This is an optimization exercise on Yosys and OpenROAD, whose aim is a short achievable clock period and few clock cycles, not a production implementation.
At most, simulation tests tie the RTL to the original design; equivalence was not proved.
Some runs may be left out. An edit can pass the tests and still lose a function that they never use.
For runs 2, 6 and 7, only the layout was checked, not whether the RTL still works.
Power figures rest on the tool's default switching activity, not on a simulated workload.

### Path with the least slack, run 1

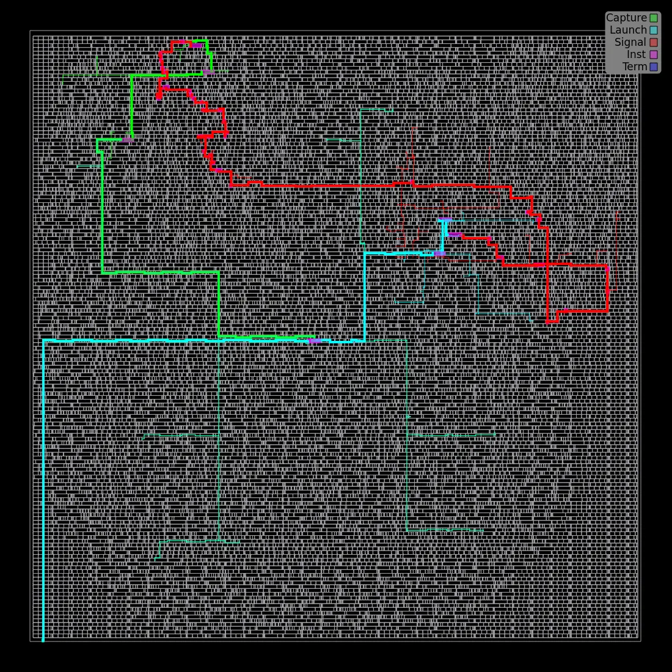
### Hierarchy map of the flops, run 1

Scale: 1.5 px per um. Other sequential cells in the stronger grey, the rest of the logic in the fainter grey.
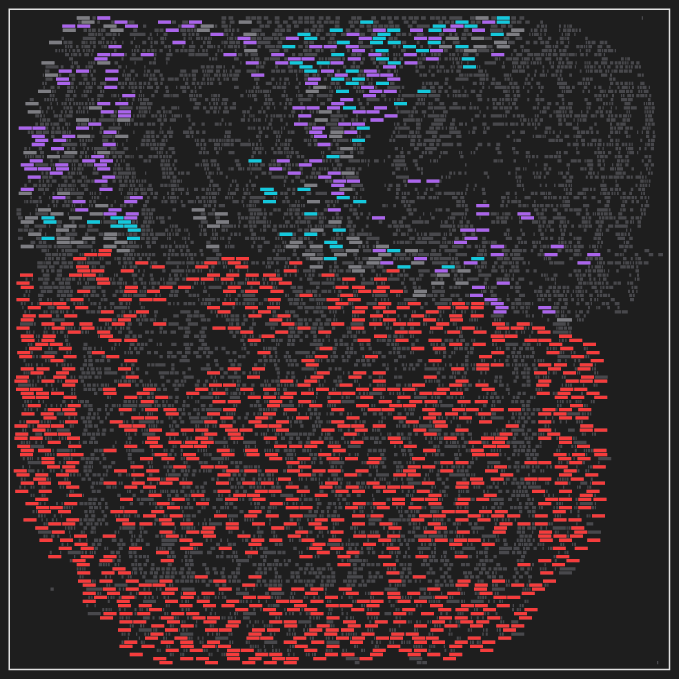
### Signal metal coverage by tile, run 1

The die is cut into 22 by 22 equal tiles; white is low, dark blue is high, scaled to the fullest tile. Values are wire area over tile area, all layers added.
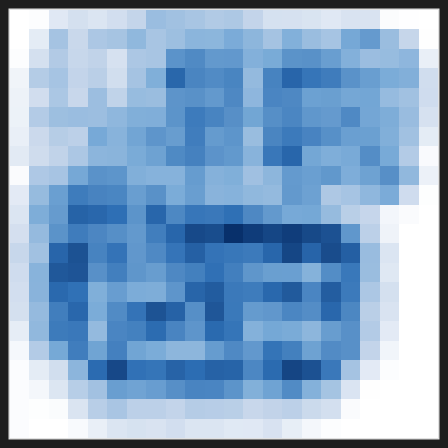
[flow/run.sh]
#!/bin/bash
# synth_recipe.tcl (not shown) runs the flow's synth.tcl, then flattens the netlist and writes it again
# the make line also repeats each setting of config.mk as NAME=value (left out here)
make -C /OpenROAD-flow-scripts/flow DESIGN_CONFIG=/design/flow/config.mk WORK_HOME=/design/flow/orfs CLKGATE_MAP_FILE= SYNTH_SCRIPT=/design/flow/synth_recipe.tcl finish
[flow/config.mk]
export PLATFORM = sky130hd
export DESIGN_NAME = riscv
export DESIGN_NICKNAME = riscv
export VERILOG_FILES = /design/flow/design.v
export SDC_FILE = /design/flow/constraint.sdc
export NUM_CORES = 8
export LEC_CHECK = 0
export CAP_MARGIN = 20
export CORE_MARGIN = 2
export CORE_UTILIZATION = 40
export PLACE_DENSITY = 0.6
export SLEW_MARGIN = 20
[flow/constraint.sdc]
create_clock -name core_clock -period 10.0 [get_ports {clk}]
set_input_delay 2.0000 -clock core_clock [delete_from_list [all_inputs] [get_ports {clk}]]
set_output_delay 2.0000 -clock core_clock [all_outputs]
set_load 0.01 [all_outputs]
[flow/design.v]
module riscv_if(
	input				clk,
	input				rst,
	input		[4:0]		stall,
	input				br_i,	 
	input		[31:0]	pc_i,	 
	output	reg	[31:0]	pc_o	 
);
always @(posedge clk or posedge rst) begin
	if (rst) begin
		pc_o <= 0;
	end else if (stall[0]) begin
	end else if (br_i) begin
		pc_o <= pc_i;
	end else begin
		pc_o <= pc_o + 4;
	end
end
endmodule
module riscv_id(
	input		[31:0]	pc_i,
	input		[31:0]	inst_i,
	input		[31:0]	rs1_val_i,
	input		[31:0]	rs2_val_i,
	output		[4:0]	rs1_idx_o,
	output		[4:0]	rs2_idx_o,
	output	reg			rs_re_o,
	output		[4:0]	rd_idx_o,
	output	reg			rd_we_o,
	output	reg	[7:0]	alu_op_o,
	output	reg	[31:0]	alu_a_o,
	output	reg	[31:0]	alu_b_o,
	output	reg	[31:0]	offset_o,
	output	reg			br_o,
	output	reg			zero_en_o,
	output		[31:0]	data_o,
	output	reg			data_we_o,
	output	reg			data_re_o
);
wire	[31:0]	I_imm;
wire	[31:0]	S_imm;
wire	[31:0]	B_imm;
wire	[31:0]	J_imm;
wire	[31:0]	U_imm;
assign	I_imm	= {{20{inst_i[31]}}, inst_i[31:20]};
assign	S_imm	= {{20{inst_i[31]}}, inst_i[31:25], inst_i[11:7]};
assign	B_imm	= {{20{inst_i[31]}}, inst_i[7], inst_i[30:25], inst_i[11:8], 1'b0};
assign	J_imm	= {{12{inst_i[31]}}, inst_i[19:12], inst_i[20], inst_i[30:21], 1'b0};
assign	U_imm	= {inst_i[31:12], 12'b0};
assign	rs1_idx_o	= inst_i[19:15];
assign	rs2_idx_o	= inst_i[24:20];
assign	rd_idx_o	= inst_i[11:7];
assign	data_o		= rs2_val_i;
always @(*) begin
	alu_op_o	= 4'b0000;
	alu_a_o		= rs1_val_i;
	alu_b_o		= rs2_val_i;
	offset_o	= 32'b0;
	data_we_o	= 1'b0;
	data_re_o	= 1'b0;
	rs_re_o		= 1'b1;
	rd_we_o		= 1'b1;
	br_o		= 1'b0;
	zero_en_o	= 1'b1;
	if ((inst_i & 32'hfe00707f) == 32'h33) begin  
		alu_op_o	= 4'b0100;
	end else if ((inst_i & 32'hfe00707f) == 32'h40000033) begin  
		alu_op_o	= 4'b0110;
	end else if ((inst_i & 32'hfe00707f) == 32'h4033) begin  
		alu_op_o	= 4'b1001;
	end else if ((inst_i & 32'hfe00707f) == 32'h6033) begin  
		alu_op_o	= 4'b1000;
	end else if ((inst_i & 32'hfe00707f) == 32'h7033) begin  
		alu_op_o	= 4'b0111;
	end else if ((inst_i & 32'hfe00707f) == 32'h1033) begin  
		alu_op_o	= 4'b0001;
	end else if ((inst_i & 32'hfe00707f) == 32'h5033) begin  
		alu_op_o	= 4'b0010;
	end else if ((inst_i & 32'hfe00707f) == 32'h40005033) begin  
		alu_op_o	= 4'b0011;
	end else if ((inst_i & 32'hfe00707f) == 32'h2033) begin  
		alu_op_o	= 4'b1011;
	end else if ((inst_i & 32'hfe00707f) == 32'h3033) begin  
		alu_op_o	= 4'b1010;
	end else if ((inst_i & 32'h707f) == 32'h13) begin  
		alu_op_o	= 4'b0100;
		alu_b_o		= I_imm;
	end else if ((inst_i & 32'h707f) == 32'h4013) begin  
		alu_op_o	= 4'b1001;
		alu_b_o		= I_imm;
	end else if ((inst_i & 32'h707f) == 32'h6013) begin  
		alu_op_o	= 4'b1000;
		alu_b_o		= I_imm;
	end else if ((inst_i & 32'h707f) == 32'h7013) begin  
		alu_op_o	= 4'b0111;
		alu_b_o		= I_imm;
	end else if ((inst_i & 32'hfc00707f) == 32'h1013) begin  
		alu_op_o	= 4'b0001;
		alu_b_o		= I_imm;
	end else if ((inst_i & 32'hfc00707f) == 32'h5013) begin  
		alu_op_o	= 4'b0010;
		alu_b_o		= I_imm;
	end else if ((inst_i & 32'hfc00707f) == 32'h40005013) begin  
		alu_op_o	= 4'b0011;
		alu_b_o		= I_imm;
	end else if ((inst_i & 32'h707f) == 32'h2013) begin  
		alu_op_o	= 4'b1011;
		alu_b_o		= I_imm;
	end else if ((inst_i & 32'h707f) == 32'h3013) begin  
		alu_op_o	= 4'b1010;
		alu_b_o		= I_imm;
	end else if ((inst_i & 32'h707f) == 32'h3) begin  
		alu_op_o	= 4'b0100;
		alu_b_o		= I_imm;
		data_re_o	= 1'b1;
	end else if ((inst_i & 32'h707f) == 32'h1003) begin  
		alu_op_o	= 4'b0100;
		alu_b_o		= I_imm;
		data_re_o	= 1'b1;
	end else if ((inst_i & 32'h707f) == 32'h2003) begin  
		alu_op_o	= 4'b0100;
		alu_b_o		= I_imm;
		data_re_o	= 1'b1;
	end else if ((inst_i & 32'h707f) == 32'h4003) begin  
		alu_op_o	= 4'b0100;
		alu_b_o		= I_imm;
		data_re_o	= 1'b1;
	end else if ((inst_i & 32'h707f) == 32'h5003) begin  
		alu_op_o	= 4'b0100;
		alu_b_o		= I_imm;
		data_re_o	= 1'b1;
	end else if ((inst_i & 32'h707f) == 32'h23) begin  
		alu_op_o	= 4'b0100;
		alu_b_o		= S_imm;
		data_we_o	= 1'b1;
		rd_we_o		= 1'b0;
	end else if ((inst_i & 32'h707f) == 32'h1023) begin  
		alu_op_o	= 4'b0100;
		alu_b_o		= S_imm;
		data_we_o	= 1'b1;
		rd_we_o		= 1'b0;
	end else if ((inst_i & 32'h707f) == 32'h2023) begin  
		alu_op_o	= 4'b0100;
		alu_b_o		= S_imm;
		data_we_o	= 1'b1;
		rd_we_o		= 1'b0;
	end else if ((inst_i & 32'h707f) == 32'h63) begin  
		alu_op_o	= 4'b0110;
		offset_o	= B_imm;
		br_o		= 1'b1;
		rd_we_o		= 1'b0;
	end else if ((inst_i & 32'h707f) == 32'h1063) begin  
		alu_op_o	= 4'b0110;
		offset_o	= B_imm;
		br_o		= 1'b1;
		zero_en_o	= 1'b0;
		rd_we_o		= 1'b0;
	end else if ((inst_i & 32'h707f) == 32'h4063) begin  
		alu_op_o	= 4'b1011;
		offset_o	= B_imm;
		br_o		= 1'b1;
		zero_en_o	= 1'b0;
		rd_we_o		= 1'b0;
	end else if ((inst_i & 32'h707f) == 32'h5063) begin  
		alu_op_o	= 4'b1011;
		offset_o	= B_imm;
		br_o		= 1'b1;
		rd_we_o		= 1'b0;
	end else if ((inst_i & 32'h707f) == 32'h6063) begin  
		alu_op_o	= 4'b1010;
		offset_o	= B_imm;
		br_o		= 1'b1;
		zero_en_o	= 1'b0;
		rd_we_o		= 1'b0;
	end else if ((inst_i & 32'h707f) == 32'h7063) begin  
		alu_op_o	= 4'b1010;
		offset_o	= B_imm;
		br_o		= 1'b1;
		rd_we_o		= 1'b0;
	end else if ((inst_i & 32'h7f) == 32'h6f) begin  
		alu_op_o	= 4'b0100;
		alu_a_o		= pc_i;
		alu_b_o		= 4;
		rs_re_o		= 1'b0;
		offset_o	= J_imm;
		br_o		= 1'b1;
		zero_en_o	= 1'b0;
	end else if ((inst_i & 32'h707f) == 32'h67) begin  
		alu_op_o	= 4'b0100;
		alu_a_o		= pc_i;
		alu_b_o		= 4;
		offset_o	= ((I_imm + rs1_val_i) & 32'hfffffffe) - pc_i;
		br_o		= 1'b1;
		zero_en_o	= 1'b0;
	end else if ((inst_i & 32'h7f) == 32'h37) begin  
		alu_op_o	= 4'b0100;
		alu_a_o		= 32'b0;
		alu_b_o		= U_imm;
		rs_re_o		= 1'b0;
	end else if ((inst_i & 32'h7f) == 32'h17) begin  
		alu_op_o	= 4'b0100;
		alu_a_o		= pc_i;
		alu_b_o		= U_imm;
		rs_re_o		= 1'b0;
	end
end
endmodule
module riscv_alu(
	input	[7:0]	alu_op_i,
	input	[31:0]	alu_a_i,
	input	[31:0]	alu_b_i,
	output			zero_o,
	output	[31:0]	alu_p_o
);
reg	[31:0]	result_r;
reg	[31:16]		shift_right_fill_r;
reg	[31:0]	shift_right_1_r;
reg	[31:0]	shift_right_2_r;
reg	[31:0]	shift_right_4_r;
reg	[31:0]	shift_right_8_r;
reg	[31:0]	shift_left_1_r;
reg	[31:0]	shift_left_2_r;
reg	[31:0]	shift_left_4_r;
reg	[31:0]	shift_left_8_r;
wire	[31:0]	sub_res_w = alu_a_i - alu_b_i;
always @ (*) begin
	shift_right_fill_r = 16'b0;
	shift_right_1_r = 32'b0;
	shift_right_2_r = 32'b0;
	shift_right_4_r = 32'b0;
	shift_right_8_r = 32'b0;
	shift_left_1_r = 32'b0;
	shift_left_2_r = 32'b0;
	shift_left_4_r = 32'b0;
	shift_left_8_r = 32'b0;
	case (alu_op_i)
	4'b0001 : begin
		if (alu_b_i[0] == 1'b1)
			shift_left_1_r = {alu_a_i[30:0],1'b0};
		else
			shift_left_1_r = alu_a_i;
		if (alu_b_i[1] == 1'b1)
			shift_left_2_r = {shift_left_1_r[29:0],2'b00};
		else
			shift_left_2_r = shift_left_1_r;
		if (alu_b_i[2] == 1'b1)
			shift_left_4_r = {shift_left_2_r[27:0],4'b0000};
		else
			shift_left_4_r = shift_left_2_r;
		if (alu_b_i[3] == 1'b1)
			shift_left_8_r = {shift_left_4_r[23:0],8'b00000000};
		else
			shift_left_8_r = shift_left_4_r;
		if (alu_b_i[4] == 1'b1)
			result_r = {shift_left_8_r[15:0],16'b0000000000000000};
		else
			result_r = shift_left_8_r;
	end
	4'b0010, 4'b0011: begin
		if (alu_a_i[31] == 1'b1 && alu_op_i == 4'b0011)
			shift_right_fill_r = 16'b1111111111111111;
		else
			shift_right_fill_r = 16'b0000000000000000;
		if (alu_b_i[0] == 1'b1)
			shift_right_1_r = {shift_right_fill_r[31], alu_a_i[31:1]};
		else
			shift_right_1_r = alu_a_i;
		if (alu_b_i[1] == 1'b1)
			shift_right_2_r = {shift_right_fill_r[31:30], shift_right_1_r[31:2]};
		else
			shift_right_2_r = shift_right_1_r;
		if (alu_b_i[2] == 1'b1)
			shift_right_4_r = {shift_right_fill_r[31:28], shift_right_2_r[31:4]};
		else
			shift_right_4_r = shift_right_2_r;
		if (alu_b_i[3] == 1'b1)
			shift_right_8_r = {shift_right_fill_r[31:24], shift_right_4_r[31:8]};
		else
			shift_right_8_r = shift_right_4_r;
		if (alu_b_i[4] == 1'b1)
			result_r = {shift_right_fill_r[31:16], shift_right_8_r[31:16]};
		else
			result_r = shift_right_8_r;
	end
	4'b0100 : begin
		result_r	= (alu_a_i + alu_b_i);
	end
	4'b0110 : begin
		result_r	= sub_res_w;
	end
	4'b0111 : begin
		result_r	= (alu_a_i & alu_b_i);
	end
	4'b1000  : begin
		result_r	= (alu_a_i | alu_b_i);
	end
	4'b1001 : begin
		result_r	= (alu_a_i ^ alu_b_i);
	end
	4'b1010 : begin
		result_r	  = (alu_a_i < alu_b_i) ? 32'h1 : 32'h0;
	end
	4'b1011  : begin
		if (alu_a_i[31] != alu_b_i[31])
			result_r  = alu_a_i[31] ? 32'h1 : 32'h0;
		else
			result_r  = sub_res_w[31] ? 32'h1 : 32'h0;		
	end
	default  : begin
		result_r	  = alu_a_i;
	end
	endcase
end
assign alu_p_o	= result_r;
assign zero_o	= (result_r == 32'h0);
endmodule
module riscv_ex (
	input		[31:0]	pc_i,
	input		[7:0]	alu_op_i,
	input		[31:0]	alu_a_i,
	input		[31:0]	alu_b_i,
	input		[31:0]	offset_i,
	input				br_i,
	input				zero_en_i,
	output				br_o,
	output		[31:0]	pc_o,
	output		[31:0]	data_addr_o
);
wire	zero;
riscv_alu ALU(
	.alu_op_i(alu_op_i),
	.alu_a_i(alu_a_i),
	.alu_b_i(alu_b_i),
	.zero_o(zero),
	.alu_p_o(data_addr_o)
);
assign br_o = (br_i == 1'b1 && zero == zero_en_i);
assign pc_o = pc_i + offset_i;
endmodule
module riscv_wb(
	input		[31:0]	data_i,
	input		[31:0]	data_addr_i,
	input				data_re_i,
	output	reg	[31:0]	rd_val_o
);
always @(*) begin
	if (data_re_i == 1'b1) begin
		rd_val_o = data_i;
	end else begin
		rd_val_o = data_addr_i;
	end
end
endmodule
module riscv_register(
	input				clk,
	input				rst,
	input		[4:0]	rs1_idx_i,
	input		[4:0]	rs2_idx_i,
	input		[4:0]	rd_idx_i,
	input				rd_we_i,
	input		[31:0]	rd_val_i,
	output	reg	[31:0]	rs1_val_o,
	output	reg	[31:0]	rs2_val_o
);
reg	[31:0]	x0;
reg	[31:0]	x1;
reg	[31:0]	x2;
reg	[31:0]	x3;
reg	[31:0]	x4;
reg	[31:0]	x5;
reg	[31:0]	x6;
reg	[31:0]	x7;
reg	[31:0]	x8;
reg	[31:0]	x9;
reg	[31:0]	x10;
reg	[31:0]	x11;
reg	[31:0]	x12;
reg	[31:0]	x13;
reg	[31:0]	x14;
reg	[31:0]	x15;
reg	[31:0]	x16;
reg	[31:0]	x17;
reg	[31:0]	x18;
reg	[31:0]	x19;
reg	[31:0]	x20;
reg	[31:0]	x21;
reg	[31:0]	x22;
reg	[31:0]	x23;
reg	[31:0]	x24;
reg	[31:0]	x25;
reg	[31:0]	x26;
reg	[31:0]	x27;
reg	[31:0]	x28;
reg	[31:0]	x29;
reg	[31:0]	x30;
reg	[31:0]	x31;
always @(posedge clk or posedge rst) begin
	if (rst) begin
		x0 <= 0;
		x1 <= 0;
		x2 <= 0;
		x3 <= 0;
		x4 <= 0;
		x5 <= 0;
		x6 <= 0;
		x7 <= 0;
		x8 <= 0;
		x9 <= 0;
		x10 <= 0;
		x11 <= 0;
		x12 <= 0;
		x13 <= 0;
		x14 <= 0;
		x15 <= 0;
		x16 <= 0;
		x17 <= 0;
		x18 <= 0;
		x19 <= 0;
		x20 <= 0;
		x21 <= 0;
		x22 <= 0;
		x23 <= 0;
		x24 <= 0;
		x25 <= 0;
		x26 <= 0;
		x27 <= 0;
		x28 <= 0;
		x29 <= 0;
		x30 <= 0;
		x31 <= 0;
	end else if (rd_we_i) begin
		case (rd_idx_i)
			1:	x1 <= rd_val_i;
			2:	x2 <= rd_val_i;
			3:	x3 <= rd_val_i;
			4:	x4 <= rd_val_i;
			5:	x5 <= rd_val_i;
			6:	x6 <= rd_val_i;
			7:	x7 <= rd_val_i;
			8:	x8 <= rd_val_i;
			9:	x9 <= rd_val_i;
			10:	x10 <= rd_val_i;
			11:	x11 <= rd_val_i;
			12:	x12 <= rd_val_i;
			13:	x13 <= rd_val_i;
			14:	x14 <= rd_val_i;
			15:	x15 <= rd_val_i;
			16:	x16 <= rd_val_i;
			17:	x17 <= rd_val_i;
			18:	x18 <= rd_val_i;
			19:	x19 <= rd_val_i;
			20:	x20 <= rd_val_i;
			21:	x21 <= rd_val_i;
			22:	x22 <= rd_val_i;
			23:	x23 <= rd_val_i;
			24:	x24 <= rd_val_i;
			25:	x25 <= rd_val_i;
			26:	x26 <= rd_val_i;
			27:	x27 <= rd_val_i;
			28:	x28 <= rd_val_i;
			29:	x29 <= rd_val_i;
			30:	x30 <= rd_val_i;
			31:	x31 <= rd_val_i;
		endcase
	end
end
always @(*) begin
	case (rs1_idx_i)
		1:	rs1_val_o = x1;
		2:	rs1_val_o = x2;
		3:	rs1_val_o = x3;
		4:	rs1_val_o = x4;
		5:	rs1_val_o = x5;
		6:	rs1_val_o = x6;
		7:	rs1_val_o = x7;
		8:	rs1_val_o = x8;
		9:	rs1_val_o = x9;
		10:	rs1_val_o = x10;
		11:	rs1_val_o = x11;
		12:	rs1_val_o = x12;
		13:	rs1_val_o = x13;
		14:	rs1_val_o = x14;
		15:	rs1_val_o = x15;
		16:	rs1_val_o = x16;
		17:	rs1_val_o = x17;
		18:	rs1_val_o = x18;
		19:	rs1_val_o = x19;
		20:	rs1_val_o = x20;
		21:	rs1_val_o = x21;
		22:	rs1_val_o = x22;
		23:	rs1_val_o = x23;
		24:	rs1_val_o = x24;
		25:	rs1_val_o = x25;
		26:	rs1_val_o = x26;
		27:	rs1_val_o = x27;
		28:	rs1_val_o = x28;
		29:	rs1_val_o = x29;
		30:	rs1_val_o = x30;
		31:	rs1_val_o = x31;
		default: rs1_val_o = 0;
	endcase
	case (rs2_idx_i)
		1:	rs2_val_o = x1;
		2:	rs2_val_o = x2;
		3:	rs2_val_o = x3;
		4:	rs2_val_o = x4;
		5:	rs2_val_o = x5;
		6:	rs2_val_o = x6;
		7:	rs2_val_o = x7;
		8:	rs2_val_o = x8;
		9:	rs2_val_o = x9;
		10:	rs2_val_o = x10;
		11:	rs2_val_o = x11;
		12:	rs2_val_o = x12;
		13:	rs2_val_o = x13;
		14:	rs2_val_o = x14;
		15:	rs2_val_o = x15;
		16:	rs2_val_o = x16;
		17:	rs2_val_o = x17;
		18:	rs2_val_o = x18;
		19:	rs2_val_o = x19;
		20:	rs2_val_o = x20;
		21:	rs2_val_o = x21;
		22:	rs2_val_o = x22;
		23:	rs2_val_o = x23;
		24:	rs2_val_o = x24;
		25:	rs2_val_o = x25;
		26:	rs2_val_o = x26;
		27:	rs2_val_o = x27;
		28:	rs2_val_o = x28;
		29:	rs2_val_o = x29;
		30:	rs2_val_o = x30;
		31:	rs2_val_o = x31;
		default: rs2_val_o = 0;
	endcase
end
endmodule
module riscv_id_ex(
	input				clk,
	input				rst,
	input		[4:0]		stall,
	input		[31:0]	pc_i,
	input		[4:0]	rd_idx_i,
	input				rd_we_i,
	input		[7:0]	alu_op_i,
	input		[31:0]	alu_a_i,
	input		[31:0]	alu_b_i,
	input		[31:0]	offset_i,
	input				br_i,
	input				zero_en_i,
	input		[31:0]	data_i,
	input				data_we_i,
	input				data_re_i,
	output	reg	[31:0]	pc_o,
	output	reg	[4:0]	rd_idx_o,
	output	reg			rd_we_o,
	output	reg	[7:0]	alu_op_o,
	output	reg	[31:0]	alu_a_o,
	output	reg	[31:0]	alu_b_o,
	output	reg	[31:0]	offset_o,
	output	reg			br_o,
	output	reg			zero_en_o,
	output	reg	[31:0]	data_o,
	output	reg			data_we_o,
	output	reg			data_re_o
);
always @(posedge clk or posedge rst) begin
	if (rst) begin
		pc_o		<= 0;
		rd_idx_o	<= 0;
		rd_we_o		<= 0;
		alu_op_o	<= 4'b0000;
		alu_a_o		<= 0;
		alu_b_o		<= 0;
		offset_o	<= 0;
		br_o		<= 0;
		zero_en_o	<= 0;
		data_o		<= 0;
		data_we_o	<= 0;
		data_re_o	<= 0;
	end else if (stall[1] && !stall[2]) begin
		pc_o		<= 0;
		rd_idx_o	<= 0;
		rd_we_o		<= 0;
		alu_op_o	<= 4'b0000;
		alu_a_o		<= 0;
		alu_b_o		<= 0;
		offset_o	<= 0;
		br_o		<= 0;
		zero_en_o	<= 0;
		data_o		<= 0;
		data_we_o	<= 0;
		data_re_o	<= 0;
	end else if (!stall[1]) begin
		pc_o		<= pc_i;
		rd_idx_o	<= rd_idx_i;
		rd_we_o		<= rd_we_i;
		alu_op_o	<= alu_op_i;
		alu_a_o		<= alu_a_i;
		alu_b_o		<= alu_b_i;
		offset_o	<= offset_i;
		br_o		<= br_i;
		zero_en_o	<= zero_en_i;
		data_o		<= data_i;
		data_we_o	<= data_we_i;
		data_re_o	<= data_re_i;
	end
end
endmodule
module riscv_ex_mem(
	input				clk,
	input				rst,
	input		[4:0]		stall,
	input		[4:0]	rd_idx_i,
	input				rd_we_i,
	input		[31:0]	data_i,
	input				data_we_i,
	input				data_re_i,
	input		[31:0]	data_addr_i,
	output	reg	[4:0]	rd_idx_o,
	output	reg			rd_we_o,
	output	reg	[31:0]	data_o,
	output	reg			data_we_o,
	output	reg			data_re_o,
	output	reg	[31:0]	data_addr_o
);
always @(posedge clk or posedge rst) begin
	if (rst) begin
		rd_idx_o <= 0;
		rd_we_o <= 0;
		data_o <= 0;
		data_we_o <= 0;
		data_re_o <= 0;
		data_addr_o <= 0;
	end else if (stall[2] && !stall[3]) begin
		rd_idx_o <= 0;
		rd_we_o <= 0;
		data_o <= 0;
		data_we_o <= 0;
		data_re_o <= 0;
		data_addr_o <= 0;
	end else if (!stall[2]) begin
		rd_idx_o <= rd_idx_i;
		rd_we_o <= rd_we_i;
		data_o <= data_i;
		data_we_o <= data_we_i;
		data_re_o <= data_re_i;
		data_addr_o <= data_addr_i;
	end
end
endmodule
module riscv_mem_wb(
	input				clk,
	input				rst,
	input		[4:0]		stall,
	input		[4:0]	rd_idx_i,
	input				rd_we_i,
	input		[31:0]	data_i,
	input		[31:0]	data_addr_i,
	input				data_re_i,
	output	reg	[4:0]	rd_idx_o,
	output	reg			rd_we_o,
	output	reg	[31:0]	data_o,
	output	reg	[31:0]	data_addr_o,
	output	reg			data_re_o
);
always @(posedge clk or posedge rst) begin
	if (rst) begin
		rd_idx_o <= 0;
		rd_we_o <= 0;
		data_o <= 0;
		data_addr_o <= 0;
		data_re_o <= 0;
	end else if (stall[3] && !stall[4]) begin
		rd_idx_o <= 0;
		rd_we_o <= 0;
		data_o <= 0;
		data_addr_o <= 0;
		data_re_o <= 0;
	end else if (!stall[3]) begin
		rd_idx_o <= rd_idx_i;
		rd_we_o <= rd_we_i;
		data_o <= data_i;
		data_addr_o <= data_addr_i;
		data_re_o <= data_re_i;
	end
end
endmodule
module riscv_stall(
	input				rst,
	input				inst_busy_i,
	input				data_busy_i,
	input				rs_re_id_i,
	input		[4:0]	rs1_idx_id_i,
	input		[4:0]	rs2_idx_id_i,
	input				is_load_ex_i,
	input		[4:0]	rd_idx_ex_i,
	input				br_i,
	output	reg	[4:0]		stall
);
wire	is_data_hazard;
assign	is_data_hazard = rs_re_id_i && is_load_ex_i && (rs1_idx_id_i == rd_idx_ex_i || rs2_idx_id_i == rd_idx_ex_i);
always @ (*) begin
	if (rst) begin
		stall = 5'b00000;
	end else if (data_busy_i) begin
		stall = 5'b01111;
	end else if (is_data_hazard) begin
		stall = 5'b00011;
	end else if (br_i) begin
		stall = 5'b00010;
	end else if (inst_busy_i) begin
		stall = 5'b00001;
	end else begin
		stall = 5'b00000;
	end
end
endmodule
module riscv_forward(
	input				rd_we_ex_i,
	input		[4:0]	rd_idx_ex_i,
	input		[31:0]	rd_val_ex_i,
	input				rd_we_mem_i,
	input		[4:0]	rd_idx_mem_i,
	input				data_re_mem_i,
	input		[31:0]	data_addr_mem_i,
	input		[31:0]	data_mem_i,
	input				rd_we_wb_i,
	input		[4:0]	rd_idx_wb_i,
	input		[31:0]	rd_val_wb_i,
	input		[4:0]	rs1_idx_id_i,
	input		[31:0]	rs1_val_reg_i,
	input		[4:0]	rs2_idx_id_i,
	input		[31:0]	rs2_val_reg_i,
	output	reg	[31:0]	rs1_val_o,
	output	reg	[31:0]	rs2_val_o
);
wire	[31:0]	rd_val_mem;
assign	rd_val_mem = data_re_mem_i ? data_mem_i : data_addr_mem_i;
always @(*) begin
	rs1_val_o = rs1_val_reg_i;
	rs2_val_o = rs2_val_reg_i;
	if (rd_we_wb_i && rd_idx_wb_i != 5'd0) begin		 
		if (rd_idx_wb_i == rs1_idx_id_i) begin	 
			rs1_val_o = rd_val_wb_i;
		end
		if (rd_idx_wb_i == rs2_idx_id_i) begin	 
			rs2_val_o = rd_val_wb_i;
		end
	end
	if (rd_we_mem_i && rd_idx_mem_i != 5'd0) begin		 
		if (rd_idx_mem_i == rs1_idx_id_i) begin	 
			rs1_val_o = rd_val_mem;
		end
		if (rd_idx_mem_i == rs2_idx_id_i) begin	 
			rs2_val_o = rd_val_mem;
		end
	end
	if (rd_we_ex_i && rd_idx_ex_i != 5'd0) begin		 
		if (rd_idx_ex_i == rs1_idx_id_i) begin	 
			rs1_val_o = rd_val_ex_i;
		end
		if (rd_idx_ex_i == rs2_idx_id_i) begin	 
			rs2_val_o = rd_val_ex_i;
		end
	end
end
endmodule
module riscv(
	input	wire		clk,
	input	wire		rst,		 
	input	wire	[31:0]	inst_i,		 
	output	wire	[31:0]	inst_addr_o,	 
	output	wire		inst_ce_o,	 
	input	wire	[31:0]	data_i,		 
	output	wire		data_we_o,	 
	output	wire		data_ce_o,	 
	output	wire	[31:0]	data_addr_o,	 
	output	wire	[31:0]	data_o		 
);
wire	[4:0]		stall;		 
wire			br_o_id;	 
wire			br_i_ex;
wire			br_o_ex;
wire	[31:0]	pc_i_ex;	 
wire	[31:0]	pc_next;
wire	[31:0]	rs1_val_id;	 
wire	[31:0]	rs1_val_reg;
wire	[31:0]	rs2_val_id;	 
wire	[31:0]	rs2_val_reg;
wire	[4:0]	rs1_idx_id;	 
wire	[4:0]	rs2_idx_id;	 
wire			rs_re_id;	 
wire	[4:0]	rd_idx_o_id;	 
wire	[4:0]	rd_idx_ex;
wire	[4:0]	rd_idx_mem;
wire	[4:0]	rd_idx_wb;
wire	[31:0]	rd_val_wb;	 
wire			rd_we_o_id;	 
wire			rd_we_ex;
wire			rd_we_mem;
wire			rd_we_wb;
wire	[7:0]	alu_op_o_id;	 
wire	[7:0]	alu_op_i_ex;
wire	[31:0]	alu_a_o_id;	 
wire	[31:0]	alu_a_i_ex;
wire	[31:0]	alu_b_o_id;	 
wire	[31:0]	alu_b_i_ex;
wire	[31:0]	offset_o_id;	 
wire	[31:0]	offset_i_ex;
wire			zero_en_o_id;	 
wire			zero_en_i_ex;
wire	[31:0]	data_o_id;	 
wire	[31:0]	data_ex;
wire	[31:0]	data_i_wb;	 
wire			data_we_o_id;	 
wire			data_we_ex;
wire			data_re_o_id;	 
wire			data_re_ex;
wire			data_re_mem;
wire	[31:0]	data_addr_o_ex;	 
wire	[31:0]	data_addr_i_wb;	 
wire			data_we_i_wb;	 
wire			data_re_i_wb;	 
assign	inst_ce_o = 1;			 
assign	data_ce_o = 1;			 
riscv_stall STALL(
	.rst(rst),
	.inst_busy_i(1'b0),
	.data_busy_i(1'b0),
	.rs_re_id_i(rs_re_id),
	.rs1_idx_id_i(rs1_idx_id),
	.rs2_idx_id_i(rs2_idx_id),
	.is_load_ex_i(data_re_ex),
	.rd_idx_ex_i(rd_idx_ex),
	.br_i(br_o_ex),
	.stall(stall)
);
riscv_forward FORWARD(
	.rd_we_ex_i(rd_we_ex),
	.rd_idx_ex_i(rd_idx_ex),
	.rd_val_ex_i(data_addr_o_ex),
	.rd_we_mem_i(rd_we_mem),
	.rd_idx_mem_i(rd_idx_mem),
	.data_re_mem_i(data_re_mem),
	.data_addr_mem_i(data_addr_o),
	.data_mem_i(data_i),
	.rd_we_wb_i(rd_we_wb),
	.rd_idx_wb_i(rd_idx_wb),
	.rd_val_wb_i(rd_val_wb),
	.rs1_idx_id_i(rs1_idx_id),
	.rs1_val_reg_i(rs1_val_reg),
	.rs2_idx_id_i(rs2_idx_id),
	.rs2_val_reg_i(rs2_val_reg),
	.rs1_val_o(rs1_val_id),
	.rs2_val_o(rs2_val_id)
);
riscv_if IF(
	.clk(clk),
	.rst(rst),
	.stall(stall),
	.br_i(br_o_ex),
	.pc_i(pc_next),
	.pc_o(inst_addr_o)
);
riscv_id ID(
	.pc_i(inst_addr_o),
	.inst_i(inst_i),
	.rs1_val_i(rs1_val_id),
	.rs2_val_i(rs2_val_id),
	.rs1_idx_o(rs1_idx_id),
	.rs2_idx_o(rs2_idx_id),
	.rs_re_o(rs_re_id),
	.rd_idx_o(rd_idx_o_id),
	.rd_we_o(rd_we_o_id),
	.alu_op_o(alu_op_o_id),
	.alu_a_o(alu_a_o_id),
	.alu_b_o(alu_b_o_id),
	.offset_o(offset_o_id),
	.br_o(br_o_id),
	.zero_en_o(zero_en_o_id),
	.data_o(data_o_id),
	.data_we_o(data_we_o_id),
	.data_re_o(data_re_o_id)
);
riscv_register REG(
	.clk(clk),
	.rst(rst),
	.rs1_idx_i(rs1_idx_id),
	.rs2_idx_i(rs2_idx_id),
	.rd_idx_i(rd_idx_wb),
	.rd_we_i(rd_we_wb),
	.rd_val_i(rd_val_wb),
	.rs1_val_o(rs1_val_reg),
	.rs2_val_o(rs2_val_reg)
);
riscv_id_ex ID_EX(
	.clk(clk),
	.rst(rst),
	.stall(stall),
	.pc_i(inst_addr_o),
	.rd_idx_i(rd_idx_o_id),
	.rd_we_i(rd_we_o_id),
	.alu_op_i(alu_op_o_id),
	.alu_a_i(alu_a_o_id),
	.alu_b_i(alu_b_o_id),
	.offset_i(offset_o_id),
	.br_i(br_o_id),
	.zero_en_i(zero_en_o_id),
	.data_i(data_o_id),
	.data_we_i(data_we_o_id),
	.data_re_i(data_re_o_id),
	.pc_o(pc_i_ex),
	.rd_idx_o(rd_idx_ex),
	.rd_we_o(rd_we_ex),
	.alu_op_o(alu_op_i_ex),
	.alu_a_o(alu_a_i_ex),
	.alu_b_o(alu_b_i_ex),
	.offset_o(offset_i_ex),
	.br_o(br_i_ex),
	.zero_en_o(zero_en_i_ex),
	.data_o(data_ex),
	.data_we_o(data_we_ex),
	.data_re_o(data_re_ex)
);
riscv_ex EX(
	.pc_i(pc_i_ex),
	.alu_op_i(alu_op_i_ex),
	.alu_a_i(alu_a_i_ex),
	.alu_b_i(alu_b_i_ex),
	.offset_i(offset_i_ex),
	.br_i(br_i_ex),
	.zero_en_i(zero_en_i_ex),
	.br_o(br_o_ex),
	.pc_o(pc_next),
	.data_addr_o(data_addr_o_ex)
);
riscv_ex_mem EX_MEM(
	.clk(clk),
	.rst(rst),
	.stall(stall),
	.rd_idx_i(rd_idx_ex),
	.rd_we_i(rd_we_ex),
	.data_i(data_ex),
	.data_we_i(data_we_ex),
	.data_re_i(data_re_ex),
	.data_addr_i(data_addr_o_ex),
	.rd_idx_o(rd_idx_mem),
	.rd_we_o(rd_we_mem),
	.data_o(data_o),
	.data_we_o(data_we_o),
	.data_re_o(data_re_mem),
	.data_addr_o(data_addr_o)
);
riscv_mem_wb MEM_WB(
	.clk(clk),
	.rst(rst),
	.stall(stall),
	.rd_idx_i(rd_idx_mem),
	.rd_we_i(rd_we_mem),
	.data_i(data_i),
	.data_addr_i(data_addr_o),
	.data_re_i(data_re_mem),
	.rd_idx_o(rd_idx_wb),
	.rd_we_o(rd_we_wb),
	.data_o(data_i_wb),
	.data_addr_o(data_addr_i_wb),
	.data_re_o(data_re_i_wb)
);
riscv_wb WB(
	.data_i(data_i_wb),
	.data_addr_i(data_addr_i_wb),
	.data_re_i(data_re_i_wb),
	.rd_val_o(rd_val_wb)
);
endmodule
==> results.json, run 1 <==
{
  "track_usage_pct": 42.0,
  "power_w": 0.0239,
  "syn_to_final_growth_pct": 17.3,
  "yosysTopAreaCellShare_pct": 44.3,
  "worstSetupStartpointType": "register",
  "worstPathArrival_ns": 10.15,
  "root_buffer": "clkbuf_16",
  "dp.cells": 10900,
  "num_rows": 159,
  "drive_gt1_share_pct": 13.0,
  "worst-path-stages": 36,
  "seq_area_mm2": 0.0336,
  "multi_input_area_share_pct": 44.7,
  "grt_pass1_vias": 73100,
  "hold_class": "register to register",
  "cts_made_buffers": 150,
  "async_flop_share_pct": 100,
  "signal_buffers": 757,
  "drc_errors": 0,
  "h-tree-depth": 4,
  "timing.hold.ws_ns": 0.345,
  "io_buffer_count": 162,
  "whs_endpoint": "EX_MEM.data_o[25]",
  "rsz0062_at_grt": "no",
  "powerSeq_w": 0.00875,
  "power_frac_comb_pct": 39.0,
  "die_h_um": 439,
  "post_cts_buffers": 0,
  "worstHoldStart": "ID_EX.data_o[25]",
  "final_hold_viol_count": 0,
  "reg2reg_to": "ID_EX.offset_o[29]",
  "synth_top_area_cell": "dfrtp_1",
  "synth_top_family_by_area": "compound AO/OA/AOI/OAI gates",
  "status": "finished clean",
  "clockBufferDepth": 3
}
Testbench counts for the RTL of run 1, summed over its fixed seeds: cycles 172,680.
About 'Path with the least slack':
setup_tns: 0 ns
minimum clock period: 9.47 ns
Worst Slack Setup Final: 0.525 ns
Layout Utilization: 47.3%
Layout Cells excl Fill: 11,200

About 'Hierarchy map of the flops':
scope	colour	placed flops
REG	red	992
EX_MEM	cyan	72
ID_EX	purple	174
not coloured	103

About 'Signal metal coverage by tile':
tiles over half the peak	45%
fullest tile	0.90
mean over tiles	0.39
densest ninth of the die	middle
nearly empty tiles	9.9%

--- run 2 (changed files replaced; the others as in run 1) ---
removed: flow/run.sh
==> flow/design.v <==
module riscv_if(
	input	[31:0]			pc_i,
	input	[32-1:0]		v_i,
	input	[32-1:0]		unc_i,
	input	[32-1:0]		ret_i,
	input	[32*7-1:0]	tag_i,
	input	[32*12-1:0]	tgt_i,
	input	[32*2-1:0]		ctr_i,
	input	[12+1:2]		ras_i,
	output				hit_o,
	output				pred_o,
	output	[1:0]			ctr_o,
	output	[12+1:2]		ptgt_o
);
wire	[5-1:0]	idx = pc_i[5+1:2];
wire	[7-1:0]	tag = pc_i[5+7+1:5+2];
assign	hit_o  = v_i[idx] & (tag_i[idx*7 +: 7] == tag);
assign	ctr_o  = ctr_i[idx*2 +: 2];
assign	pred_o = hit_o & (unc_i[idx] | ctr_o[1]);
assign	ptgt_o = ret_i[idx] ? ras_i : tgt_i[idx*12 +: 12];
endmodule
module riscv_id(
	input	[31:0]		inst_i,
	output	[4:0]		rd_o,
	output	[4:0]		rs1_o,
	output	[4:0]		rs2_o,
	output			lui_o,
	output			auipc_o,
	output			jal_o,
	output			jalr_o,
	output			br_o,
	output			load_o,
	output			store_o,
	output			use1_o,		 
	output			use2_o,		 
	output			wr_o,		 
	output			rs2b_o,		 
	output			call_o,
	output			ret_o,
	output	[31:0]		imm_o,		 
	output	[31:0]		timm_o,		 
	output	[5:0]		brc_o,		 
	output	[11-1:0]	op_o
);
wire	[31:0]	inst = inst_i;
wire	[4:0]	opc  = inst[6:2];
wire	[2:0]	f3   = inst[14:12];
assign	rd_o  = inst[11:7];
assign	rs1_o = inst[19:15];
assign	rs2_o = inst[24:20];
wire	opimm = (opc == 5'b00100);
wire	op    = (opc == 5'b01100);
assign	lui_o   = (opc == 5'b01101);
assign	auipc_o = (opc == 5'b00101);
assign	jal_o   = (opc == 5'b11011);
assign	jalr_o  = (opc == 5'b11001);
assign	br_o    = (opc == 5'b11000);
assign	load_o  = (opc == 5'b00000);
assign	store_o = (opc == 5'b01000);
assign	use1_o  = jalr_o | br_o | load_o | store_o | opimm | op;
assign	use2_o  = br_o | store_o | op;
assign	wr_o    = lui_o | auipc_o | jal_o | jalr_o | load_o | opimm | op;
assign	rs2b_o  = br_o | op;
wire	rd_link  = (rd_o == 5'd1) | (rd_o == 5'd5);
wire	rs1_link = (rs1_o == 5'd1) | (rs1_o == 5'd5);
assign	call_o  = (jal_o | jalr_o) & rd_link;
assign	ret_o   = jalr_o & rs1_link & ~rd_link;
wire	[31:0]	imm_i = {{20{inst[31]}}, inst[31:20]};
wire	[31:0]	imm_s = {{20{inst[31]}}, inst[31:25], inst[11:7]};
wire	[31:0]	imm_b = {{20{inst[31]}}, inst[7], inst[30:25], inst[11:8], 1'b0};
wire	[31:0]	imm_u = {inst[31:12], 12'b0};
wire	[31:0]	imm_j = {{12{inst[31]}}, inst[19:12], inst[20], inst[30:21], 1'b0};
assign	imm_o  = store_o ? imm_s : (lui_o | auipc_o) ? imm_u : imm_i;
assign	timm_o = jal_o ? imm_j : imm_b;
assign	brc_o = {f3 == 3'd7, f3 == 3'd6, f3 == 3'd5, f3 == 3'd4, f3 == 3'd1, f3 == 3'd0} & {6{br_o}};
wire	alu = op | opimm;
assign	op_o[0]  = lui_o | auipc_o | load_o | store_o | (opimm & f3 == 3'd0) | (op & f3 == 3'd0 & ~inst[30]);
assign	op_o[1]  = op & f3 == 3'd0 & inst[30];
assign	op_o[2]  = alu & f3 == 3'd2;
assign	op_o[3] = alu & f3 == 3'd3;
assign	op_o[4]  = alu & f3 == 3'd4;
assign	op_o[5]   = alu & f3 == 3'd6;
assign	op_o[6]  = alu & f3 == 3'd7;
assign	op_o[7]  = alu & f3 == 3'd1;
assign	op_o[8]  = alu & f3 == 3'd5 & ~inst[30];
assign	op_o[9]  = alu & f3 == 3'd5 & inst[30];
assign	op_o[10] = jal_o | jalr_o;
endmodule
module riscv_alu(
	input	[31:0]		a_i,
	input	[31:0]		b_i,
	input	[11-1:0]	op_i,
	input	[31:0]		pc4_i,
	output	[31:0]		res_o
);
wire	[31:0]	a = a_i;
wire	[31:0]	b = b_i;
wire	[31:0]	sum  = a + b;
wire	[31:0]	diff = a - b;
wire		ltu  = (a < b);
wire		lts  = (a[31] != b[31]) ? a[31] : ltu;
wire	[31:0]	sll  = a << b[4:0];
wire	[31:0]	srl  = a >> b[4:0];
wire	[31:0]	sra  = $signed(a) >>> b[4:0];
assign	res_o = ({32{op_i[0]}}  & sum) |
		({32{op_i[1]}}  & diff) |
		{31'd0, (op_i[2] & lts) | (op_i[3] & ltu)} |
		({32{op_i[4]}}  & (a ^ b)) |
		({32{op_i[5]}}   & (a | b)) |
		({32{op_i[6]}}  & (a & b)) |
		({32{op_i[7]}}  & sll) |
		({32{op_i[8]}}  & srl) |
		({32{op_i[9]}}  & sra) |
		({32{op_i[10]}} & pc4_i);
endmodule
module riscv_ex(
	input		valid_i,
	input	[31:0]	a_i,
	input	[31:0]	b_i,
	input	[31:0]	pc_i,
	input	[31:0]	pc4_i,
	input	[31:0]	timm_i,
	input		br_i,
	input		jal_i,
	input		jalr_i,
	input	[5:0]	brc_i,
	input		pred_i,		 
	input	[31:2]	ptgt_i,		 
	output		mispred_o,
	output		taken_o,
	output	[31:0]	tgt_o,
	output	[31:0]	redir_o
);
function automatic sum_eq;
	input [31:0] a;
	input [31:0] b;
	input [31:0] k;
	reg   [31:0] r;
	reg   [31:0] g;
	integer i;
	begin
		r = a ^ b ^ k;			 
		g = (a & b) | ((a ^ b) & r);	 
		sum_eq = (r[1] == (a[0] & b[0]));
		for (i = 1; i < 31; i = i + 1)
			sum_eq = sum_eq & (r[i+1] == g[i]);
	end
endfunction
wire	eq  = (a_i == b_i);
wire	ltu = (a_i < b_i);
wire	lts = (a_i[31] != b_i[31]) ? a_i[31] : ltu;
wire	taken = (brc_i[0] & eq) | (brc_i[1] & ~eq) | (brc_i[2] & lts) | (brc_i[3] & ~lts) |
		(brc_i[4] & ltu) | (brc_i[5] & ~ltu);
wire	[31:0]	jalr_sum = a_i + b_i;
wire	[31:0]	br_tgt   = pc_i + timm_i;
assign	taken_o = jal_i | jalr_i | (br_i & taken);
assign	tgt_o   = jalr_i ? {jalr_sum[31:1], 1'b0} : br_tgt;
wire	tgt_ok = jalr_i ? sum_eq(a_i, b_i, {ptgt_i, 2'b00}) : sum_eq(pc_i, timm_i, {ptgt_i, 2'b00});
assign	mispred_o = valid_i & ((taken_o != pred_i) | (taken_o & ~tgt_ok));
assign	redir_o = taken_o ? tgt_o : pc4_i;
endmodule
module riscv_wb(
	input	[31:0]		pc_i,
	input			mispred_i,
	input	[31:0]		redir_i,
	input			stall_i,
	input			pred_i,
	input	[12+1:2]	ptgt_i,
	output	[31:0]		next_o,
	output	[31:0]		pc4_o
);
assign	pc4_o  = pc_i + 32'd4;
assign	next_o = mispred_i ? redir_i :
		 stall_i   ? pc_i :
		 pred_i    ? {pc_i[31:12+2], ptgt_i, 2'b00} : pc4_o;
endmodule
module riscv_register(
	input	[32*32-1:0]	rf_i,
	input	[4:0]		idx_i,
	output	[31:0]		val_o
);
assign	val_o = rf_i[idx_i*32 +: 32];
endmodule
module riscv_stall(
	input	[4:0]	rs1_i,
	input	[4:0]	rs2_i,
	input		use1_i,
	input		use2_i,
	input		e_fwd_i,	 
	input		e_load_i,	 
	input	[4:0]	e_rd_i,
	input		m_fwd_i,	 
	input	[4:0]	m_rd_i,
	output		s1_e_o,
	output		s1_m_o,
	output		s1_r_o,
	output		s2_e_o,
	output		s2_m_o,
	output		s2_r_o,
	output		stall_o
);
wire	h1e = e_fwd_i & (e_rd_i == rs1_i);
wire	h1m = m_fwd_i & (m_rd_i == rs1_i);
wire	h2e = e_fwd_i & (e_rd_i == rs2_i);
wire	h2m = m_fwd_i & (m_rd_i == rs2_i);
assign	s1_e_o = h1e;
assign	s1_m_o = ~h1e & h1m;
assign	s1_r_o = ~h1e & ~h1m;
assign	s2_e_o = h2e;
assign	s2_m_o = ~h2e & h2m;
assign	s2_r_o = ~h2e & ~h2m;
assign	stall_o = e_load_i & ((use1_i & (e_rd_i == rs1_i)) | (use2_i & (e_rd_i == rs2_i)));
endmodule
module riscv_forward(
	input		sel_e_i,	 
	input		sel_m_i,	 
	input		sel_r_i,	 
	input		sel_x_i,	 
	input	[31:0]	e_i,
	input	[31:0]	m_i,
	input	[31:0]	r_i,
	input	[31:0]	x_i,
	output	[31:0]	val_o
);
assign	val_o = ({32{sel_e_i}} & e_i) | ({32{sel_m_i}} & m_i) |
		({32{sel_r_i}} & r_i) | ({32{sel_x_i}} & x_i);
endmodule
module riscv(
	input	wire		clk,
	input	wire		rst,		 
	input	wire	[31:0]	inst_i,		 
	output	wire	[31:0]	inst_addr_o,	 
	output	wire		inst_ce_o,	 
	input	wire	[31:0]	data_i,		 
	output	wire		data_we_o,	 
	output	wire		data_ce_o,	 
	output	wire	[31:0]	data_addr_o,	 
	output	wire	[31:0]	data_o		 
);
assign	inst_ce_o = 1'b1;
assign	data_ce_o = 1'b1;
reg	[31:0]	pc_out;
reg	[31:0]	pc_n;
wire	[31:0]	pc = ~pc_n;
reg		e_valid;
reg	[31:0]	e_pc;
reg	[31:0]	e_pc4;
reg	[31:0]	e_a;		 
reg	[31:0]	e_b;		 
reg	[31:0]	e_s;		 
reg	[31:0]	e_timm;		 
reg	[4:0]	e_rd;
reg		e_we;		 
reg		e_load;
reg		e_store;
reg		e_br;
reg		e_jal;
reg		e_jalr;
reg		e_call;
reg		e_ret;
reg	[5:0]	e_brc;		 
reg	[11-1:0]	e_op;	 
reg		e_pred;		 
reg	[31:2]	e_ptgt;		 
reg		e_hit;		 
reg	[1:0]	e_ctr;		 
reg		m_valid;
reg	[31:0]	m_addr;
reg	[31:0]	m_res_n;
reg	[31:0]	m_sd;
reg		m_we_mem;
reg	[4:0]	m_rd;
reg		m_we;
reg		m_load;
reg	[31:0]	rf [1:31];
reg		btb_v   [0:32-1];
reg	[7-1:0]	btb_tag [0:32-1];
reg	[12+1:2]	btb_tgt [0:32-1];
reg	[1:0]	btb_ctr [0:32-1];
reg		btb_unc [0:32-1];	 
reg		btb_ret [0:32-1];	 
reg	[12+1:2]	ras0, ras1, ras2, ras3;
reg		u_btb;
reg	[5-1:0]	u_idx;
reg	[7-1:0]	u_tag;
reg	[12+1:2]	u_tgt;
reg		u_v, u_unc, u_ret;
reg	[1:0]	u_ctr;
reg		u_call, u_pop;
reg	[12+1:2]	u_link;
wire	[31:0]	m_res = ~m_res_n;
wire	[31:0]	m_val = m_load ? data_i : m_res;
wire	[31:0]	res;
riscv_alu ALU(
	.a_i(e_a),
	.b_i(e_b),
	.op_i(e_op),
	.pc4_i(e_pc4),
	.res_o(res)
);
wire		mispred;
wire		act_taken;
wire	[31:0]	act_tgt;
wire	[31:0]	redir_pc;
riscv_ex BR(
	.valid_i(e_valid),
	.a_i(e_a),
	.b_i(e_b),
	.pc_i(e_pc),
	.pc4_i(e_pc4),
	.timm_i(e_timm),
	.br_i(e_br),
	.jal_i(e_jal),
	.jalr_i(e_jalr),
	.brc_i(e_brc),
	.pred_i(e_pred),
	.ptgt_i({e_pc[31:12+2], e_ptgt[12+1:2]}),
	.mispred_o(mispred),
	.taken_o(act_taken),
	.tgt_o(act_tgt),
	.redir_o(redir_pc)
);
wire	[4:0]	rd, rs1, rs2;
wire		d_lui, d_auipc, d_jal, d_jalr, d_br, d_load, d_store;
wire		d_use1, d_use2, d_wr, d_rs2b, d_call, d_ret;
wire	[31:0]	d_imm, d_timm;
wire	[5:0]	d_brc;
wire	[11-1:0]	d_op;
riscv_id DEC(
	.inst_i(inst_i),
	.rd_o(rd),
	.rs1_o(rs1),
	.rs2_o(rs2),
	.lui_o(d_lui),
	.auipc_o(d_auipc),
	.jal_o(d_jal),
	.jalr_o(d_jalr),
	.br_o(d_br),
	.load_o(d_load),
	.store_o(d_store),
	.use1_o(d_use1),
	.use2_o(d_use2),
	.wr_o(d_wr),
	.rs2b_o(d_rs2b),
	.call_o(d_call),
	.ret_o(d_ret),
	.imm_o(d_imm),
	.timm_o(d_timm),
	.brc_o(d_brc),
	.op_o(d_op)
);
wire	[32*32-1:0]	rf_flat;
assign	rf_flat[31:0] = 32'd0;
genvar gi;
generate
	for (gi = 1; gi < 32; gi = gi + 1) begin : g_rf
		assign rf_flat[gi*32 +: 32] = rf[gi];
	end
endgenerate
wire	[31:0]	rf1, rf2;
riscv_register RD1(.rf_i(rf_flat), .idx_i(rs1), .val_o(rf1));
riscv_register RD2(.rf_i(rf_flat), .idx_i(rs2), .val_o(rf2));
wire	s1_e, s1_m, s1_r, s2_e, s2_m, s2_r, stall;
riscv_stall HAZ(
	.rs1_i(rs1),
	.rs2_i(rs2),
	.use1_i(d_use1),
	.use2_i(d_use2),
	.e_fwd_i(e_valid & e_we),
	.e_load_i(e_valid & e_load & e_we),
	.e_rd_i(e_rd),
	.m_fwd_i(m_valid & m_we),
	.m_rd_i(m_rd),
	.s1_e_o(s1_e),
	.s1_m_o(s1_m),
	.s1_r_o(s1_r),
	.s2_e_o(s2_e),
	.s2_m_o(s2_m),
	.s2_r_o(s2_r),
	.stall_o(stall)
);
wire	[31:0]	opa, opb, ops;
riscv_forward FA(
	.sel_e_i(s1_e & ~d_auipc & ~d_lui),
	.sel_m_i(s1_m & ~d_auipc & ~d_lui),
	.sel_r_i(s1_r & ~d_auipc & ~d_lui),
	.sel_x_i(d_auipc),
	.e_i(res),
	.m_i(m_val),
	.r_i(rf1),
	.x_i(pc),
	.val_o(opa)
);
riscv_forward FB(
	.sel_e_i(s2_e & d_rs2b),
	.sel_m_i(s2_m & d_rs2b),
	.sel_r_i(s2_r & d_rs2b),
	.sel_x_i(~d_rs2b),
	.e_i(res),
	.m_i(m_val),
	.r_i(rf2),
	.x_i(d_imm),
	.val_o(opb)
);
riscv_forward FS(
	.sel_e_i(s2_e),
	.sel_m_i(s2_m),
	.sel_r_i(s2_r),
	.sel_x_i(1'b0),
	.e_i(res),
	.m_i(m_val),
	.r_i(rf2),
	.x_i(32'd0),
	.val_o(ops)
);
wire	[32-1:0]		bv_flat, bu_flat, br_flat;
wire	[32*7-1:0]	bt_flat;
wire	[32*12-1:0]	bg_flat;
wire	[32*2-1:0]		bc_flat;
generate
	for (gi = 0; gi < 32; gi = gi + 1) begin : g_btb
		assign bv_flat[gi] = btb_v[gi];
		assign bu_flat[gi] = btb_unc[gi];
		assign br_flat[gi] = btb_ret[gi];
		assign bt_flat[gi*7 +: 7] = btb_tag[gi];
		assign bg_flat[gi*12 +: 12] = btb_tgt[gi];
		assign bc_flat[gi*2 +: 2] = btb_ctr[gi];
	end
endgenerate
wire		f_hit, f_pred;
wire	[1:0]	f_ctr;
wire	[12+1:2]	f_ptgt;
riscv_if BTB(
	.pc_i(pc),
	.v_i(bv_flat),
	.unc_i(bu_flat),
	.ret_i(br_flat),
	.tag_i(bt_flat),
	.tgt_i(bg_flat),
	.ctr_i(bc_flat),
	.ras_i(ras0),
	.hit_o(f_hit),
	.pred_o(f_pred),
	.ctr_o(f_ctr),
	.ptgt_o(f_ptgt)
);
wire	[31:0]	next_pc, pc4;
riscv_wb NPC(
	.pc_i(pc),
	.mispred_i(mispred),
	.redir_i(redir_pc),
	.stall_i(stall),
	.pred_i(f_pred),
	.ptgt_i(f_ptgt),
	.next_o(next_pc),
	.pc4_o(pc4)
);
always @(posedge clk or posedge rst) begin
	if (rst) begin
		pc_out <= 32'd0;
		pc_n   <= 32'hffffffff;
	end else begin
		pc_out <= next_pc;
		pc_n   <= ~next_pc;
	end
end
assign	inst_addr_o = pc_out;
always @(posedge clk or posedge rst) begin
	if (rst) begin
		e_valid <= 1'b0;
	end else begin
		e_valid <= ~mispred & ~stall;
	end
end
always @(posedge clk) begin
	e_pc    <= pc;
	e_pc4   <= pc4;
	e_a     <= opa;
	e_b     <= opb;
	e_s     <= ops;
	e_timm  <= d_timm;
	e_rd    <= rd;
	e_we    <= d_wr & (rd != 5'd0);
	e_load  <= d_load;
	e_store <= d_store;
	e_br    <= d_br;
	e_jal   <= d_jal;
	e_jalr  <= d_jalr;
	e_call  <= d_call;
	e_ret   <= d_ret;
	e_brc   <= d_brc;
	e_op    <= d_op;
	e_pred  <= f_pred;
	e_ptgt  <= {pc[31:12+2], f_ptgt};
	e_hit   <= f_hit;
	e_ctr   <= f_ctr;
end
always @(posedge clk or posedge rst) begin
	if (rst) begin
		m_valid  <= 1'b0;
		m_we_mem <= 1'b0;
	end else begin
		m_valid  <= e_valid;
		m_we_mem <= e_valid & e_store;
	end
end
always @(posedge clk) begin
	m_addr  <= res;
	m_res_n <= ~res;
	m_sd    <= e_s;
	m_rd    <= e_rd;
	m_we    <= e_we;
	m_load  <= e_load;
end
assign	data_addr_o = m_addr;
assign	data_o      = m_sd;
assign	data_we_o   = m_we_mem;
integer k;
always @(posedge clk or posedge rst) begin
	if (rst) begin
		for (k = 1; k < 32; k = k + 1)
			rf[k] <= 32'd0;
	end else if (m_valid & m_we) begin
		rf[m_rd] <= m_val;
	end
end
wire	e_ctl = e_br | e_jal | e_jalr;
always @(posedge clk or posedge rst) begin
	if (rst) begin
		u_btb  <= 1'b0;
		u_call <= 1'b0;
		u_pop  <= 1'b0;
	end else begin
		u_btb  <= e_valid & (act_taken | e_hit);
		u_call <= e_valid & e_call;
		u_pop  <= e_valid & e_ret;
	end
end
always @(posedge clk) begin
	u_idx  <= e_pc[5+1:2];
	u_tag  <= e_pc[5+7+1:5+2];
	u_tgt  <= act_taken ? act_tgt[12+1:2] : e_ptgt[12+1:2];
	u_v    <= e_ctl;
	u_unc  <= e_jal | e_jalr;
	u_ret  <= e_ret;
	u_ctr  <= ~e_hit ? 2'd2 :
		  act_taken ? ((e_ctr == 2'd3) ? 2'd3 : e_ctr + 2'd1) :
			      ((e_ctr == 2'd0) ? 2'd0 : e_ctr - 2'd1);
	u_link <= e_pc4[12+1:2];
end
integer j;
always @(posedge clk or posedge rst) begin
	if (rst) begin
		for (j = 0; j < 32; j = j + 1)
			btb_v[j] <= 1'b0;
	end else if (u_btb) begin
		btb_v[u_idx] <= u_v;
	end
end
always @(posedge clk) begin
	if (u_btb) begin
		btb_tag[u_idx] <= u_tag;
		btb_tgt[u_idx] <= u_tgt;
		btb_unc[u_idx] <= u_unc;
		btb_ret[u_idx] <= u_ret;
		btb_ctr[u_idx] <= u_ctr;
	end
end
always @(posedge clk or posedge rst) begin
	if (rst) begin
		ras0 <= {12{1'b0}};
		ras1 <= {12{1'b0}};
		ras2 <= {12{1'b0}};
		ras3 <= {12{1'b0}};
	end else if (u_call & u_pop) begin
		ras0 <= u_link;
	end else if (u_call) begin
		ras0 <= u_link;
		ras1 <= ras0;
		ras2 <= ras1;
		ras3 <= ras2;
	end else if (u_pop) begin
		ras0 <= ras1;
		ras1 <= ras2;
		ras2 <= ras3;
	end
end
endmodule
==> flow/flow/run.sh <==
#!/bin/bash
set -u
bash standard.sh SETUP_SLACK_MARGIN=6.7 finish > standard_flow.log 2>&1
==> flow/standard.sh <==
#!/bin/bash
# synth_recipe.tcl (not shown) runs the flow's synth.tcl, then flattens the netlist and writes it again
# the make line also repeats each setting of config.mk as NAME=value (left out here)
make -C /OpenROAD-flow-scripts/flow DESIGN_CONFIG=/design/flow/config.mk WORK_HOME=/design/flow/orfs CLKGATE_MAP_FILE= SYNTH_SCRIPT=/design/flow/synth_recipe.tcl "${@:-finish}"
==> flow/config.mk <==
export PLATFORM = sky130hd
export DESIGN_NAME = riscv
export DESIGN_NICKNAME = riscv
export VERILOG_FILES = /design/flow/design.v
export SDC_FILE = /design/flow/constraint.sdc
export NUM_CORES = 8
export LEC_CHECK = 0
export CAP_MARGIN = 20
export CORE_MARGIN = 2
export CORE_UTILIZATION = 40
export PLACE_DENSITY = 0.6
export SLEW_MARGIN = 20
export SYNTH_HIERARCHICAL = 1
export TNS_END_PERCENT = 100
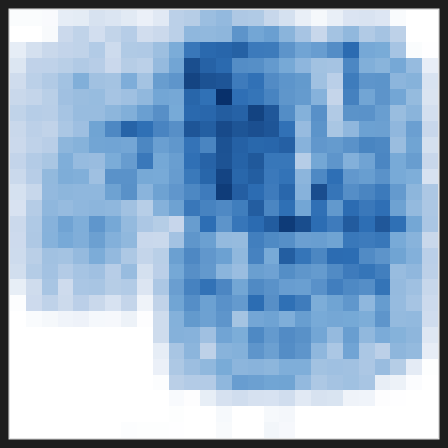
*Signal metal coverage by tile, run 2*
The die is cut into 27 by 27 equal tiles; white is low, dark blue is high, scaled to the fullest tile. Values are wire area over tile area, all layers added.
Routed WL: 506 mm
routed via count: 90,100

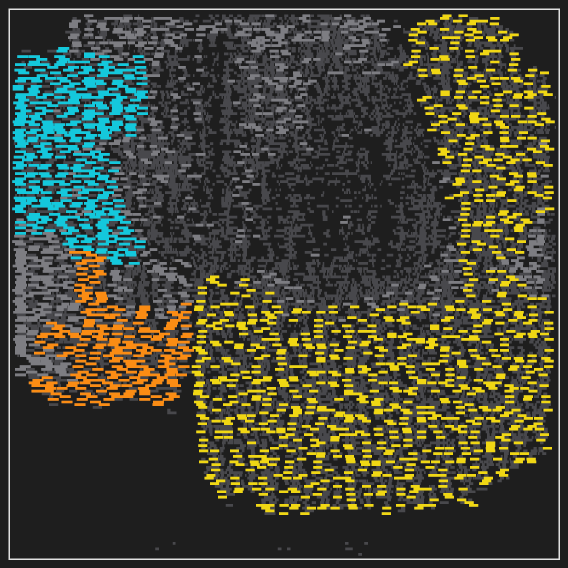
*Where the registers sit, run 2*
Scale: 1 px per um. Other sequential cells in the stronger grey, the rest of the logic in the fainter grey.
signal	colour	placed flops
btb_tag	orange	224
btb_tgt	cyan	384
rf	yellow	992
not coloured	660

==> run 2 against run 1 <==
Against the previous run:
- flip-flop and latch count up 919
- register-to-register slack better by 5.2 ns
- total power rose by 33%
- hold slack worse by 0.053 ns
- routed wire length increased by 21%
- largest cell class unchanged
- sequential power up 43%
- non-clock buffer count rose by 178
==> results.json, run 2 <==
{
  "signal_buffers": 935,
  "dp.cells": 13400,
  "timing.hold.ws_ns": 0.292,
  "worstPathArrival_ns": 5.07,
  "skew_ns": 0.112,
  "final_hold_viol_count": 0,
  "drive_gt1_share_pct": 33.1,
  "cts.clk_slew.worst_paths_ns": 0.07,
  "h-tree-depth": 4,
  "die_h_um": 548,
  "cp-startpoint": "e_b[19]",
  "post_cts_buffers": 270,
  "multi_input_area_share_pct": 41.1,
  "r2r_setup_slack_ns": 5.77,
  "drc_errors": 0,
  "grt_pass1_wl_mm": 687,
  "final_cells": 14400,
  "grt_use_met3_pct": 6.91,
  "syn_inst": 9673,
  "cts_made_buffers": 243,
  "rsz0062_at_grt": "yes",
  "worst-path-stages": 19,
  "reg2reg_to": "pc_n[17]",
  "finalCriticalPeriod_ns": 4.23,
  "power_frac_comb_pct": 31.3,
  "tns_ns": 0,
  "status": "finished clean",
  "final_util_pct": 49.3,
  "grtUsageMet1_pct": 41.2,
  "grt_pass1_vias": 88700,
  "drv_cap": 0,
  "track_usage_pct": 32.2,
  "n_clock_buffer": 330,
  "nonClkBufAreaFrac_pct": 8.41,
  "io_buffer_count": 160,
  "syn_to_final_growth_pct": 22.3,
  "whs_endpoint": "m_sd[4]",
  "num_rows": 199,
  "worstHoldStart": "e_s[4]",
  "hold_class": "register to register",
  "root_buffer": "clkbuf_16",
  "powerSeq_w": 0.0125,
  "power_w": 0.0319,
  "fin_nets": 10500,
  "cts_hold_buf": 0,
  "worstSetupStartpointType": "register",
  "fmax_mhz": 236,
  "seq_area_mm2": 0.0585
}
==> run 3: changes to the inputs <==
--- a/flow/design.v
+++ b/flow/design.v
@@ -102,5 +102,5 @@
 wire	[31:0]	sll  = a << b[4:0];
 wire	[31:0]	srl  = a >> b[4:0];
-wire	[31:0]	sra  = $signed(a) >>> b[4:0];
+wire	[31:0]	sra  = srl | ({32{a[31]}} & ~(32'hffffffff >> b[4:0]));
 assign	res_o = ({32{op_i[0]}}  & sum) |
 		({32{op_i[1]}}  & diff) |
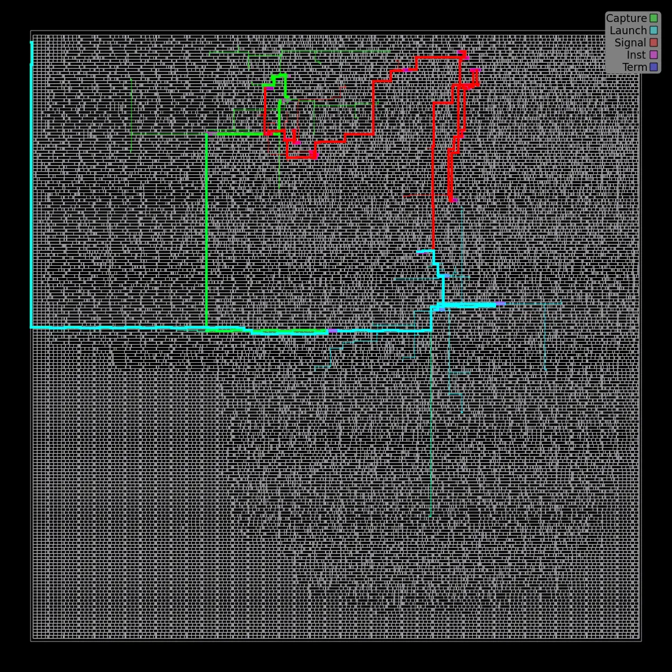
*Path with the least slack, run 3*
minimum clock period: 4.04 ns
Layout Cells excl Fill: 14,300
Layout Utilization: 48.9%
Worst Slack Setup Final: 5.96 ns

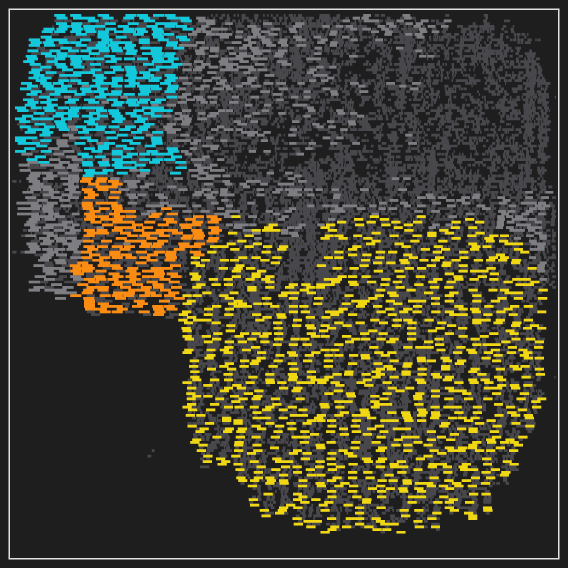
*Where the registers sit, run 3*
Scale: 1 px per um. Other sequential cells in the stronger grey, the rest of the logic in the fainter grey.
signal	colour	placed flops
rf	yellow	992
btb_tag	orange	224
btb_tgt	cyan	384
Seq. pwr: 0.0125 W
Register Area: 0.0586 mm^2
Seq/total area: 40.7%

==> run 3 against run 2 <==
Against the previous run:
- via count is 1.2% lower
- sequential power hardly changed
- worst setup slack better by 0.20 ns
- total power is 1.1% lower
- combinational power is 2% lower
- still clean on timing, DRC and antenna
- clock-buffer cell count is 22 higher
- core utilization is 0.39 points lower
- clock skew is 0.023 ns lower
==> results.json, run 3 <==
{
  "dp.cells": 13300,
  "worst-path-stages": 17,
  "worstPathArrival_ns": 4.85,
  "syn_to_final_growth_pct": 21.5,
  "dr_total_vias": 89000,
  "fmax_mhz": 248,
  "finalWirelength_mm": 472,
  "grt_use_met3_pct": 6.91,
  "cts_hold_buf": 0,
  "io_buffer_count": 160,
  "rsz0062_at_grt": "yes",
  "cts_made_buffers": 241,
  "status": "finished clean",
  "num_rows": 199,
  "reg2reg_to": "pc_out[2]",
  "power_w": 0.0315,
  "fin_nets": 10500,
  "multi_input_area_share_pct": 41.2,
  "drc_errors": 0,
  "r2r_setup_slack_ns": 5.96,
  "h-tree-depth": 4,
  "whs_endpoint": "m_sd[28]",
  "cts.clk_slew.worst_paths_ns": 0.06,
  "timing.hold.ws_ns": 0.327,
  "n_clock_buffer": 352,
  "nonClkBufAreaFrac_pct": 8.01,
  "worstSetupStartpointType": "register",
  "track_usage_pct": 30.2,
  "cp-startpoint": "e_b[25]",
  "die_h_um": 548,
  "worstHoldStart": "e_s[28]",
  "post_cts_buffers": 284,
  "hold_class": "register to register",
  "grtUsageMet1_pct": 39.7
}
Testbench counts for the RTL of run 3, summed over its fixed seeds: cycles 155,029.
## Run 4: large edit since run 3, in outline
flow/design.v: 588 -> 1080 lines; modules unchanged: 1
  riscv_if: edited, 21 -> 40 lines
  riscv_if_static: new, 38 lines
  riscv_if_ssel: new, 18 lines
  riscv_if_inc19: new, 8 lines
  riscv_if_add12: new, 14 lines
  riscv_if_pg12: new, 9 lines
  riscv_if_sum12: new, 9 lines
  riscv_alu: edited, 27 -> 41 lines
  riscv_alu_other: new, 14 lines
  riscv_alu_mux: new, 15 lines
  riscv_alu_shift: new, 12 lines
  riscv_alu_add: new, 16 lines
  riscv_alu_pg: new, 12 lines
  riscv_alu_pfx: new, 26 lines
  riscv_alu_xsum: new, 9 lines
  riscv_ex: edited, 46 -> 26 lines
  riscv_ex_cmp: new, 24 lines
  riscv_ex_cmpl: new, 22 lines
  riscv_ex_cmpf: new, 18 lines
  riscv_ex_sumeq: new, 14 lines
  riscv_ex_xor2: new, 7 lines
  riscv_ex_sumeq_g: new, 9 lines
  riscv_ex_sumeq_ok: new, 9 lines
  riscv_ex_and31: new, 12 lines
  riscv_ex_nand4: new, 13 lines
  riscv_ex_nor4: new, 13 lines
  riscv_ex_nor2: new, 13 lines
  riscv_ex_nand2: new, 13 lines
  riscv_wb: edited, 15 -> 12 lines
  riscv_wb_s: new, 14 lines
  and 8 more new or edited modules
==> module riscv_alu_xsum as of run 4 <==
module riscv_alu_xsum #(
	parameter SUB = 0
)(
	input	[31:0]	p_i,
	input	[31:0]	nc_i,
	output	[31:0]	s_o
);
assign	s_o = p_i ^ {~nc_i[30:0], SUB ? 1'b1 : 1'b0};
endmodule
==> module riscv_if as of run 4 <==
module riscv_if(
	input	[12+1:2]		pc_i,
	input	[16-1:0]		v_i,
	input	[16-1:0]		tk_i,	 
	input	[16-1:0]		ret_i,
	input	[16*12-1:0]	tag_i,
	input	[16*12-1:0]	tgt_i,
	input	[16*2-1:0]		ctr_i,
	input	[12+1:2]		ras_i,
	output	[16-1:0]		match_o,
	output				hit_o,
	output				pred_o,
	output	[1:0]			ctr_o,
	output	[12+1:2]		ptgt_o
);
integer i;
reg	[12+1:2]	t;
reg	[1:0]		c;
reg			r;
always @(*) begin
	t = {12{1'b0}};
	c = 2'd0;
	r = 1'b0;
	for (i = 0; i < 16; i = i + 1) begin
		t = t | ({12{match_o[i]}} & tgt_i[i*12 +: 12]);
		c = c | ({2{match_o[i]}} & ctr_i[i*2 +: 2]);
		r = r | (match_o[i] & ret_i[i]);
	end
end
genvar gi;
generate
	for (gi = 0; gi < 16; gi = gi + 1) begin : g_m
		assign match_o[gi] = v_i[gi] & (tag_i[gi*12 +: 12] == pc_i);
	end
endgenerate
assign	hit_o  = |match_o;
assign	pred_o = |(match_o & tk_i);
assign	ctr_o  = c;
assign	ptgt_o = r ? ras_i : t;
endmodule
==> module riscv_ex_sumeq as of run 4 <==
module riscv_ex_sumeq(
	input	[31:0]	a_i,
	input	[31:0]	b_i,
	input	[31:0]	k_i,
	output		eq_o
);
wire	[31:0]	x, r, g;
wire	[30:0]	ok;
riscv_ex_xor2 X1(.a_i(a_i), .b_i(b_i), .y_o(x));
riscv_ex_xor2 X2(.a_i(x), .b_i(k_i), .y_o(r));
riscv_ex_sumeq_g G(.a_i(a_i), .b_i(b_i), .x_i(x), .r_i(r), .g_o(g));
riscv_ex_sumeq_ok K(.r_i(r), .g_i(g), .a0_i(a_i[0]), .b0_i(b_i[0]), .ok_o(ok));
riscv_ex_and31 A(.x_i(ok), .y_o(eq_o));
endmodule
==> module riscv_if_pg12 as of run 4 <==
module riscv_if_pg12(
	input	[11:0]	a_i,
	input	[11:0]	b_i,
	output	[11:0]	g_o,
	output	[11:0]	p_o
);
assign	g_o = a_i & b_i;
assign	p_o = a_i ^ b_i;
endmodule
==> module riscv_stall as of run 4 <==
module riscv_stall(
	input	[4:0]	rs1_i,
	input	[4:0]	rs2_i,
	input		use1_i,
	input		use2_i,
	input		e_fwd_i,	 
	input		e_load_i,	 
	input	[4:0]	e_rd_i,
	input		m_fwd_i,	 
	input	[4:0]	m_rd_i,
	output		h1e_o,
	output		h1m_o,
	output		h2e_o,
	output		h2m_o,
	output		stall_o
);
wire	eq1 = (e_rd_i == rs1_i);
wire	eq2 = (e_rd_i == rs2_i);
assign	h1e_o = e_fwd_i & eq1;
assign	h1m_o = m_fwd_i & (m_rd_i == rs1_i);
assign	h2e_o = e_fwd_i & eq2;
assign	h2m_o = m_fwd_i & (m_rd_i == rs2_i);
assign	stall_o = e_load_i & ((use1_i & eq1) | (use2_i & eq2));
endmodule
==> module riscv_if_add12 as of run 4 <==
module riscv_if_add12(
	input	[11:0]	a_i,
	input	[11:0]	b_i,
	output	[11:0]	s_o,
	output		c_o
);
wire	[11:0]	g0, p0, g1, p1, g2, p2, g3, p3, g4, p4;
riscv_if_pg12 PG(.a_i(a_i), .b_i(b_i), .g_o(g0), .p_o(p0));
riscv_alu_pfx #(.D(1), .INV(0), .W(12)) L1(.g_i(g0), .p_i(p0), .g_o(g1), .p_o(p1));
riscv_alu_pfx #(.D(2), .INV(1), .W(12)) L2(.g_i(g1), .p_i(p1), .g_o(g2), .p_o(p2));
riscv_alu_pfx #(.D(4), .INV(0), .W(12)) L3(.g_i(g2), .p_i(p2), .g_o(g3), .p_o(p3));
riscv_alu_pfx #(.D(8), .INV(1), .W(12)) L4(.g_i(g3), .p_i(p3), .g_o(g4), .p_o(p4));
riscv_if_sum12 SU(.p_i(p0), .c_i(g4), .s_o(s_o), .c_o(c_o));
endmodule
==> module riscv_if_ssel as of run 4 <==
module riscv_if_ssel(
	input		jal_i,
	input		bb_i,
	input		s_i,
	input		jc_i,
	input		bc_i,
	input	[12:2]	jlo_i,
	input	[12:2]	blo_i,
	input	[31:13]	hi_i,
	input	[31:13]	hi_p_i,
	input	[31:13]	hi_m_i,
	input	[31:2]	ret_i,
	output	[31:2]	tgt_o
);
wire	[31:13]	jhi = (jc_i == s_i) ? hi_i : jc_i ? hi_p_i : hi_m_i;
wire	[31:13]	bhi = bc_i ? hi_i : hi_m_i;
assign	tgt_o = jal_i ? {jhi, jlo_i} : bb_i ? {bhi, blo_i} : ret_i;
endmodule
==> module riscv_ex_nor4 as of run 4 <==
module riscv_ex_nor4 #(
	parameter W = 1
)(
	input	[4*W-1:0]	x_i,
	output	[W-1:0]		y_o
);
genvar i;
generate
	for (i = 0; i < W; i = i + 1) begin : g_b
		assign y_o[i] = ~|x_i[4*i +: 4];
	end
endgenerate
endmodule
==> module riscv_alu_other as of run 4 <==
module riscv_alu_other(
	input	[31:0]		a_i,
	input	[31:0]		b_i,
	input	[11-1:0]	op_i,
	input	[31:0]		pc4_i,
	input	[31:0]		sh_i,
	output	[31:0]		res_o
);
assign	res_o = ({32{op_i[4]}}  & (a_i ^ b_i)) |
		({32{op_i[5]}}   & (a_i | b_i)) |
		({32{op_i[6]}}  & (a_i & b_i)) |
		({32{op_i[7] | op_i[8] | op_i[9]}} & sh_i) |
		({32{op_i[10]}} & pc4_i);
endmodule
==> module riscv_if_inc19 as of run 4 <==
module riscv_if_inc19(
	input	[31:13]	pc_i,
	output	[31:13]	inc_o,
	output	[31:13]	dec_o
);
assign	inc_o = pc_i + 19'd1;
assign	dec_o = pc_i - 19'd1;
endmodule
==> module riscv_ex_cmpl as of run 4 <==
module riscv_ex_cmpl #(
	parameter W = 1,
	parameter INV = 0
)(
	input	[2*W-1:0]	g_i,
	input	[2*W-1:0]	e_i,
	output	[W-1:0]		g_o,
	output	[W-1:0]		e_o
);
genvar i;
generate
	for (i = 0; i < W; i = i + 1) begin : g_b
		if (INV == 0) begin : g_aoi
			assign g_o[i] = ~(g_i[2*i+1] | (e_i[2*i+1] & g_i[2*i]));
			assign e_o[i] = ~(e_i[2*i+1] & e_i[2*i]);
		end else begin : g_oai
			assign g_o[i] = ~(g_i[2*i+1] & (e_i[2*i+1] | g_i[2*i]));
			assign e_o[i] = ~(e_i[2*i+1] | e_i[2*i]);
		end
	end
endgenerate
endmodule
==> module riscv_register as of run 4 <==
module riscv_register(
	input	[32*32-1:0]	rf_i,
	input	[4:0]		idx_i,
	output	[31:0]		val_o
);
wire	[31:0]	sel;
riscv_register_dec DEC(.idx_i(idx_i), .sel_o(sel));
genvar b;
generate
	for (b = 0; b < 32; b = b + 1) begin : g_bit
		wire	[31:0]	col;
		wire	[15:0]	l1;
		wire	[3:0]	l2;
		wire	[1:0]	l3;
		genvar r;
		for (r = 0; r < 32; r = r + 1) begin : g_col
			assign col[r] = rf_i[r*32 + b];
		end
		riscv_register_aoi22 L1(.s_i(sel), .d_i(col), .y_o(l1));
		riscv_ex_nand4 #(.W(4)) L2(.x_i(l1), .y_o(l2));
		riscv_ex_nor2  #(.W(2)) L3(.x_i(l2), .y_o(l3));
		riscv_ex_nand2 #(.W(1)) L4(.x_i(l3), .y_o(val_o[b]));
	end
endgenerate
endmodule
==> module riscv_ex_and31 as of run 4 <==
module riscv_ex_and31(
	input	[30:0]	x_i,
	output		y_o
);
wire	[7:0]	n1;
wire	[1:0]	a2;
wire		n3;
riscv_ex_nand4 #(.W(8)) L1(.x_i({1'b1, x_i}), .y_o(n1));
riscv_ex_nor4  #(.W(2)) L2(.x_i(n1), .y_o(a2));
riscv_ex_nand2 #(.W(1)) L3(.x_i(a2), .y_o(n3));
assign	y_o = ~n3;
endmodule
==> module riscv_ex_cmpf as of run 4 <==
module riscv_ex_cmpf(
	input		a31_i,
	input		b31_i,
	input		ng_i,
	input		ne_i,
	input	[5:0]	brc_i,
	output		eq_o,
	output		ltu_o,
	output		lts_o,
	output		taken_o
);
wire	e31 = ~(a31_i ^ b31_i);
assign	eq_o  = e31 & ~ne_i;
assign	ltu_o = (~a31_i & b31_i) | (e31 & ~ng_i);
assign	lts_o = (a31_i & ~b31_i) | (e31 & ~ng_i);
assign	taken_o = (brc_i[0] & eq_o) | (brc_i[1] & ~eq_o) | (brc_i[2] & lts_o) | (brc_i[3] & ~lts_o) |
		  (brc_i[4] & ltu_o) | (brc_i[5] & ~ltu_o);
endmodule
==> module riscv_if_sum12 as of run 4 <==
module riscv_if_sum12(
	input	[11:0]	p_i,
	input	[11:0]	c_i,
	output	[11:0]	s_o,
	output		c_o
);
assign	s_o = p_i ^ {c_i[10:0], 1'b0};
assign	c_o = c_i[11];
endmodule
==> module riscv_register_dec as of run 4 <==
module riscv_register_dec(
	input	[4:0]	idx_i,
	output	[31:0]	sel_o
);
genvar i;
generate
	for (i = 0; i < 32; i = i + 1) begin : g_d
		assign sel_o[i] = (i != 0) && (idx_i == i);
	end
endgenerate
endmodule
==> module riscv_ex_nand4 as of run 4 <==
module riscv_ex_nand4 #(
	parameter W = 1
)(
	input	[4*W-1:0]	x_i,
	output	[W-1:0]		y_o
);
genvar i;
generate
	for (i = 0; i < W; i = i + 1) begin : g_b
		assign y_o[i] = ~&x_i[4*i +: 4];
	end
endgenerate
endmodule
==> module riscv_wb as of run 4 <==
module riscv_wb(
	input	[31:0]		pc_i,
	input			stall_i,
	input			pred_i,
	input	[12+1:2]	ptgt_i,
	output	[31:0]		next_o,
	output	[31:0]		pc4_o
);
assign	pc4_o  = pc_i + 32'd4;
assign	next_o = stall_i ? pc_i :
		 pred_i  ? {pc_i[31:12+2], ptgt_i, 2'b00} : pc4_o;
endmodule
==> module riscv_wb_f as of run 4 <==
module riscv_wb_f(
	input			mispred_i,
	input	[31:0]		redir_i,
	input	[31:0]		next_i,
	output	[31:0]		next_o
);
assign	next_o = mispred_i ? redir_i : next_i;
endmodule
==> module riscv_ex_xor2 as of run 4 <==
module riscv_ex_xor2(
	input	[31:0]	a_i,
	input	[31:0]	b_i,
	output	[31:0]	y_o
);
assign	y_o = a_i ^ b_i;
endmodule
==> module riscv_alu_pg as of run 4 <==
module riscv_alu_pg #(
	parameter SUB = 0
)(
	input	[31:0]	a_i,
	input	[31:0]	b_i,
	output	[31:0]	g_o,
	output	[31:0]	p_o
);
wire	[31:0]	b = SUB ? ~b_i : b_i;
assign	p_o = a_i ^ b;
assign	g_o = SUB ? {a_i[31:1] & b[31:1], a_i[0] | b[0]} : (a_i & b);
endmodule
==> module riscv_forward as of run 4 <==
module riscv_forward(
	input		sel_e_i,
	input	[31:0]	e_i,
	input	[31:0]	pre_i,
	output	[31:0]	val_o
);
assign	val_o = sel_e_i ? e_i : pre_i;
endmodule
==> module riscv_ex_nand2 as of run 4 <==
module riscv_ex_nand2 #(
	parameter W = 1
)(
	input	[2*W-1:0]	x_i,
	output	[W-1:0]		y_o
);
genvar i;
generate
	for (i = 0; i < W; i = i + 1) begin : g_b
		assign y_o[i] = ~&x_i[2*i +: 2];
	end
endgenerate
endmodule
==> module riscv_if_static as of run 4 <==
module riscv_if_static(
	input	[31:0]		pc_i,
	input	[31:0]		inst_i,
	input	[12+1:2]	ras_i,
	output			pred_o,
	output	[31:2]		tgt_o
);
wire	[4:0]	opc = inst_i[6:2];
wire	[4:0]	rd  = inst_i[11:7];
wire	[4:0]	rs1 = inst_i[19:15];
wire	s   = inst_i[31];
wire	jal = (opc == 5'b11011) & (inst_i[19:12] == {8{s}});
wire	bb  = (opc == 5'b11000) & s;
wire	ret = (opc == 5'b11001) & ((rs1 == 5'd1) | (rs1 == 5'd5)) & ~((rd == 5'd1) | (rd == 5'd5));
wire	[12:1]	jimm = {s, inst_i[20], inst_i[30:21]};
wire	[12:1]	bimm = {s, inst_i[7], inst_i[30:25], inst_i[11:8]};
wire	[12:1]	jlo, blo;
wire		jc, bc;
riscv_if_add12 JA(.a_i(pc_i[12:1]), .b_i(jimm), .s_o(jlo), .c_o(jc));
riscv_if_add12 BA(.a_i(pc_i[12:1]), .b_i(bimm), .s_o(blo), .c_o(bc));
wire	[31:13]	hi_p, hi_m;
riscv_if_inc19 HI(.pc_i(pc_i[31:13]), .inc_o(hi_p), .dec_o(hi_m));
riscv_if_ssel SEL(
	.jal_i(jal),
	.bb_i(bb),
	.s_i(s),
	.jc_i(jc),
	.bc_i(bc),
	.jlo_i(jlo[12:2]),
	.blo_i(blo[12:2]),
	.hi_i(pc_i[31:13]),
	.hi_p_i(hi_p),
	.hi_m_i(hi_m),
	.ret_i({pc_i[31:12+2], ras_i}),
	.tgt_o(tgt_o)
);
assign	pred_o = jal | bb | ret;
endmodule
==> module riscv_alu as of run 4 <==
module riscv_alu(
	input	[31:0]		a_i,
	input	[31:0]		b_i,
	input	[11-1:0]	op_i,
	input	[31:0]		pc4_i,
	input	[31:0]		sum_i,		 
	input	[31:0]		diff_i,		 
	input			ltu_i,
	input			lts_i,
	output	[31:0]		res_o
);
wire	[31:0]	sh;
riscv_alu_shift SH(
	.a_i(a_i),
	.sh_i(b_i[4:0]),
	.left_i(op_i[7]),
	.arith_i(op_i[9]),
	.res_o(sh)
);
wire	[31:0]	other;
riscv_alu_other OTH(
	.a_i(a_i),
	.b_i(b_i),
	.op_i(op_i),
	.pc4_i(pc4_i),
	.sh_i(sh),
	.res_o(other)
);
riscv_alu_mux MUX(
	.add_i(op_i[0]),
	.sub_i(op_i[1]),
	.slt_i(op_i[2]),
	.sltu_i(op_i[3]),
	.sum_i(sum_i),
	.diff_i(diff_i),
	.lts_i(lts_i),
	.ltu_i(ltu_i),
	.other_i(other),
	.res_o(res_o)
);
endmodule
--- a/flow/config.mk
+++ b/flow/config.mk
@@ -9,4 +9,6 @@
 export CORE_MARGIN = 2
 export CORE_UTILIZATION = 40
+export CTS_CLUSTER_DIAMETER = 100
+export CTS_CLUSTER_SIZE = 24
 export PLACE_DENSITY = 0.6
 export SLEW_MARGIN = 20
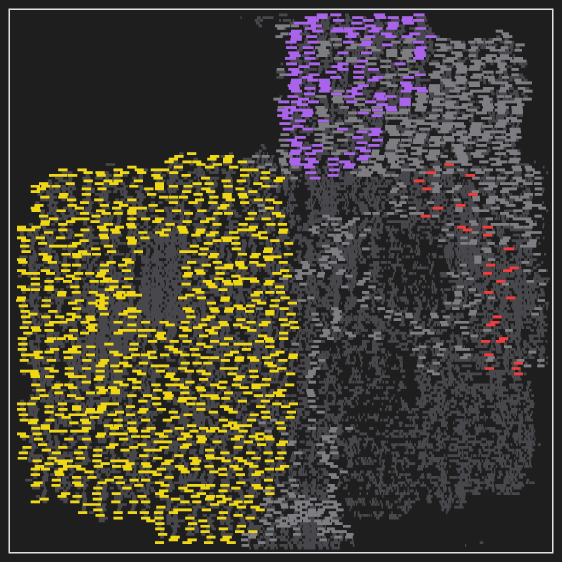
*Where the registers sit, run 4*
Scale: 1 px per um. Other sequential cells in the stronger grey, the rest of the logic in the fainter grey.
signal	colour	placed flops
btb_tag	purple	192
rf	yellow	992
pc	red	32
not coloured	821

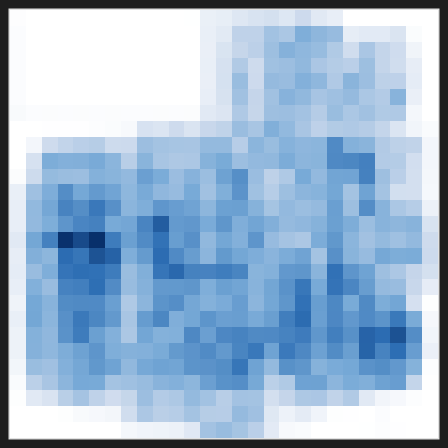
*Signal metal coverage by tile, run 4*
The die is cut into 27 by 27 equal tiles; white is low, dark blue is high, scaled to the fullest tile. Values are wire area over tile area, all layers added.
tiles over half the peak	27%
mean over tiles	0.30
emptiest ninth of the die	top left
nearly empty tiles	19%
fullest tile	0.88

==> run 4 against run 3 <==
Against the previous run:
- still clean on timing, DRC and antenna
- total power shrank 34%
- area after synthesis down 2.2%
- flip-flop and latch count shrank 223
- global-route usage rose by 2.6 points
- largest cell class unchanged
==> results.json, run 4 <==
{
  "status": "finished clean",
  "seq_area_mm2": 0.0510,
  "final_util_pct": 48.0,
  "num_rows": 197,
  "fin_ws_ns": 5.98,
  "nonClkBufAreaFrac_pct": 9.82,
  "worst-path-stages": 14,
  "dr_total_vias": 92300,
  "finalWirelength_mm": 502,
  "h-tree-depth": 3,
  "rsz0062_at_grt": "yes",
  "cts_hold_buf": 0,
  "post_cts_buffers": 310,
  "n_clock_buffer": 160,
  "syn_to_final_growth_pct": 19.3,
  "seq_share_pct": 36.9,
  "fin_nets": 10800,
  "final_cells": 14300,
  "timing.hold.ws_ns": 0.315,
  "cts.clk_slew.worst_paths_ns": 0.10,
  "grtUsageMet1_pct": 40.5,
  "worstPathArrival_ns": 4.74,
  "finalCriticalPeriod_ns": 4.02,
  "hold_class": "register to register",
  "drc_errors": 0,
  "whs_endpoint": "m_sd[0]"
}
Testbench counts for the RTL of run 4, summed over its fixed seeds: cycles 151,806.
==> run 5: changes to the inputs <==
--- a/flow/config.mk
+++ b/flow/config.mk
@@ -9,6 +9,6 @@
 export CORE_MARGIN = 2
 export CORE_UTILIZATION = 40
-export CTS_CLUSTER_DIAMETER = 100
-export CTS_CLUSTER_SIZE = 24
+export CTS_CLUSTER_DIAMETER = 150
+export CTS_CLUSTER_SIZE = 20
 export PLACE_DENSITY = 0.6
 export SLEW_MARGIN = 20
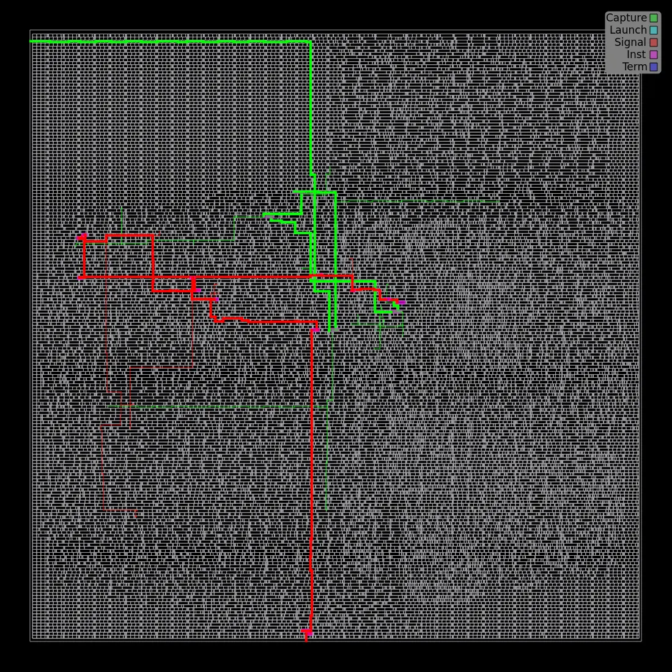
*Path with the least slack, run 5*
Layout Utilization: 47.7%
minimum clock period: 3.94 ns
Worst Slack Setup Final: 6.06 ns

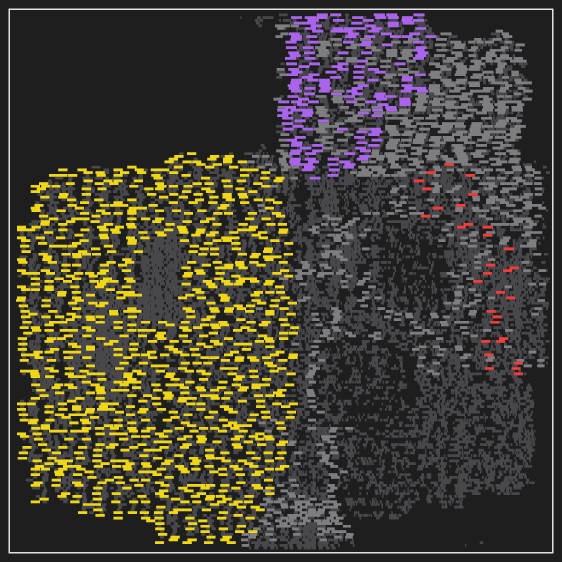
*Where the registers sit, run 5*
Scale: 1 px per um. Other sequential cells in the stronger grey, the rest of the logic in the fainter grey.
Seq/total area: 37.1%
Seq. pwr: 0.0102 W
Register Area: 0.0510 mm^2

==> run 5 against run 4 <==
Against the previous run:
- still clean on timing, DRC and antenna
- die area did not move
- clock-buffer cell count rose by 25
- sequential power barely moved
- worst setup slack improved by 0.082 ns
- non-clock buffer count fell by 48
- total power rose by 0.21%
- cell count fell by 0.20%
- hold slack barely moved
- combinational power fell by 1%
- largest power group unchanged
==> results.json, run 5 <==
{
  "status": "finished clean",
  "dp.cells": 13600,
  "finalWirelength_mm": 498,
  "drtIter0Drc": 11100,
  "die_w_um": 542,
  "syn_to_final_growth_pct": 18.6,
  "pwr_density_cell_mw_per_mm2": 152,
  "pwr-share-seq_pct": 48.8,
  "pg_clk_w": 0.00513,
  "drv_slew": 0,
  "cp-startpoint": "inst_i[21]",
  "cts.repair.resized": 1695,
  "num_rows": 197,
  "dr_total_vias": 91900,
  "required_ns": 10.74,
  "place_ws_ns": 3.49,
  "worst-path-stages": 13,
  "hold_class": "register to register",
  "fin_nets": 10700,
  "drc_errors": 0,
  "root_buffer": "clkbuf_16",
  "rsz0062_at_grt": "yes",
  "cts_hold_buf": 0,
  "timing.hold.ws_ns": 0.315,
  "worstPathArrival_ns": 4.68,
  "h-tree-depth": 3,
  "worst-path-buf-inv": 5,
  "grtUsageMet1_pct": 40.3,
  "cts.clk_slew.worst_paths_ns": 0.09,
  "n_clock_buffer": 185,
  "final_cells": 14300,
  "whs_endpoint": "m_sd[0]"
}
==> run 6: changes to the inputs <==
--- a/flow/design.v
+++ b/flow/design.v
@@ -1,4 +1,4 @@
 module riscv_if(
-	input	[12+1:2]		pc_i,
+	input	[12+1:2]		pcn_i,	 
 	input	[16-1:0]		v_i,
 	input	[16-1:0]		tk_i,	 
@@ -31,5 +31,5 @@
 generate
 	for (gi = 0; gi < 16; gi = gi + 1) begin : g_m
-		assign match_o[gi] = v_i[gi] & (tag_i[gi*12 +: 12] == pc_i);
+		assign match_o[gi] = v_i[gi] & (tag_i[gi*12 +: 12] == ~pcn_i);
 	end
 endgenerate
@@ -43,4 +43,7 @@
 	input	[31:0]		inst_i,
 	input	[12+1:2]	ras_i,
+	input			fus_i,		 
+	input	[31:0]		epc_i,		 
+	input	[31:12]		esum_i,		 
 	output			pred_o,
 	output	[31:2]		tgt_o
@@ -59,9 +62,15 @@
 riscv_if_add12 JA(.a_i(pc_i[12:1]), .b_i(jimm), .s_o(jlo), .c_o(jc));
 riscv_if_add12 BA(.a_i(pc_i[12:1]), .b_i(bimm), .s_o(blo), .c_o(bc));
-wire	[31:13]	hi_p, hi_m;
-riscv_if_inc19 HI(.pc_i(pc_i[31:13]), .inc_o(hi_p), .dec_o(hi_m));
+wire	[11:0]	flo;
+wire		fc;
+riscv_if_add12 FA(.a_i(epc_i[11:0]), .b_i(inst_i[31:20]), .s_o(flo), .c_o(fc));
 riscv_if_ssel SEL(
+	.fus_i(fus_i),
+	.fc_i(fc),
+	.flo_i(flo[11:2]),
+	.fhi_i(esum_i),
 	.jal_i(jal),
 	.bb_i(bb),
+	.ret_i(ret),
 	.s_i(s),
 	.jc_i(jc),
@@ -70,14 +79,17 @@
 	.blo_i(blo[12:2]),
 	.hi_i(pc_i[31:13]),
-	.hi_p_i(hi_p),
-	.hi_m_i(hi_m),
-	.ret_i({pc_i[31:12+2], ras_i}),
+	.ras_i(ras_i),
+	.pred_o(pred_o),
 	.tgt_o(tgt_o)
 );
-assign	pred_o = jal | bb | ret;
 endmodule
 module riscv_if_ssel(
+	input		fus_i,
+	input		fc_i,
+	input	[11:2]	flo_i,
+	input	[31:12]	fhi_i,
 	input		jal_i,
 	input		bb_i,
+	input		ret_i,
 	input		s_i,
 	input		jc_i,
@@ -86,20 +98,11 @@
 	input	[12:2]	blo_i,
 	input	[31:13]	hi_i,
-	input	[31:13]	hi_p_i,
-	input	[31:13]	hi_m_i,
-	input	[31:2]	ret_i,
+	input	[12+1:2]	ras_i,
+	output		pred_o,
 	output	[31:2]	tgt_o
 );
-wire	[31:13]	jhi = (jc_i == s_i) ? hi_i : jc_i ? hi_p_i : hi_m_i;
-wire	[31:13]	bhi = bc_i ? hi_i : hi_m_i;
-assign	tgt_o = jal_i ? {jhi, jlo_i} : bb_i ? {bhi, blo_i} : ret_i;
-endmodule
-module riscv_if_inc19(
-	input	[31:13]	pc_i,
-	output	[31:13]	inc_o,
-	output	[31:13]	dec_o
-);
-assign	inc_o = pc_i + 19'd1;
-assign	dec_o = pc_i - 19'd1;
+assign	pred_o = (jal_i & (jc_i == s_i)) | (bb_i & bc_i) | (fus_i & (fc_i == s_i)) | ret_i;
+assign	tgt_o  = jal_i ? {hi_i, jlo_i} : bb_i ? {hi_i, blo_i} : fus_i ? {fhi_i, flo_i} :
+		 {hi_i[31:12+2], ras_i};
 endmodule
 module riscv_if_add12(
@@ -576,9 +579,10 @@
 module riscv_register(
 	input	[32*32-1:0]	rf_i,
+	input	[31:0]		v_i,		 
 	input	[4:0]		idx_i,
 	output	[31:0]		val_o
 );
 wire	[31:0]	sel;
-riscv_register_dec DEC(.idx_i(idx_i), .sel_o(sel));
+riscv_register_dec DEC(.idx_i(idx_i), .v_i(v_i), .sel_o(sel));
 genvar b;
 generate
@@ -601,4 +605,5 @@
 module riscv_register_dec(
 	input	[4:0]	idx_i,
+	input	[31:0]	v_i,
 	output	[31:0]	sel_o
 );
@@ -606,5 +611,5 @@
 generate
 	for (i = 0; i < 32; i = i + 1) begin : g_d
-		assign sel_o[i] = (i != 0) && (idx_i == i);
+		assign sel_o[i] = (i != 0) && (idx_i == i) && v_i[i];
 	end
 endgenerate
@@ -649,19 +654,19 @@
 	input		sel_e_i,
 	input	[31:0]	e_i,
-	input	[31:0]	pre_i,
+	input		sel_r_i,
+	input	[31:0]	r_i,
+	input	[31:0]	o_i,
 	output	[31:0]	val_o
 );
-assign	val_o = sel_e_i ? e_i : pre_i;
+assign	val_o = sel_e_i ? e_i : sel_r_i ? r_i : o_i;
 endmodule
 module riscv_forward_pre(
 	input		sel_m_i,	 
-	input		sel_r_i,	 
 	input		sel_x_i,	 
 	input	[31:0]	m_i,
-	input	[31:0]	r_i,
 	input	[31:0]	x_i,
 	output	[31:0]	val_o
 );
-assign	val_o = ({32{sel_m_i}} & m_i) | ({32{sel_r_i}} & r_i) | ({32{sel_x_i}} & x_i);
+assign	val_o = ({32{sel_m_i}} & m_i) | ({32{sel_x_i}} & x_i);
 endmodule
 module riscv(
@@ -681,4 +686,5 @@
 reg	[31:0]	pc_out;
 reg	[31:0]	pc;
+reg	[12+1:2]	pc_btb_n;	 
 reg		e_valid;
 reg	[31:0]	e_pc;
@@ -695,4 +701,5 @@
 reg		e_jal;
 reg		e_jalr;
+reg		e_auipc;
 reg		e_call;
 reg		e_ret;
@@ -713,4 +720,5 @@
 reg		m_load;
 reg	[31:0]	rf [1:31];
+reg	[31:0]	rf_v;		 
 reg	[16-1:0]	btb_v;
 reg	[16-1:0]	btb_tk;		 
@@ -815,6 +823,6 @@
 endgenerate
 wire	[31:0]	rf1, rf2;
-riscv_register RD1(.rf_i(rf_flat), .idx_i(rs1), .val_o(rf1));
-riscv_register RD2(.rf_i(rf_flat), .idx_i(rs2), .val_o(rf2));
+riscv_register RD1(.rf_i(rf_flat), .v_i(rf_v), .idx_i(rs1), .val_o(rf1));
+riscv_register RD2(.rf_i(rf_flat), .v_i(rf_v), .idx_i(rs2), .val_o(rf2));
 wire	h1e, h1m, h2e, h2m, stall;
 riscv_stall HAZ(
@@ -836,34 +844,10 @@
 wire	a_reg = ~d_auipc & ~d_lui;
 wire	[31:0]	pre_a, pre_b, pre_s, opa, opb, ops;
-riscv_forward_pre PA(
-	.sel_m_i(a_reg & h1m),
-	.sel_r_i(a_reg & ~h1m),
-	.sel_x_i(d_auipc),
-	.m_i(m_val),
-	.r_i(rf1),
-	.x_i(pc),
-	.val_o(pre_a)
-);
-riscv_forward_pre PB(
-	.sel_m_i(d_rs2b & h2m),
-	.sel_r_i(d_rs2b & ~h2m),
-	.sel_x_i(~d_rs2b),
-	.m_i(m_val),
-	.r_i(rf2),
-	.x_i(d_imm),
-	.val_o(pre_b)
-);
-riscv_forward_pre PS(
-	.sel_m_i(h2m),
-	.sel_r_i(~h2m),
-	.sel_x_i(1'b0),
-	.m_i(m_val),
-	.r_i(rf2),
-	.x_i(32'd0),
-	.val_o(pre_s)
-);
-riscv_forward FA(.sel_e_i(a_reg & h1e), .e_i(res), .pre_i(pre_a), .val_o(opa));
-riscv_forward FB(.sel_e_i(d_rs2b & h2e), .e_i(res), .pre_i(pre_b), .val_o(opb));
-riscv_forward FS(.sel_e_i(h2e), .e_i(res), .pre_i(pre_s), .val_o(ops));
+riscv_forward_pre PA(.sel_m_i(a_reg & h1m), .sel_x_i(d_auipc), .m_i(m_val), .x_i(pc), .val_o(pre_a));
+riscv_forward_pre PB(.sel_m_i(d_rs2b & h2m), .sel_x_i(~d_rs2b), .m_i(m_val), .x_i(d_imm), .val_o(pre_b));
+riscv_forward_pre PS(.sel_m_i(h2m), .sel_x_i(1'b0), .m_i(m_val), .x_i(32'd0), .val_o(pre_s));
+riscv_forward FA(.sel_e_i(a_reg & h1e), .e_i(res), .sel_r_i(a_reg & ~h1m), .r_i(rf1), .o_i(pre_a), .val_o(opa));
+riscv_forward FB(.sel_e_i(d_rs2b & h2e), .e_i(res), .sel_r_i(d_rs2b & ~h2m), .r_i(rf2), .o_i(pre_b), .val_o(opb));
+riscv_forward FS(.sel_e_i(h2e), .e_i(res), .sel_r_i(~h2m), .r_i(rf2), .o_i(pre_s), .val_o(ops));
 wire	[16*12-1:0]	bt_flat;
 wire	[16*12-1:0]	bg_flat;
@@ -881,5 +865,5 @@
 wire	[12+1:2]	f_ptgt;
 riscv_if BTB(
-	.pc_i(pc[12+1:2]),
+	.pcn_i(pc_btb_n),
 	.v_i(btb_v),
 	.tk_i(btb_tk),
@@ -901,4 +885,7 @@
 	.inst_i(inst_i),
 	.ras_i(ras0),
+	.fus_i(d_jalr & e_auipc & h1e),
+	.epc_i(e_pc),
+	.esum_i(sum[31:12]),
 	.pred_o(s_pred),
 	.tgt_o(s_tgt)
@@ -935,5 +922,6 @@
 riscv_wb_f NPCFO(.mispred_i(mispred), .redir_i(redir_pc), .next_i(next_pc_so), .next_o(next_pc_out));
 always @(posedge clk) begin
-	pc_out <= next_pc_out;
+	pc_out   <= next_pc_out;
+	pc_btb_n <= ~next_pc_out[12+1:2];
 end
 always @(posedge clk or posedge rst) begin
@@ -966,4 +954,5 @@
 	e_jal   <= d_jal;
 	e_jalr  <= d_jalr;
+	e_auipc <= d_auipc;
 	e_call  <= d_call;
 	e_ret   <= d_ret;
@@ -995,11 +984,16 @@
 assign	data_o      = m_sd;
 assign	data_we_o   = m_we_mem;
+always @(posedge clk) begin
+	if (m_valid & m_we)
+		rf[m_rd] <= m_val;
+end
 integer k;
 always @(posedge clk or posedge rst) begin
 	if (rst) begin
-		for (k = 1; k < 32; k = k + 1)
-			rf[k] <= 32'd0;
+		rf_v <= 32'd0;
 	end else if (m_valid & m_we) begin
-		rf[m_rd] <= m_val;
+		for (k = 1; k < 32; k = k + 1)
+			if (m_rd == k)
+				rf_v[k] <= 1'b1;
 	end
 end
--- a/flow/config.mk
+++ b/flow/config.mk
@@ -9,6 +9,6 @@
 export CORE_MARGIN = 2
 export CORE_UTILIZATION = 40
-export CTS_CLUSTER_DIAMETER = 150
-export CTS_CLUSTER_SIZE = 20
+export CTS_CLUSTER_DIAMETER = 100
+export CTS_CLUSTER_SIZE = 24
 export PLACE_DENSITY = 0.6
 export SLEW_MARGIN = 20
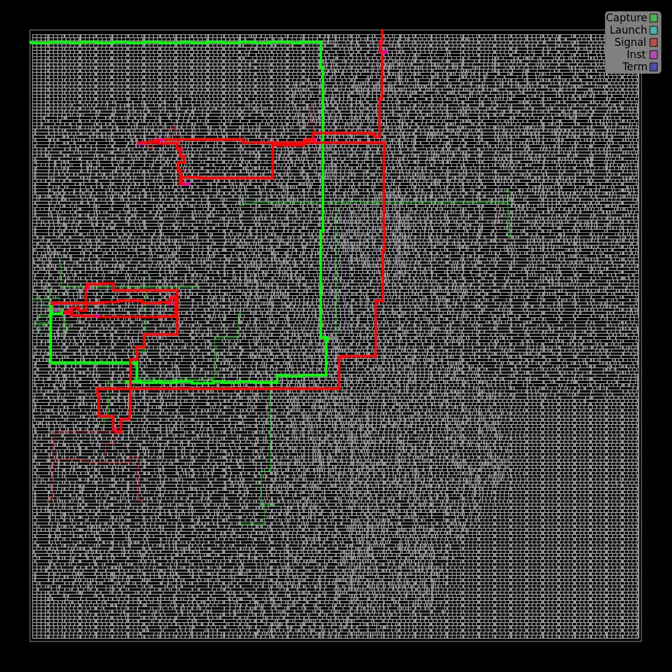
*Path with the least slack, run 6*
Worst Slack Setup Final: 5.85 ns
minimum clock period: 4.15 ns

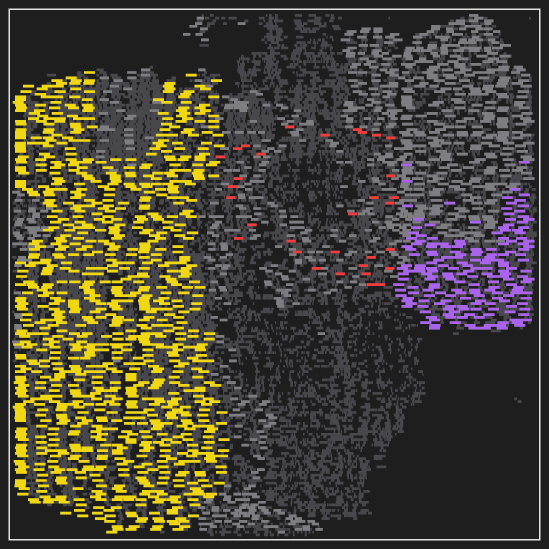
*Where the registers sit, run 6*
Scale: 1 px per um. Other sequential cells in the stronger grey, the rest of the logic in the fainter grey.
Seq/total area: 40.9%
Register Area: 0.0571 mm^2
Layout Utilization: 50.9%
Seq. pwr: 0.00988 W

==> run 6 against run 5 <==
Against the previous run:
- die area decreased by 4.8%
- total power decreased by 7.3%
- sequential power about the same
- via count increased by 1.2%
- register-to-register slack got worse by 0.13 ns
- sequential share of layout area increased by 3.8 points
- flip-flop and latch count increased by 44
- clock skew decreased by 0.035 ns
- hold slack improved by 0.0030 ns
- combinational power decreased by 23%
- first-iteration DRC count increased by 26%
- routed wire length increased by 9.2%
- critical endpoint is now e_s[23]
- largest cell class is now sequential cells
- largest power group unchanged
- highest routed layer unchanged
==> results.json, run 6 <==
{
  "cts.repair.resized": 1688,
  "fin_nets": 10700,
  "syn_to_final_growth_pct": 26.5,
  "p_int_w": 0.0132,
  "place_ws_ns": 3.25,
  "timing.hold.ws_ns": 0.318,
  "pg_clk_w": 0.00521,
  "drv_slew": 0,
  "r2r_setup_slack_ns": 6.01,
  "tns_ns": 0,
  "n_clock_buffer": 168,
  "die_h_um": 529,
  "swShare_pct": 32.1,
  "hold_class": "register to register",
  "whs_endpoint": "m_sd[29]",
  "worstPathArrival_ns": 4.89,
  "cts_hold_buf": 0,
  "dp.cells": 12700,
  "top_layer": "met5",
  "h-tree-depth": 3,
  "grt.overflow.total": 0,
  "rsz0062_at_grt": "yes",
  "syn_avg_cell_area_um2": 12.3,
  "gp_congestion": 0.949,
  "finalWirelength_mm": 543,
  "worst-path-buf-inv": 7,
  "drtIter0Drc": 14100,
  "reg_top3": "rf: 992 flops, btb_tag: 192 flops, btb_tgt: 192 flops",
  "signal_buffers": 1500,
  "die_w_um": 529,
  "io_pins": 165,
  "syn_inst": 8957,
  "required_ns": 10.73,
  "setup_viol": 0,
  "status": "finished clean",
  "multi_input_area_share_pct": 39.7,
  "multi_input_area_mm2": 0.0553,
  "dr_total_vias": 93000,
  "final_cells": 14100,
  "worst-path-stages": 15,
  "cts.clk_slew.worst_paths_ns": 0.10,
  "grtUsageMet1_pct": 41.6,
  "pwr_density_cell_mw_per_mm2": 139,
  "root_buffer": "clkbuf_16",
  "pwr-share-seq_pct": 51.0,
  "powerComb_w": 0.00429,
  "route.met2.wl_mm": 237,
  "num_rows": 192,
  "drc_errors": 0,
  "multi_input_gates": 6279,
  "wl_met1_mm": 182,
  "worstHoldStart": "e_s[29]",
  "initial_utilization_pct": 40.3,
  "cp-startpoint": "inst_i[24]",
  "grt_pass1_vias": 87700
}
==> run 7: changes to the inputs <==
--- a/flow/design.v
+++ b/flow/design.v
@@ -583,6 +583,7 @@
 	output	[31:0]		val_o
 );
-wire	[31:0]	sel;
-riscv_register_dec DEC(.idx_i(idx_i), .v_i(v_i), .sel_o(sel));
+wire	[31:0]	sel_lo, sel_hi;
+riscv_register_dec DECL(.idx_i(idx_i), .v_i(v_i), .sel_o(sel_lo));
+riscv_register_dec DECH(.idx_i(idx_i), .v_i(v_i), .sel_o(sel_hi));
 genvar b;
 generate
@@ -596,5 +597,5 @@
 			assign col[r] = rf_i[r*32 + b];
 		end
-		riscv_register_aoi22 L1(.s_i(sel), .d_i(col), .y_o(l1));
+		riscv_register_aoi22 L1(.s_i(b < 16 ? sel_lo : sel_hi), .d_i(col), .y_o(l1));
 		riscv_ex_nand4 #(.W(4)) L2(.x_i(l1), .y_o(l2));
 		riscv_ex_nor2  #(.W(2)) L3(.x_i(l2), .y_o(l3));
@@ -711,4 +712,6 @@
 reg	[16-1:0]	e_match;	 
 reg	[1:0]	e_ctr;		 
+reg	[2:0]	e_it, e_tr;	 
+reg		e_lc;
 reg		m_valid;
 reg	[31:0]	m_addr;
@@ -727,4 +730,7 @@
 reg	[12+1:2]	btb_tgt [0:16-1];
 reg	[1:0]	btb_ctr [0:16-1];
+reg	[2:0]	btb_it  [0:16-1];
+reg	[2:0]	btb_tr  [0:16-1];
+reg	[16-1:0]	btb_lc;
 reg	[16-1:0]	btb_rr;		 
 reg	[12+1:2]	ras0, ras1, ras2, ras3;
@@ -737,4 +743,7 @@
 reg		u_taken, u_hit, u_v, u_jmp, u_ret;
 reg	[1:0]	u_octr;
+reg		u_bwd;
+reg	[2:0]	u_oit, u_otr;
+reg		u_olc;
 reg		u_call, u_pop;
 reg	[12+1:2]	u_link;
@@ -861,4 +870,14 @@
 endgenerate
 wire	[16-1:0]	f_match;
+reg	[2:0]	f_it, f_tr;
+integer fi;
+always @(*) begin
+	f_it = 3'd0;
+	f_tr = 3'd0;
+	for (fi = 0; fi < 16; fi = fi + 1) begin
+		f_it = f_it | ({3{f_match[fi]}} & btb_it[fi]);
+		f_tr = f_tr | ({3{f_match[fi]}} & btb_tr[fi]);
+	end
+end
 wire		f_hit, f_pred;
 wire	[1:0]	f_ctr;
@@ -964,4 +983,7 @@
 	e_match <= f_match;
 	e_ctr   <= f_ctr;
+	e_it    <= f_it;
+	e_tr    <= f_tr;
+	e_lc    <= |(f_match & btb_lc);
 end
 always @(posedge clk or posedge rst) begin
@@ -1020,4 +1042,8 @@
 	u_hit   <= e_hit;
 	u_octr  <= e_ctr;
+	u_bwd   <= e_br & e_timm[31];
+	u_oit   <= e_it;
+	u_otr   <= e_tr;
+	u_olc   <= e_lc;
 	u_v     <= e_ctl;
 	u_jmp   <= e_jal | e_jalr;
@@ -1028,5 +1054,8 @@
 			u_taken ? ((u_octr == 2'd3) ? 2'd3 : u_octr + 2'd1) :
 				  ((u_octr == 2'd0) ? 2'd0 : u_octr - 2'd1);
-wire		u_tk  = u_jmp | u_ctr[1];
+wire	[2:0]	u_it  = ~u_taken ? 3'd0 : ~u_hit ? 3'd1 : (u_oit == 3'd7) ? 3'd7 : u_oit + 3'd1;
+wire	[2:0]	u_tr  = ~u_hit ? 3'd7 : ~u_taken ? u_oit : u_otr;
+wire		u_lc  = ~u_hit ? 1'b0 : u_taken ? u_olc : (u_oit == u_otr) & (u_oit != 3'd7);
+wire		u_tk  = u_jmp | (u_ctr[1] & ~(u_bwd & u_lc & (u_it == u_tr)));
 wire	[12+1:2]	u_tgt = u_taken ? u_atgt : u_ptgt;
 integer j;
@@ -1050,4 +1079,7 @@
 			btb_tgt[j] <= u_tgt;
 			btb_ctr[j] <= u_ctr;
+			btb_it[j]  <= u_it;
+			btb_tr[j]  <= u_tr;
+			btb_lc[j]  <= u_lc;
 		end
 	end
--- a/flow/config.mk
+++ b/flow/config.mk
@@ -9,6 +9,6 @@
 export CORE_MARGIN = 2
 export CORE_UTILIZATION = 40
-export CTS_CLUSTER_DIAMETER = 100
-export CTS_CLUSTER_SIZE = 24
+export CTS_CLUSTER_DIAMETER = 150
+export CTS_CLUSTER_SIZE = 20
 export PLACE_DENSITY = 0.6
 export SLEW_MARGIN = 20
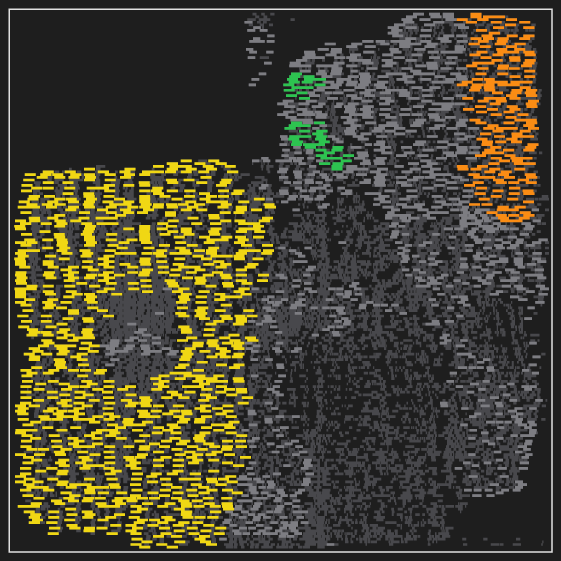
*Where the registers sit, run 7*
Scale: 1 px per um. Other sequential cells in the stronger grey, the rest of the logic in the fainter grey.
signal	colour	placed flops
rf	yellow	992
btb_tr	green	48
btb_tag	orange	192

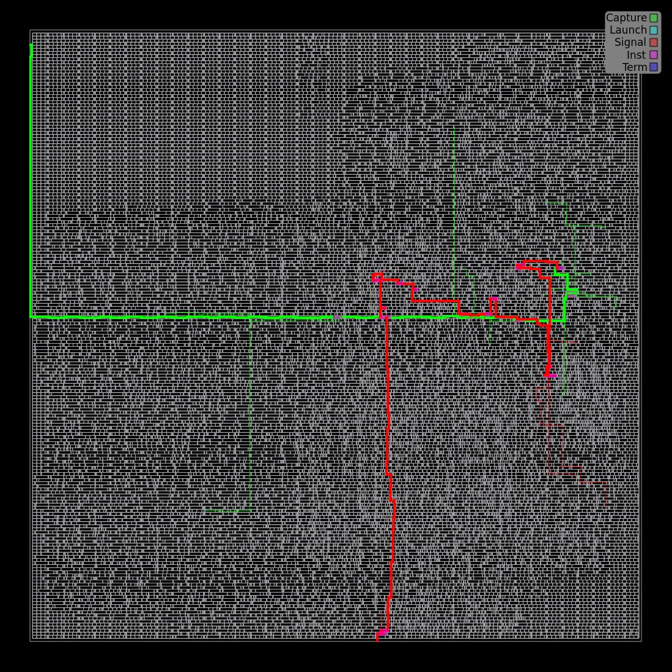
*Path with the least slack, run 7*
Worst Slack Setup Final: 5.87 ns
minimum clock period: 4.13 ns
Layout Utilization: 48.6%
Layout Cells excl Fill: 14,200

==> run 7 against run 6 <==
Against the previous run:
- still clean
- clock power up 13%
- fmax grew 0.49%
- global-route usage down 5.6 points
- combinational power is 4.9% lower
- clock skew shrank 0.026 ns
- hold slack better by 0.0078 ns
- cell count increased by 1.2%
- flip-flop and latch count grew 127
- routed wire length fell by 10%
- first-iteration DRC count down 13%
- die area is 4.7% higher
- critical path type unchanged
==> results.json, run 7 <==
{
  "required_ns": 10.69,
  "post_cts_buffers": 546,
  "io_pins": 165,
  "drtIter0Drc": 12200,
  "die_h_um": 541,
  "setup_viol": 0,
  "cts.clk_slew.worst_paths_ns": 0.09,
  "drv_slew": 0,
  "initial_utilization_pct": 40.1,
  "crit_end": "pc_out[8]",
  "drc_errors": 0,
  "p_int_w": 0.0142,
  "syn_to_final_growth_pct": 21.1,
  "h-tree-depth": 4,
  "multi_input_area_mm2": 0.0556,
  "tns_ns": 0,
  "tritoncts": "built",
  "dp.cells": 13200,
  "fin_nets": 10700,
  "cts_hold_buf": 0,
  "die_w_um": 541,
  "powerComb_w": 0.00408,
  "finalWirelength_mm": 489,
  "num_rows": 197,
  "grtUsageMet1_pct": 39.9,
  "gp_congestion": 0.965,
  "multi_input_area_share_pct": 39.7,
  "reg_top3": "rf: 992 flops, btb_tag: 192 flops, btb_tgt: 192 flops",
  "inv_count": 404,
  "syn_avg_cell_area_um2": 12.4,
  "grt.overflow.total": 0,
  "swShare_pct": 30.2,
  "worst-path-buf-inv": 6,
  "seq_area_mm2": 0.0607,
  "fmax_mhz": 242,
  "hold_class": "register to register",
  "yosys_warnings": 13,
  "root_buffer": "clkbuf_16",
  "cts.repair.resized": 1634,
  "r2r_setup_slack_ns": 6.07,
  "seq_share_pct": 43.4,
  "status": "finished clean",
  "timing.hold.ws_ns": 0.326,
  "worstPathArrival_ns": 4.83,
  "rsz0062_at_grt": "yes",
  "pg_clk_w": 0.00587,
  "multi_input_gates": 6417,
  "pwr-share-seq_pct": 51.1,
  "wl_met1_mm": 184,
  "tap_cells": 3781,
  "place_ws_ns": 3.80,
  "signal_buffers": 1187,
  "cp-startpoint": "inst_i[22]",
  "r2r_start": "pc_btb_n[12]",
  "pwr_density_cell_mw_per_mm2": 146,
  "grt_pass1_vias": 87300,
  "whs_endpoint": "m_sd[29]"
}
==> run 8: changes to the inputs <==
--- a/flow/design.v
+++ b/flow/design.v
@@ -102,5 +102,5 @@
 	output	[31:2]	tgt_o
 );
-assign	pred_o = (jal_i & (jc_i == s_i)) | (bb_i & bc_i) | (fus_i & (fc_i == s_i)) | ret_i;
+assign	pred_o = jal_i | bb_i | fus_i | ret_i;
 assign	tgt_o  = jal_i ? {hi_i, jlo_i} : bb_i ? {hi_i, blo_i} : fus_i ? {fhi_i, flo_i} :
 		 {hi_i[31:12+2], ras_i};
@@ -579,11 +579,10 @@
 module riscv_register(
 	input	[32*32-1:0]	rf_i,
-	input	[31:0]		v_i,		 
 	input	[4:0]		idx_i,
 	output	[31:0]		val_o
 );
 wire	[31:0]	sel_lo, sel_hi;
-riscv_register_dec DECL(.idx_i(idx_i), .v_i(v_i), .sel_o(sel_lo));
-riscv_register_dec DECH(.idx_i(idx_i), .v_i(v_i), .sel_o(sel_hi));
+riscv_register_dec DECL(.idx_i(idx_i), .sel_o(sel_lo));
+riscv_register_dec DECH(.idx_i(idx_i), .sel_o(sel_hi));
 genvar b;
 generate
@@ -606,5 +605,4 @@
 module riscv_register_dec(
 	input	[4:0]	idx_i,
-	input	[31:0]	v_i,
 	output	[31:0]	sel_o
 );
@@ -612,5 +610,5 @@
 generate
 	for (i = 0; i < 32; i = i + 1) begin : g_d
-		assign sel_o[i] = (i != 0) && (idx_i == i) && v_i[i];
+		assign sel_o[i] = (i != 0) && (idx_i == i);
 	end
 endgenerate
@@ -828,10 +826,10 @@
 generate
 	for (gi = 1; gi < 32; gi = gi + 1) begin : g_rf
-		assign rf_flat[gi*32 +: 32] = rf[gi];
+		assign rf_flat[gi*32 +: 32] = rf[gi] & {32{rf_v[gi]}};
 	end
 endgenerate
 wire	[31:0]	rf1, rf2;
-riscv_register RD1(.rf_i(rf_flat), .v_i(rf_v), .idx_i(rs1), .val_o(rf1));
-riscv_register RD2(.rf_i(rf_flat), .v_i(rf_v), .idx_i(rs2), .val_o(rf2));
+riscv_register RD1(.rf_i(rf_flat), .idx_i(rs1), .val_o(rf1));
+riscv_register RD2(.rf_i(rf_flat), .idx_i(rs2), .val_o(rf2));
 wire	h1e, h1m, h2e, h2m, stall;
 riscv_stall HAZ(
--- a/flow/config.mk
+++ b/flow/config.mk
@@ -6,5 +6,5 @@
 export NUM_CORES = 8
 export LEC_CHECK = 0
-export CAP_MARGIN = 20
+export CAP_MARGIN = 40
 export CORE_MARGIN = 2
 export CORE_UTILIZATION = 40
@@ -12,5 +12,5 @@
 export CTS_CLUSTER_SIZE = 20
 export PLACE_DENSITY = 0.6
-export SLEW_MARGIN = 20
+export SLEW_MARGIN = 60
 export SYNTH_HIERARCHICAL = 1
 export TNS_END_PERCENT = 100
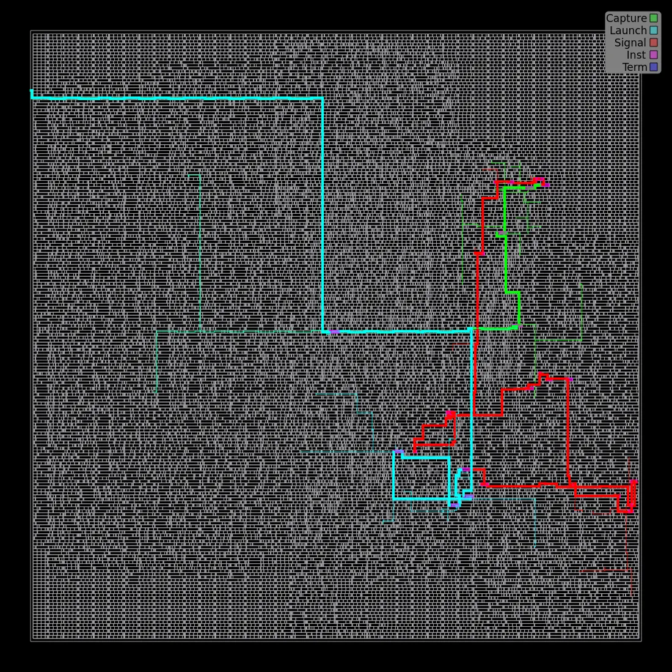
*Path with the least slack, run 8*
Layout Cells excl Fill: 15,600
Layout Utilization: 49.9%
minimum clock period: 3.81 ns
Worst Slack Setup Final: 6.19 ns

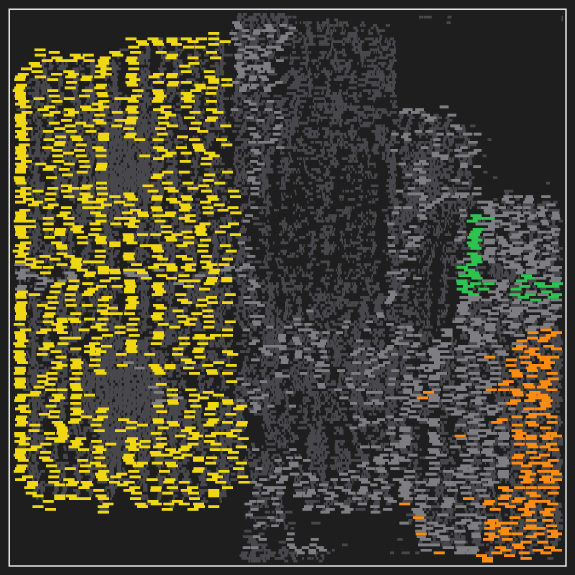
*Where the registers sit, run 8*
Scale: 1 px per um. Other sequential cells in the stronger grey, the rest of the logic in the fainter grey.
Register Area: 0.0609 mm^2
Seq. pwr: 0.0106 W
Seq/total area: 40.3%

==> run 8 against run 7 <==
Against the previous run:
- first-iteration DRC count down 4.8%
- hold slack better by 0.0039 ns
- fmax up 8.6%
- via count up 6.7%
- critical path depth up 2
- sequential share of layout area down 3.1 points
- largest cell class is now multi-input combinational cells
==> results.json, run 8 <==
{
  "fmax_mhz": 263,
  "r2r_start": "pc_btb_n[5]",
  "die_w_um": 555,
  "setup_viol": 0,
  "drc_errors": 0,
  "dp.cells": 14600,
  "root_buffer": "clkbuf_16",
  "multi_input_area_mm2": 0.0625,
  "flops_and_latches": 2208,
  "io_pins": 165,
  "p_int_w": 0.0146,
  "grt_pass1_vias": 93500,
  "die_h_um": 555,
  "signal_buffers": 1422,
  "cts.repair.resized": 1649,
  "tap_cells": 3978,
  "worstPathArrival_ns": 4.53,
  "num_rows": 202,
  "powerComb_w": 0.00504,
  "h-tree-depth": 4,
  "swShare_pct": 32.2,
  "ant_nets": 0,
  "timing.hold.ws_ns": 0.330,
  "rsz0062_at_grt": "yes",
  "cts_hold_buf": 0,
  "worst-path-buf-inv": 6,
  "initial_utilization_pct": 40.2,
  "yosys_warnings": 13,
  "route.met2.wl_mm": 247,
  "syn_to_final_growth_pct": 24.3,
  "reg_top3": "rf: 992 flops, btb_tag: 192 flops, btb_tgt: 192 flops",
  "drv_slew": 0,
  "grt.overflow.total": 0,
  "tns_ns": 0,
  "grtUsageMet1_pct": 39.5,
  "wl_met1_mm": 194,
  "tritoncts": "built",
  "pwr-share-seq_pct": 49.4,
  "fin_nets": 11800,
  "whs_endpoint": "m_sd[25]",
  "cp-startpoint": "pc_btb_n[5]",
  "syn_avg_cell_area_um2": 11.7,
  "place_ws_ns": 4.27,
  "inv_count": 402,
  "drtIter0Drc": 11700,
  "finalWirelength_mm": 525,
  "power_frac_comb_pct": 23.4,
  "post_cts_buffers": 457,
  "pwr_density_cell_mw_per_mm2": 142,
  "clockBufferDepth": 4,
  "status": "finished clean",
  "cts.clk_slew.worst_paths_ns": 0.09
}
Testbench counts for the RTL of run 8, summed over its fixed seeds: cycles 149,965.

==> notes/layouts.md <==
Pictures saved along the way, in no particular order.

Signal metal coverage by tile.
shot_01.png
The die is cut into 26 by 26 equal tiles; white is low, dark blue is high, scaled to the fullest tile. Values are wire area over tile area, all layers added.
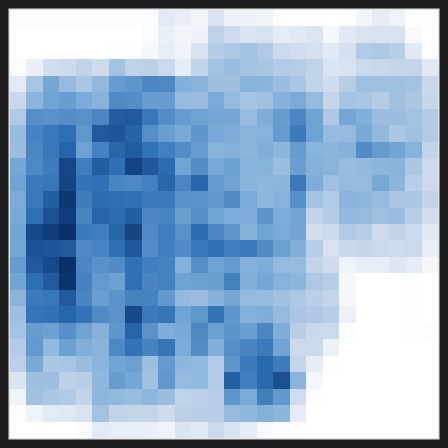
shot_02.png
The die is cut into 27 by 27 equal tiles; white is low, dark blue is high, scaled to the fullest tile. Values are wire area over tile area, all layers added.
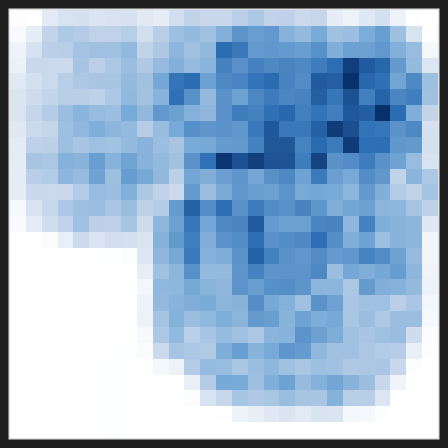
shot_03.png
The die is cut into 27 by 27 equal tiles; white is low, dark blue is high, scaled to the fullest tile. Values are wire area over tile area, all layers added.
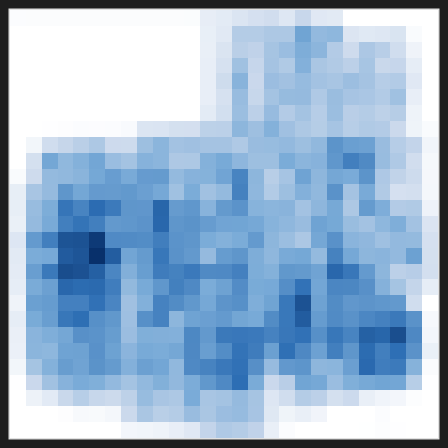
shot_04.png
The die is cut into 28 by 28 equal tiles; white is low, dark blue is high, scaled to the fullest tile. Values are wire area over tile area, all layers added.
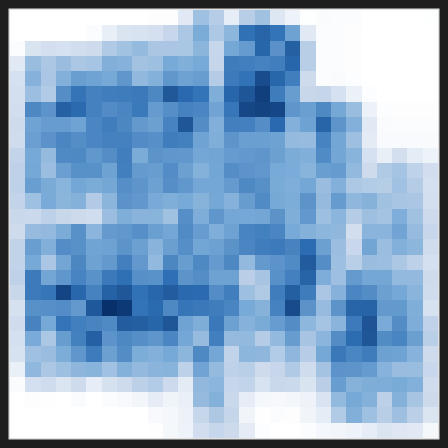
shot_05.png
The die is cut into 27 by 27 equal tiles; white is low, dark blue is high, scaled to the fullest tile. Values are wire area over tile area, all layers added.
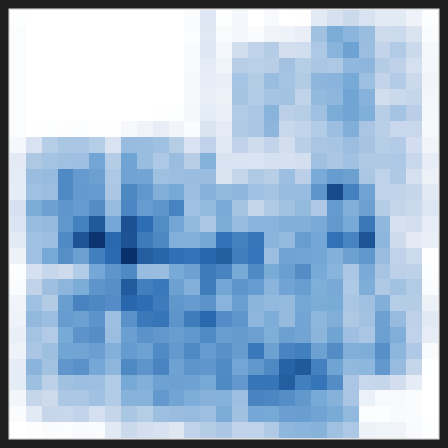
shot_05.png: run 7
shot_01.png: run 6
shot_04.png: run 8
shot_02.png: run 3
shot_03.png: run 5

[what the ideal ports hide]
The flow's constraints put no driver on any port. The routed layouts listed below were extracted and timed again, unchanged, in two steps.
Step 1, drivers: a clkbuf_16 drives clk and a buf_2 each remaining input, both assumed.
Step 2, shift: input delay + t, output delay - t, t = (earliest + latest rising clock arrival at the registers) / 2. This alone moves slack from input paths to output paths.
Three values: no drivers, after step 1, after step 2; two values: the first two.
run | shift t [ns] | slack for setup (ns) | cell pins on the clock port's net
run 1 | 0.923 | 0.525 / 0.525 / -0.272 | 1
run 2 | 1.000 | 5.768 / 5.768 / 5.036 | 1
run 3 | 0.992 | 5.965 / 5.965 / 5.124 | 1
run 4 | 0.881 | 5.978 / 6.018 / 5.136 | 1
run 5 | 0.985 | 6.060 / 6.049 / 5.064 | 1
run 6 | 0.922 | 5.846 / 5.915 / 4.993 | 1
run 7 | 0.942 | 5.866 / 5.818 / 4.876 | 1
run 8 | 0.962 | 6.193 / 6.180 / 5.218 | 1
With both steps, setup timing fails in run 1, where it was met with ideal ports. For run 5, which loses most, drivers alone change the setup slack by -0.011 ns; drivers and shift together by -0.996 ns.
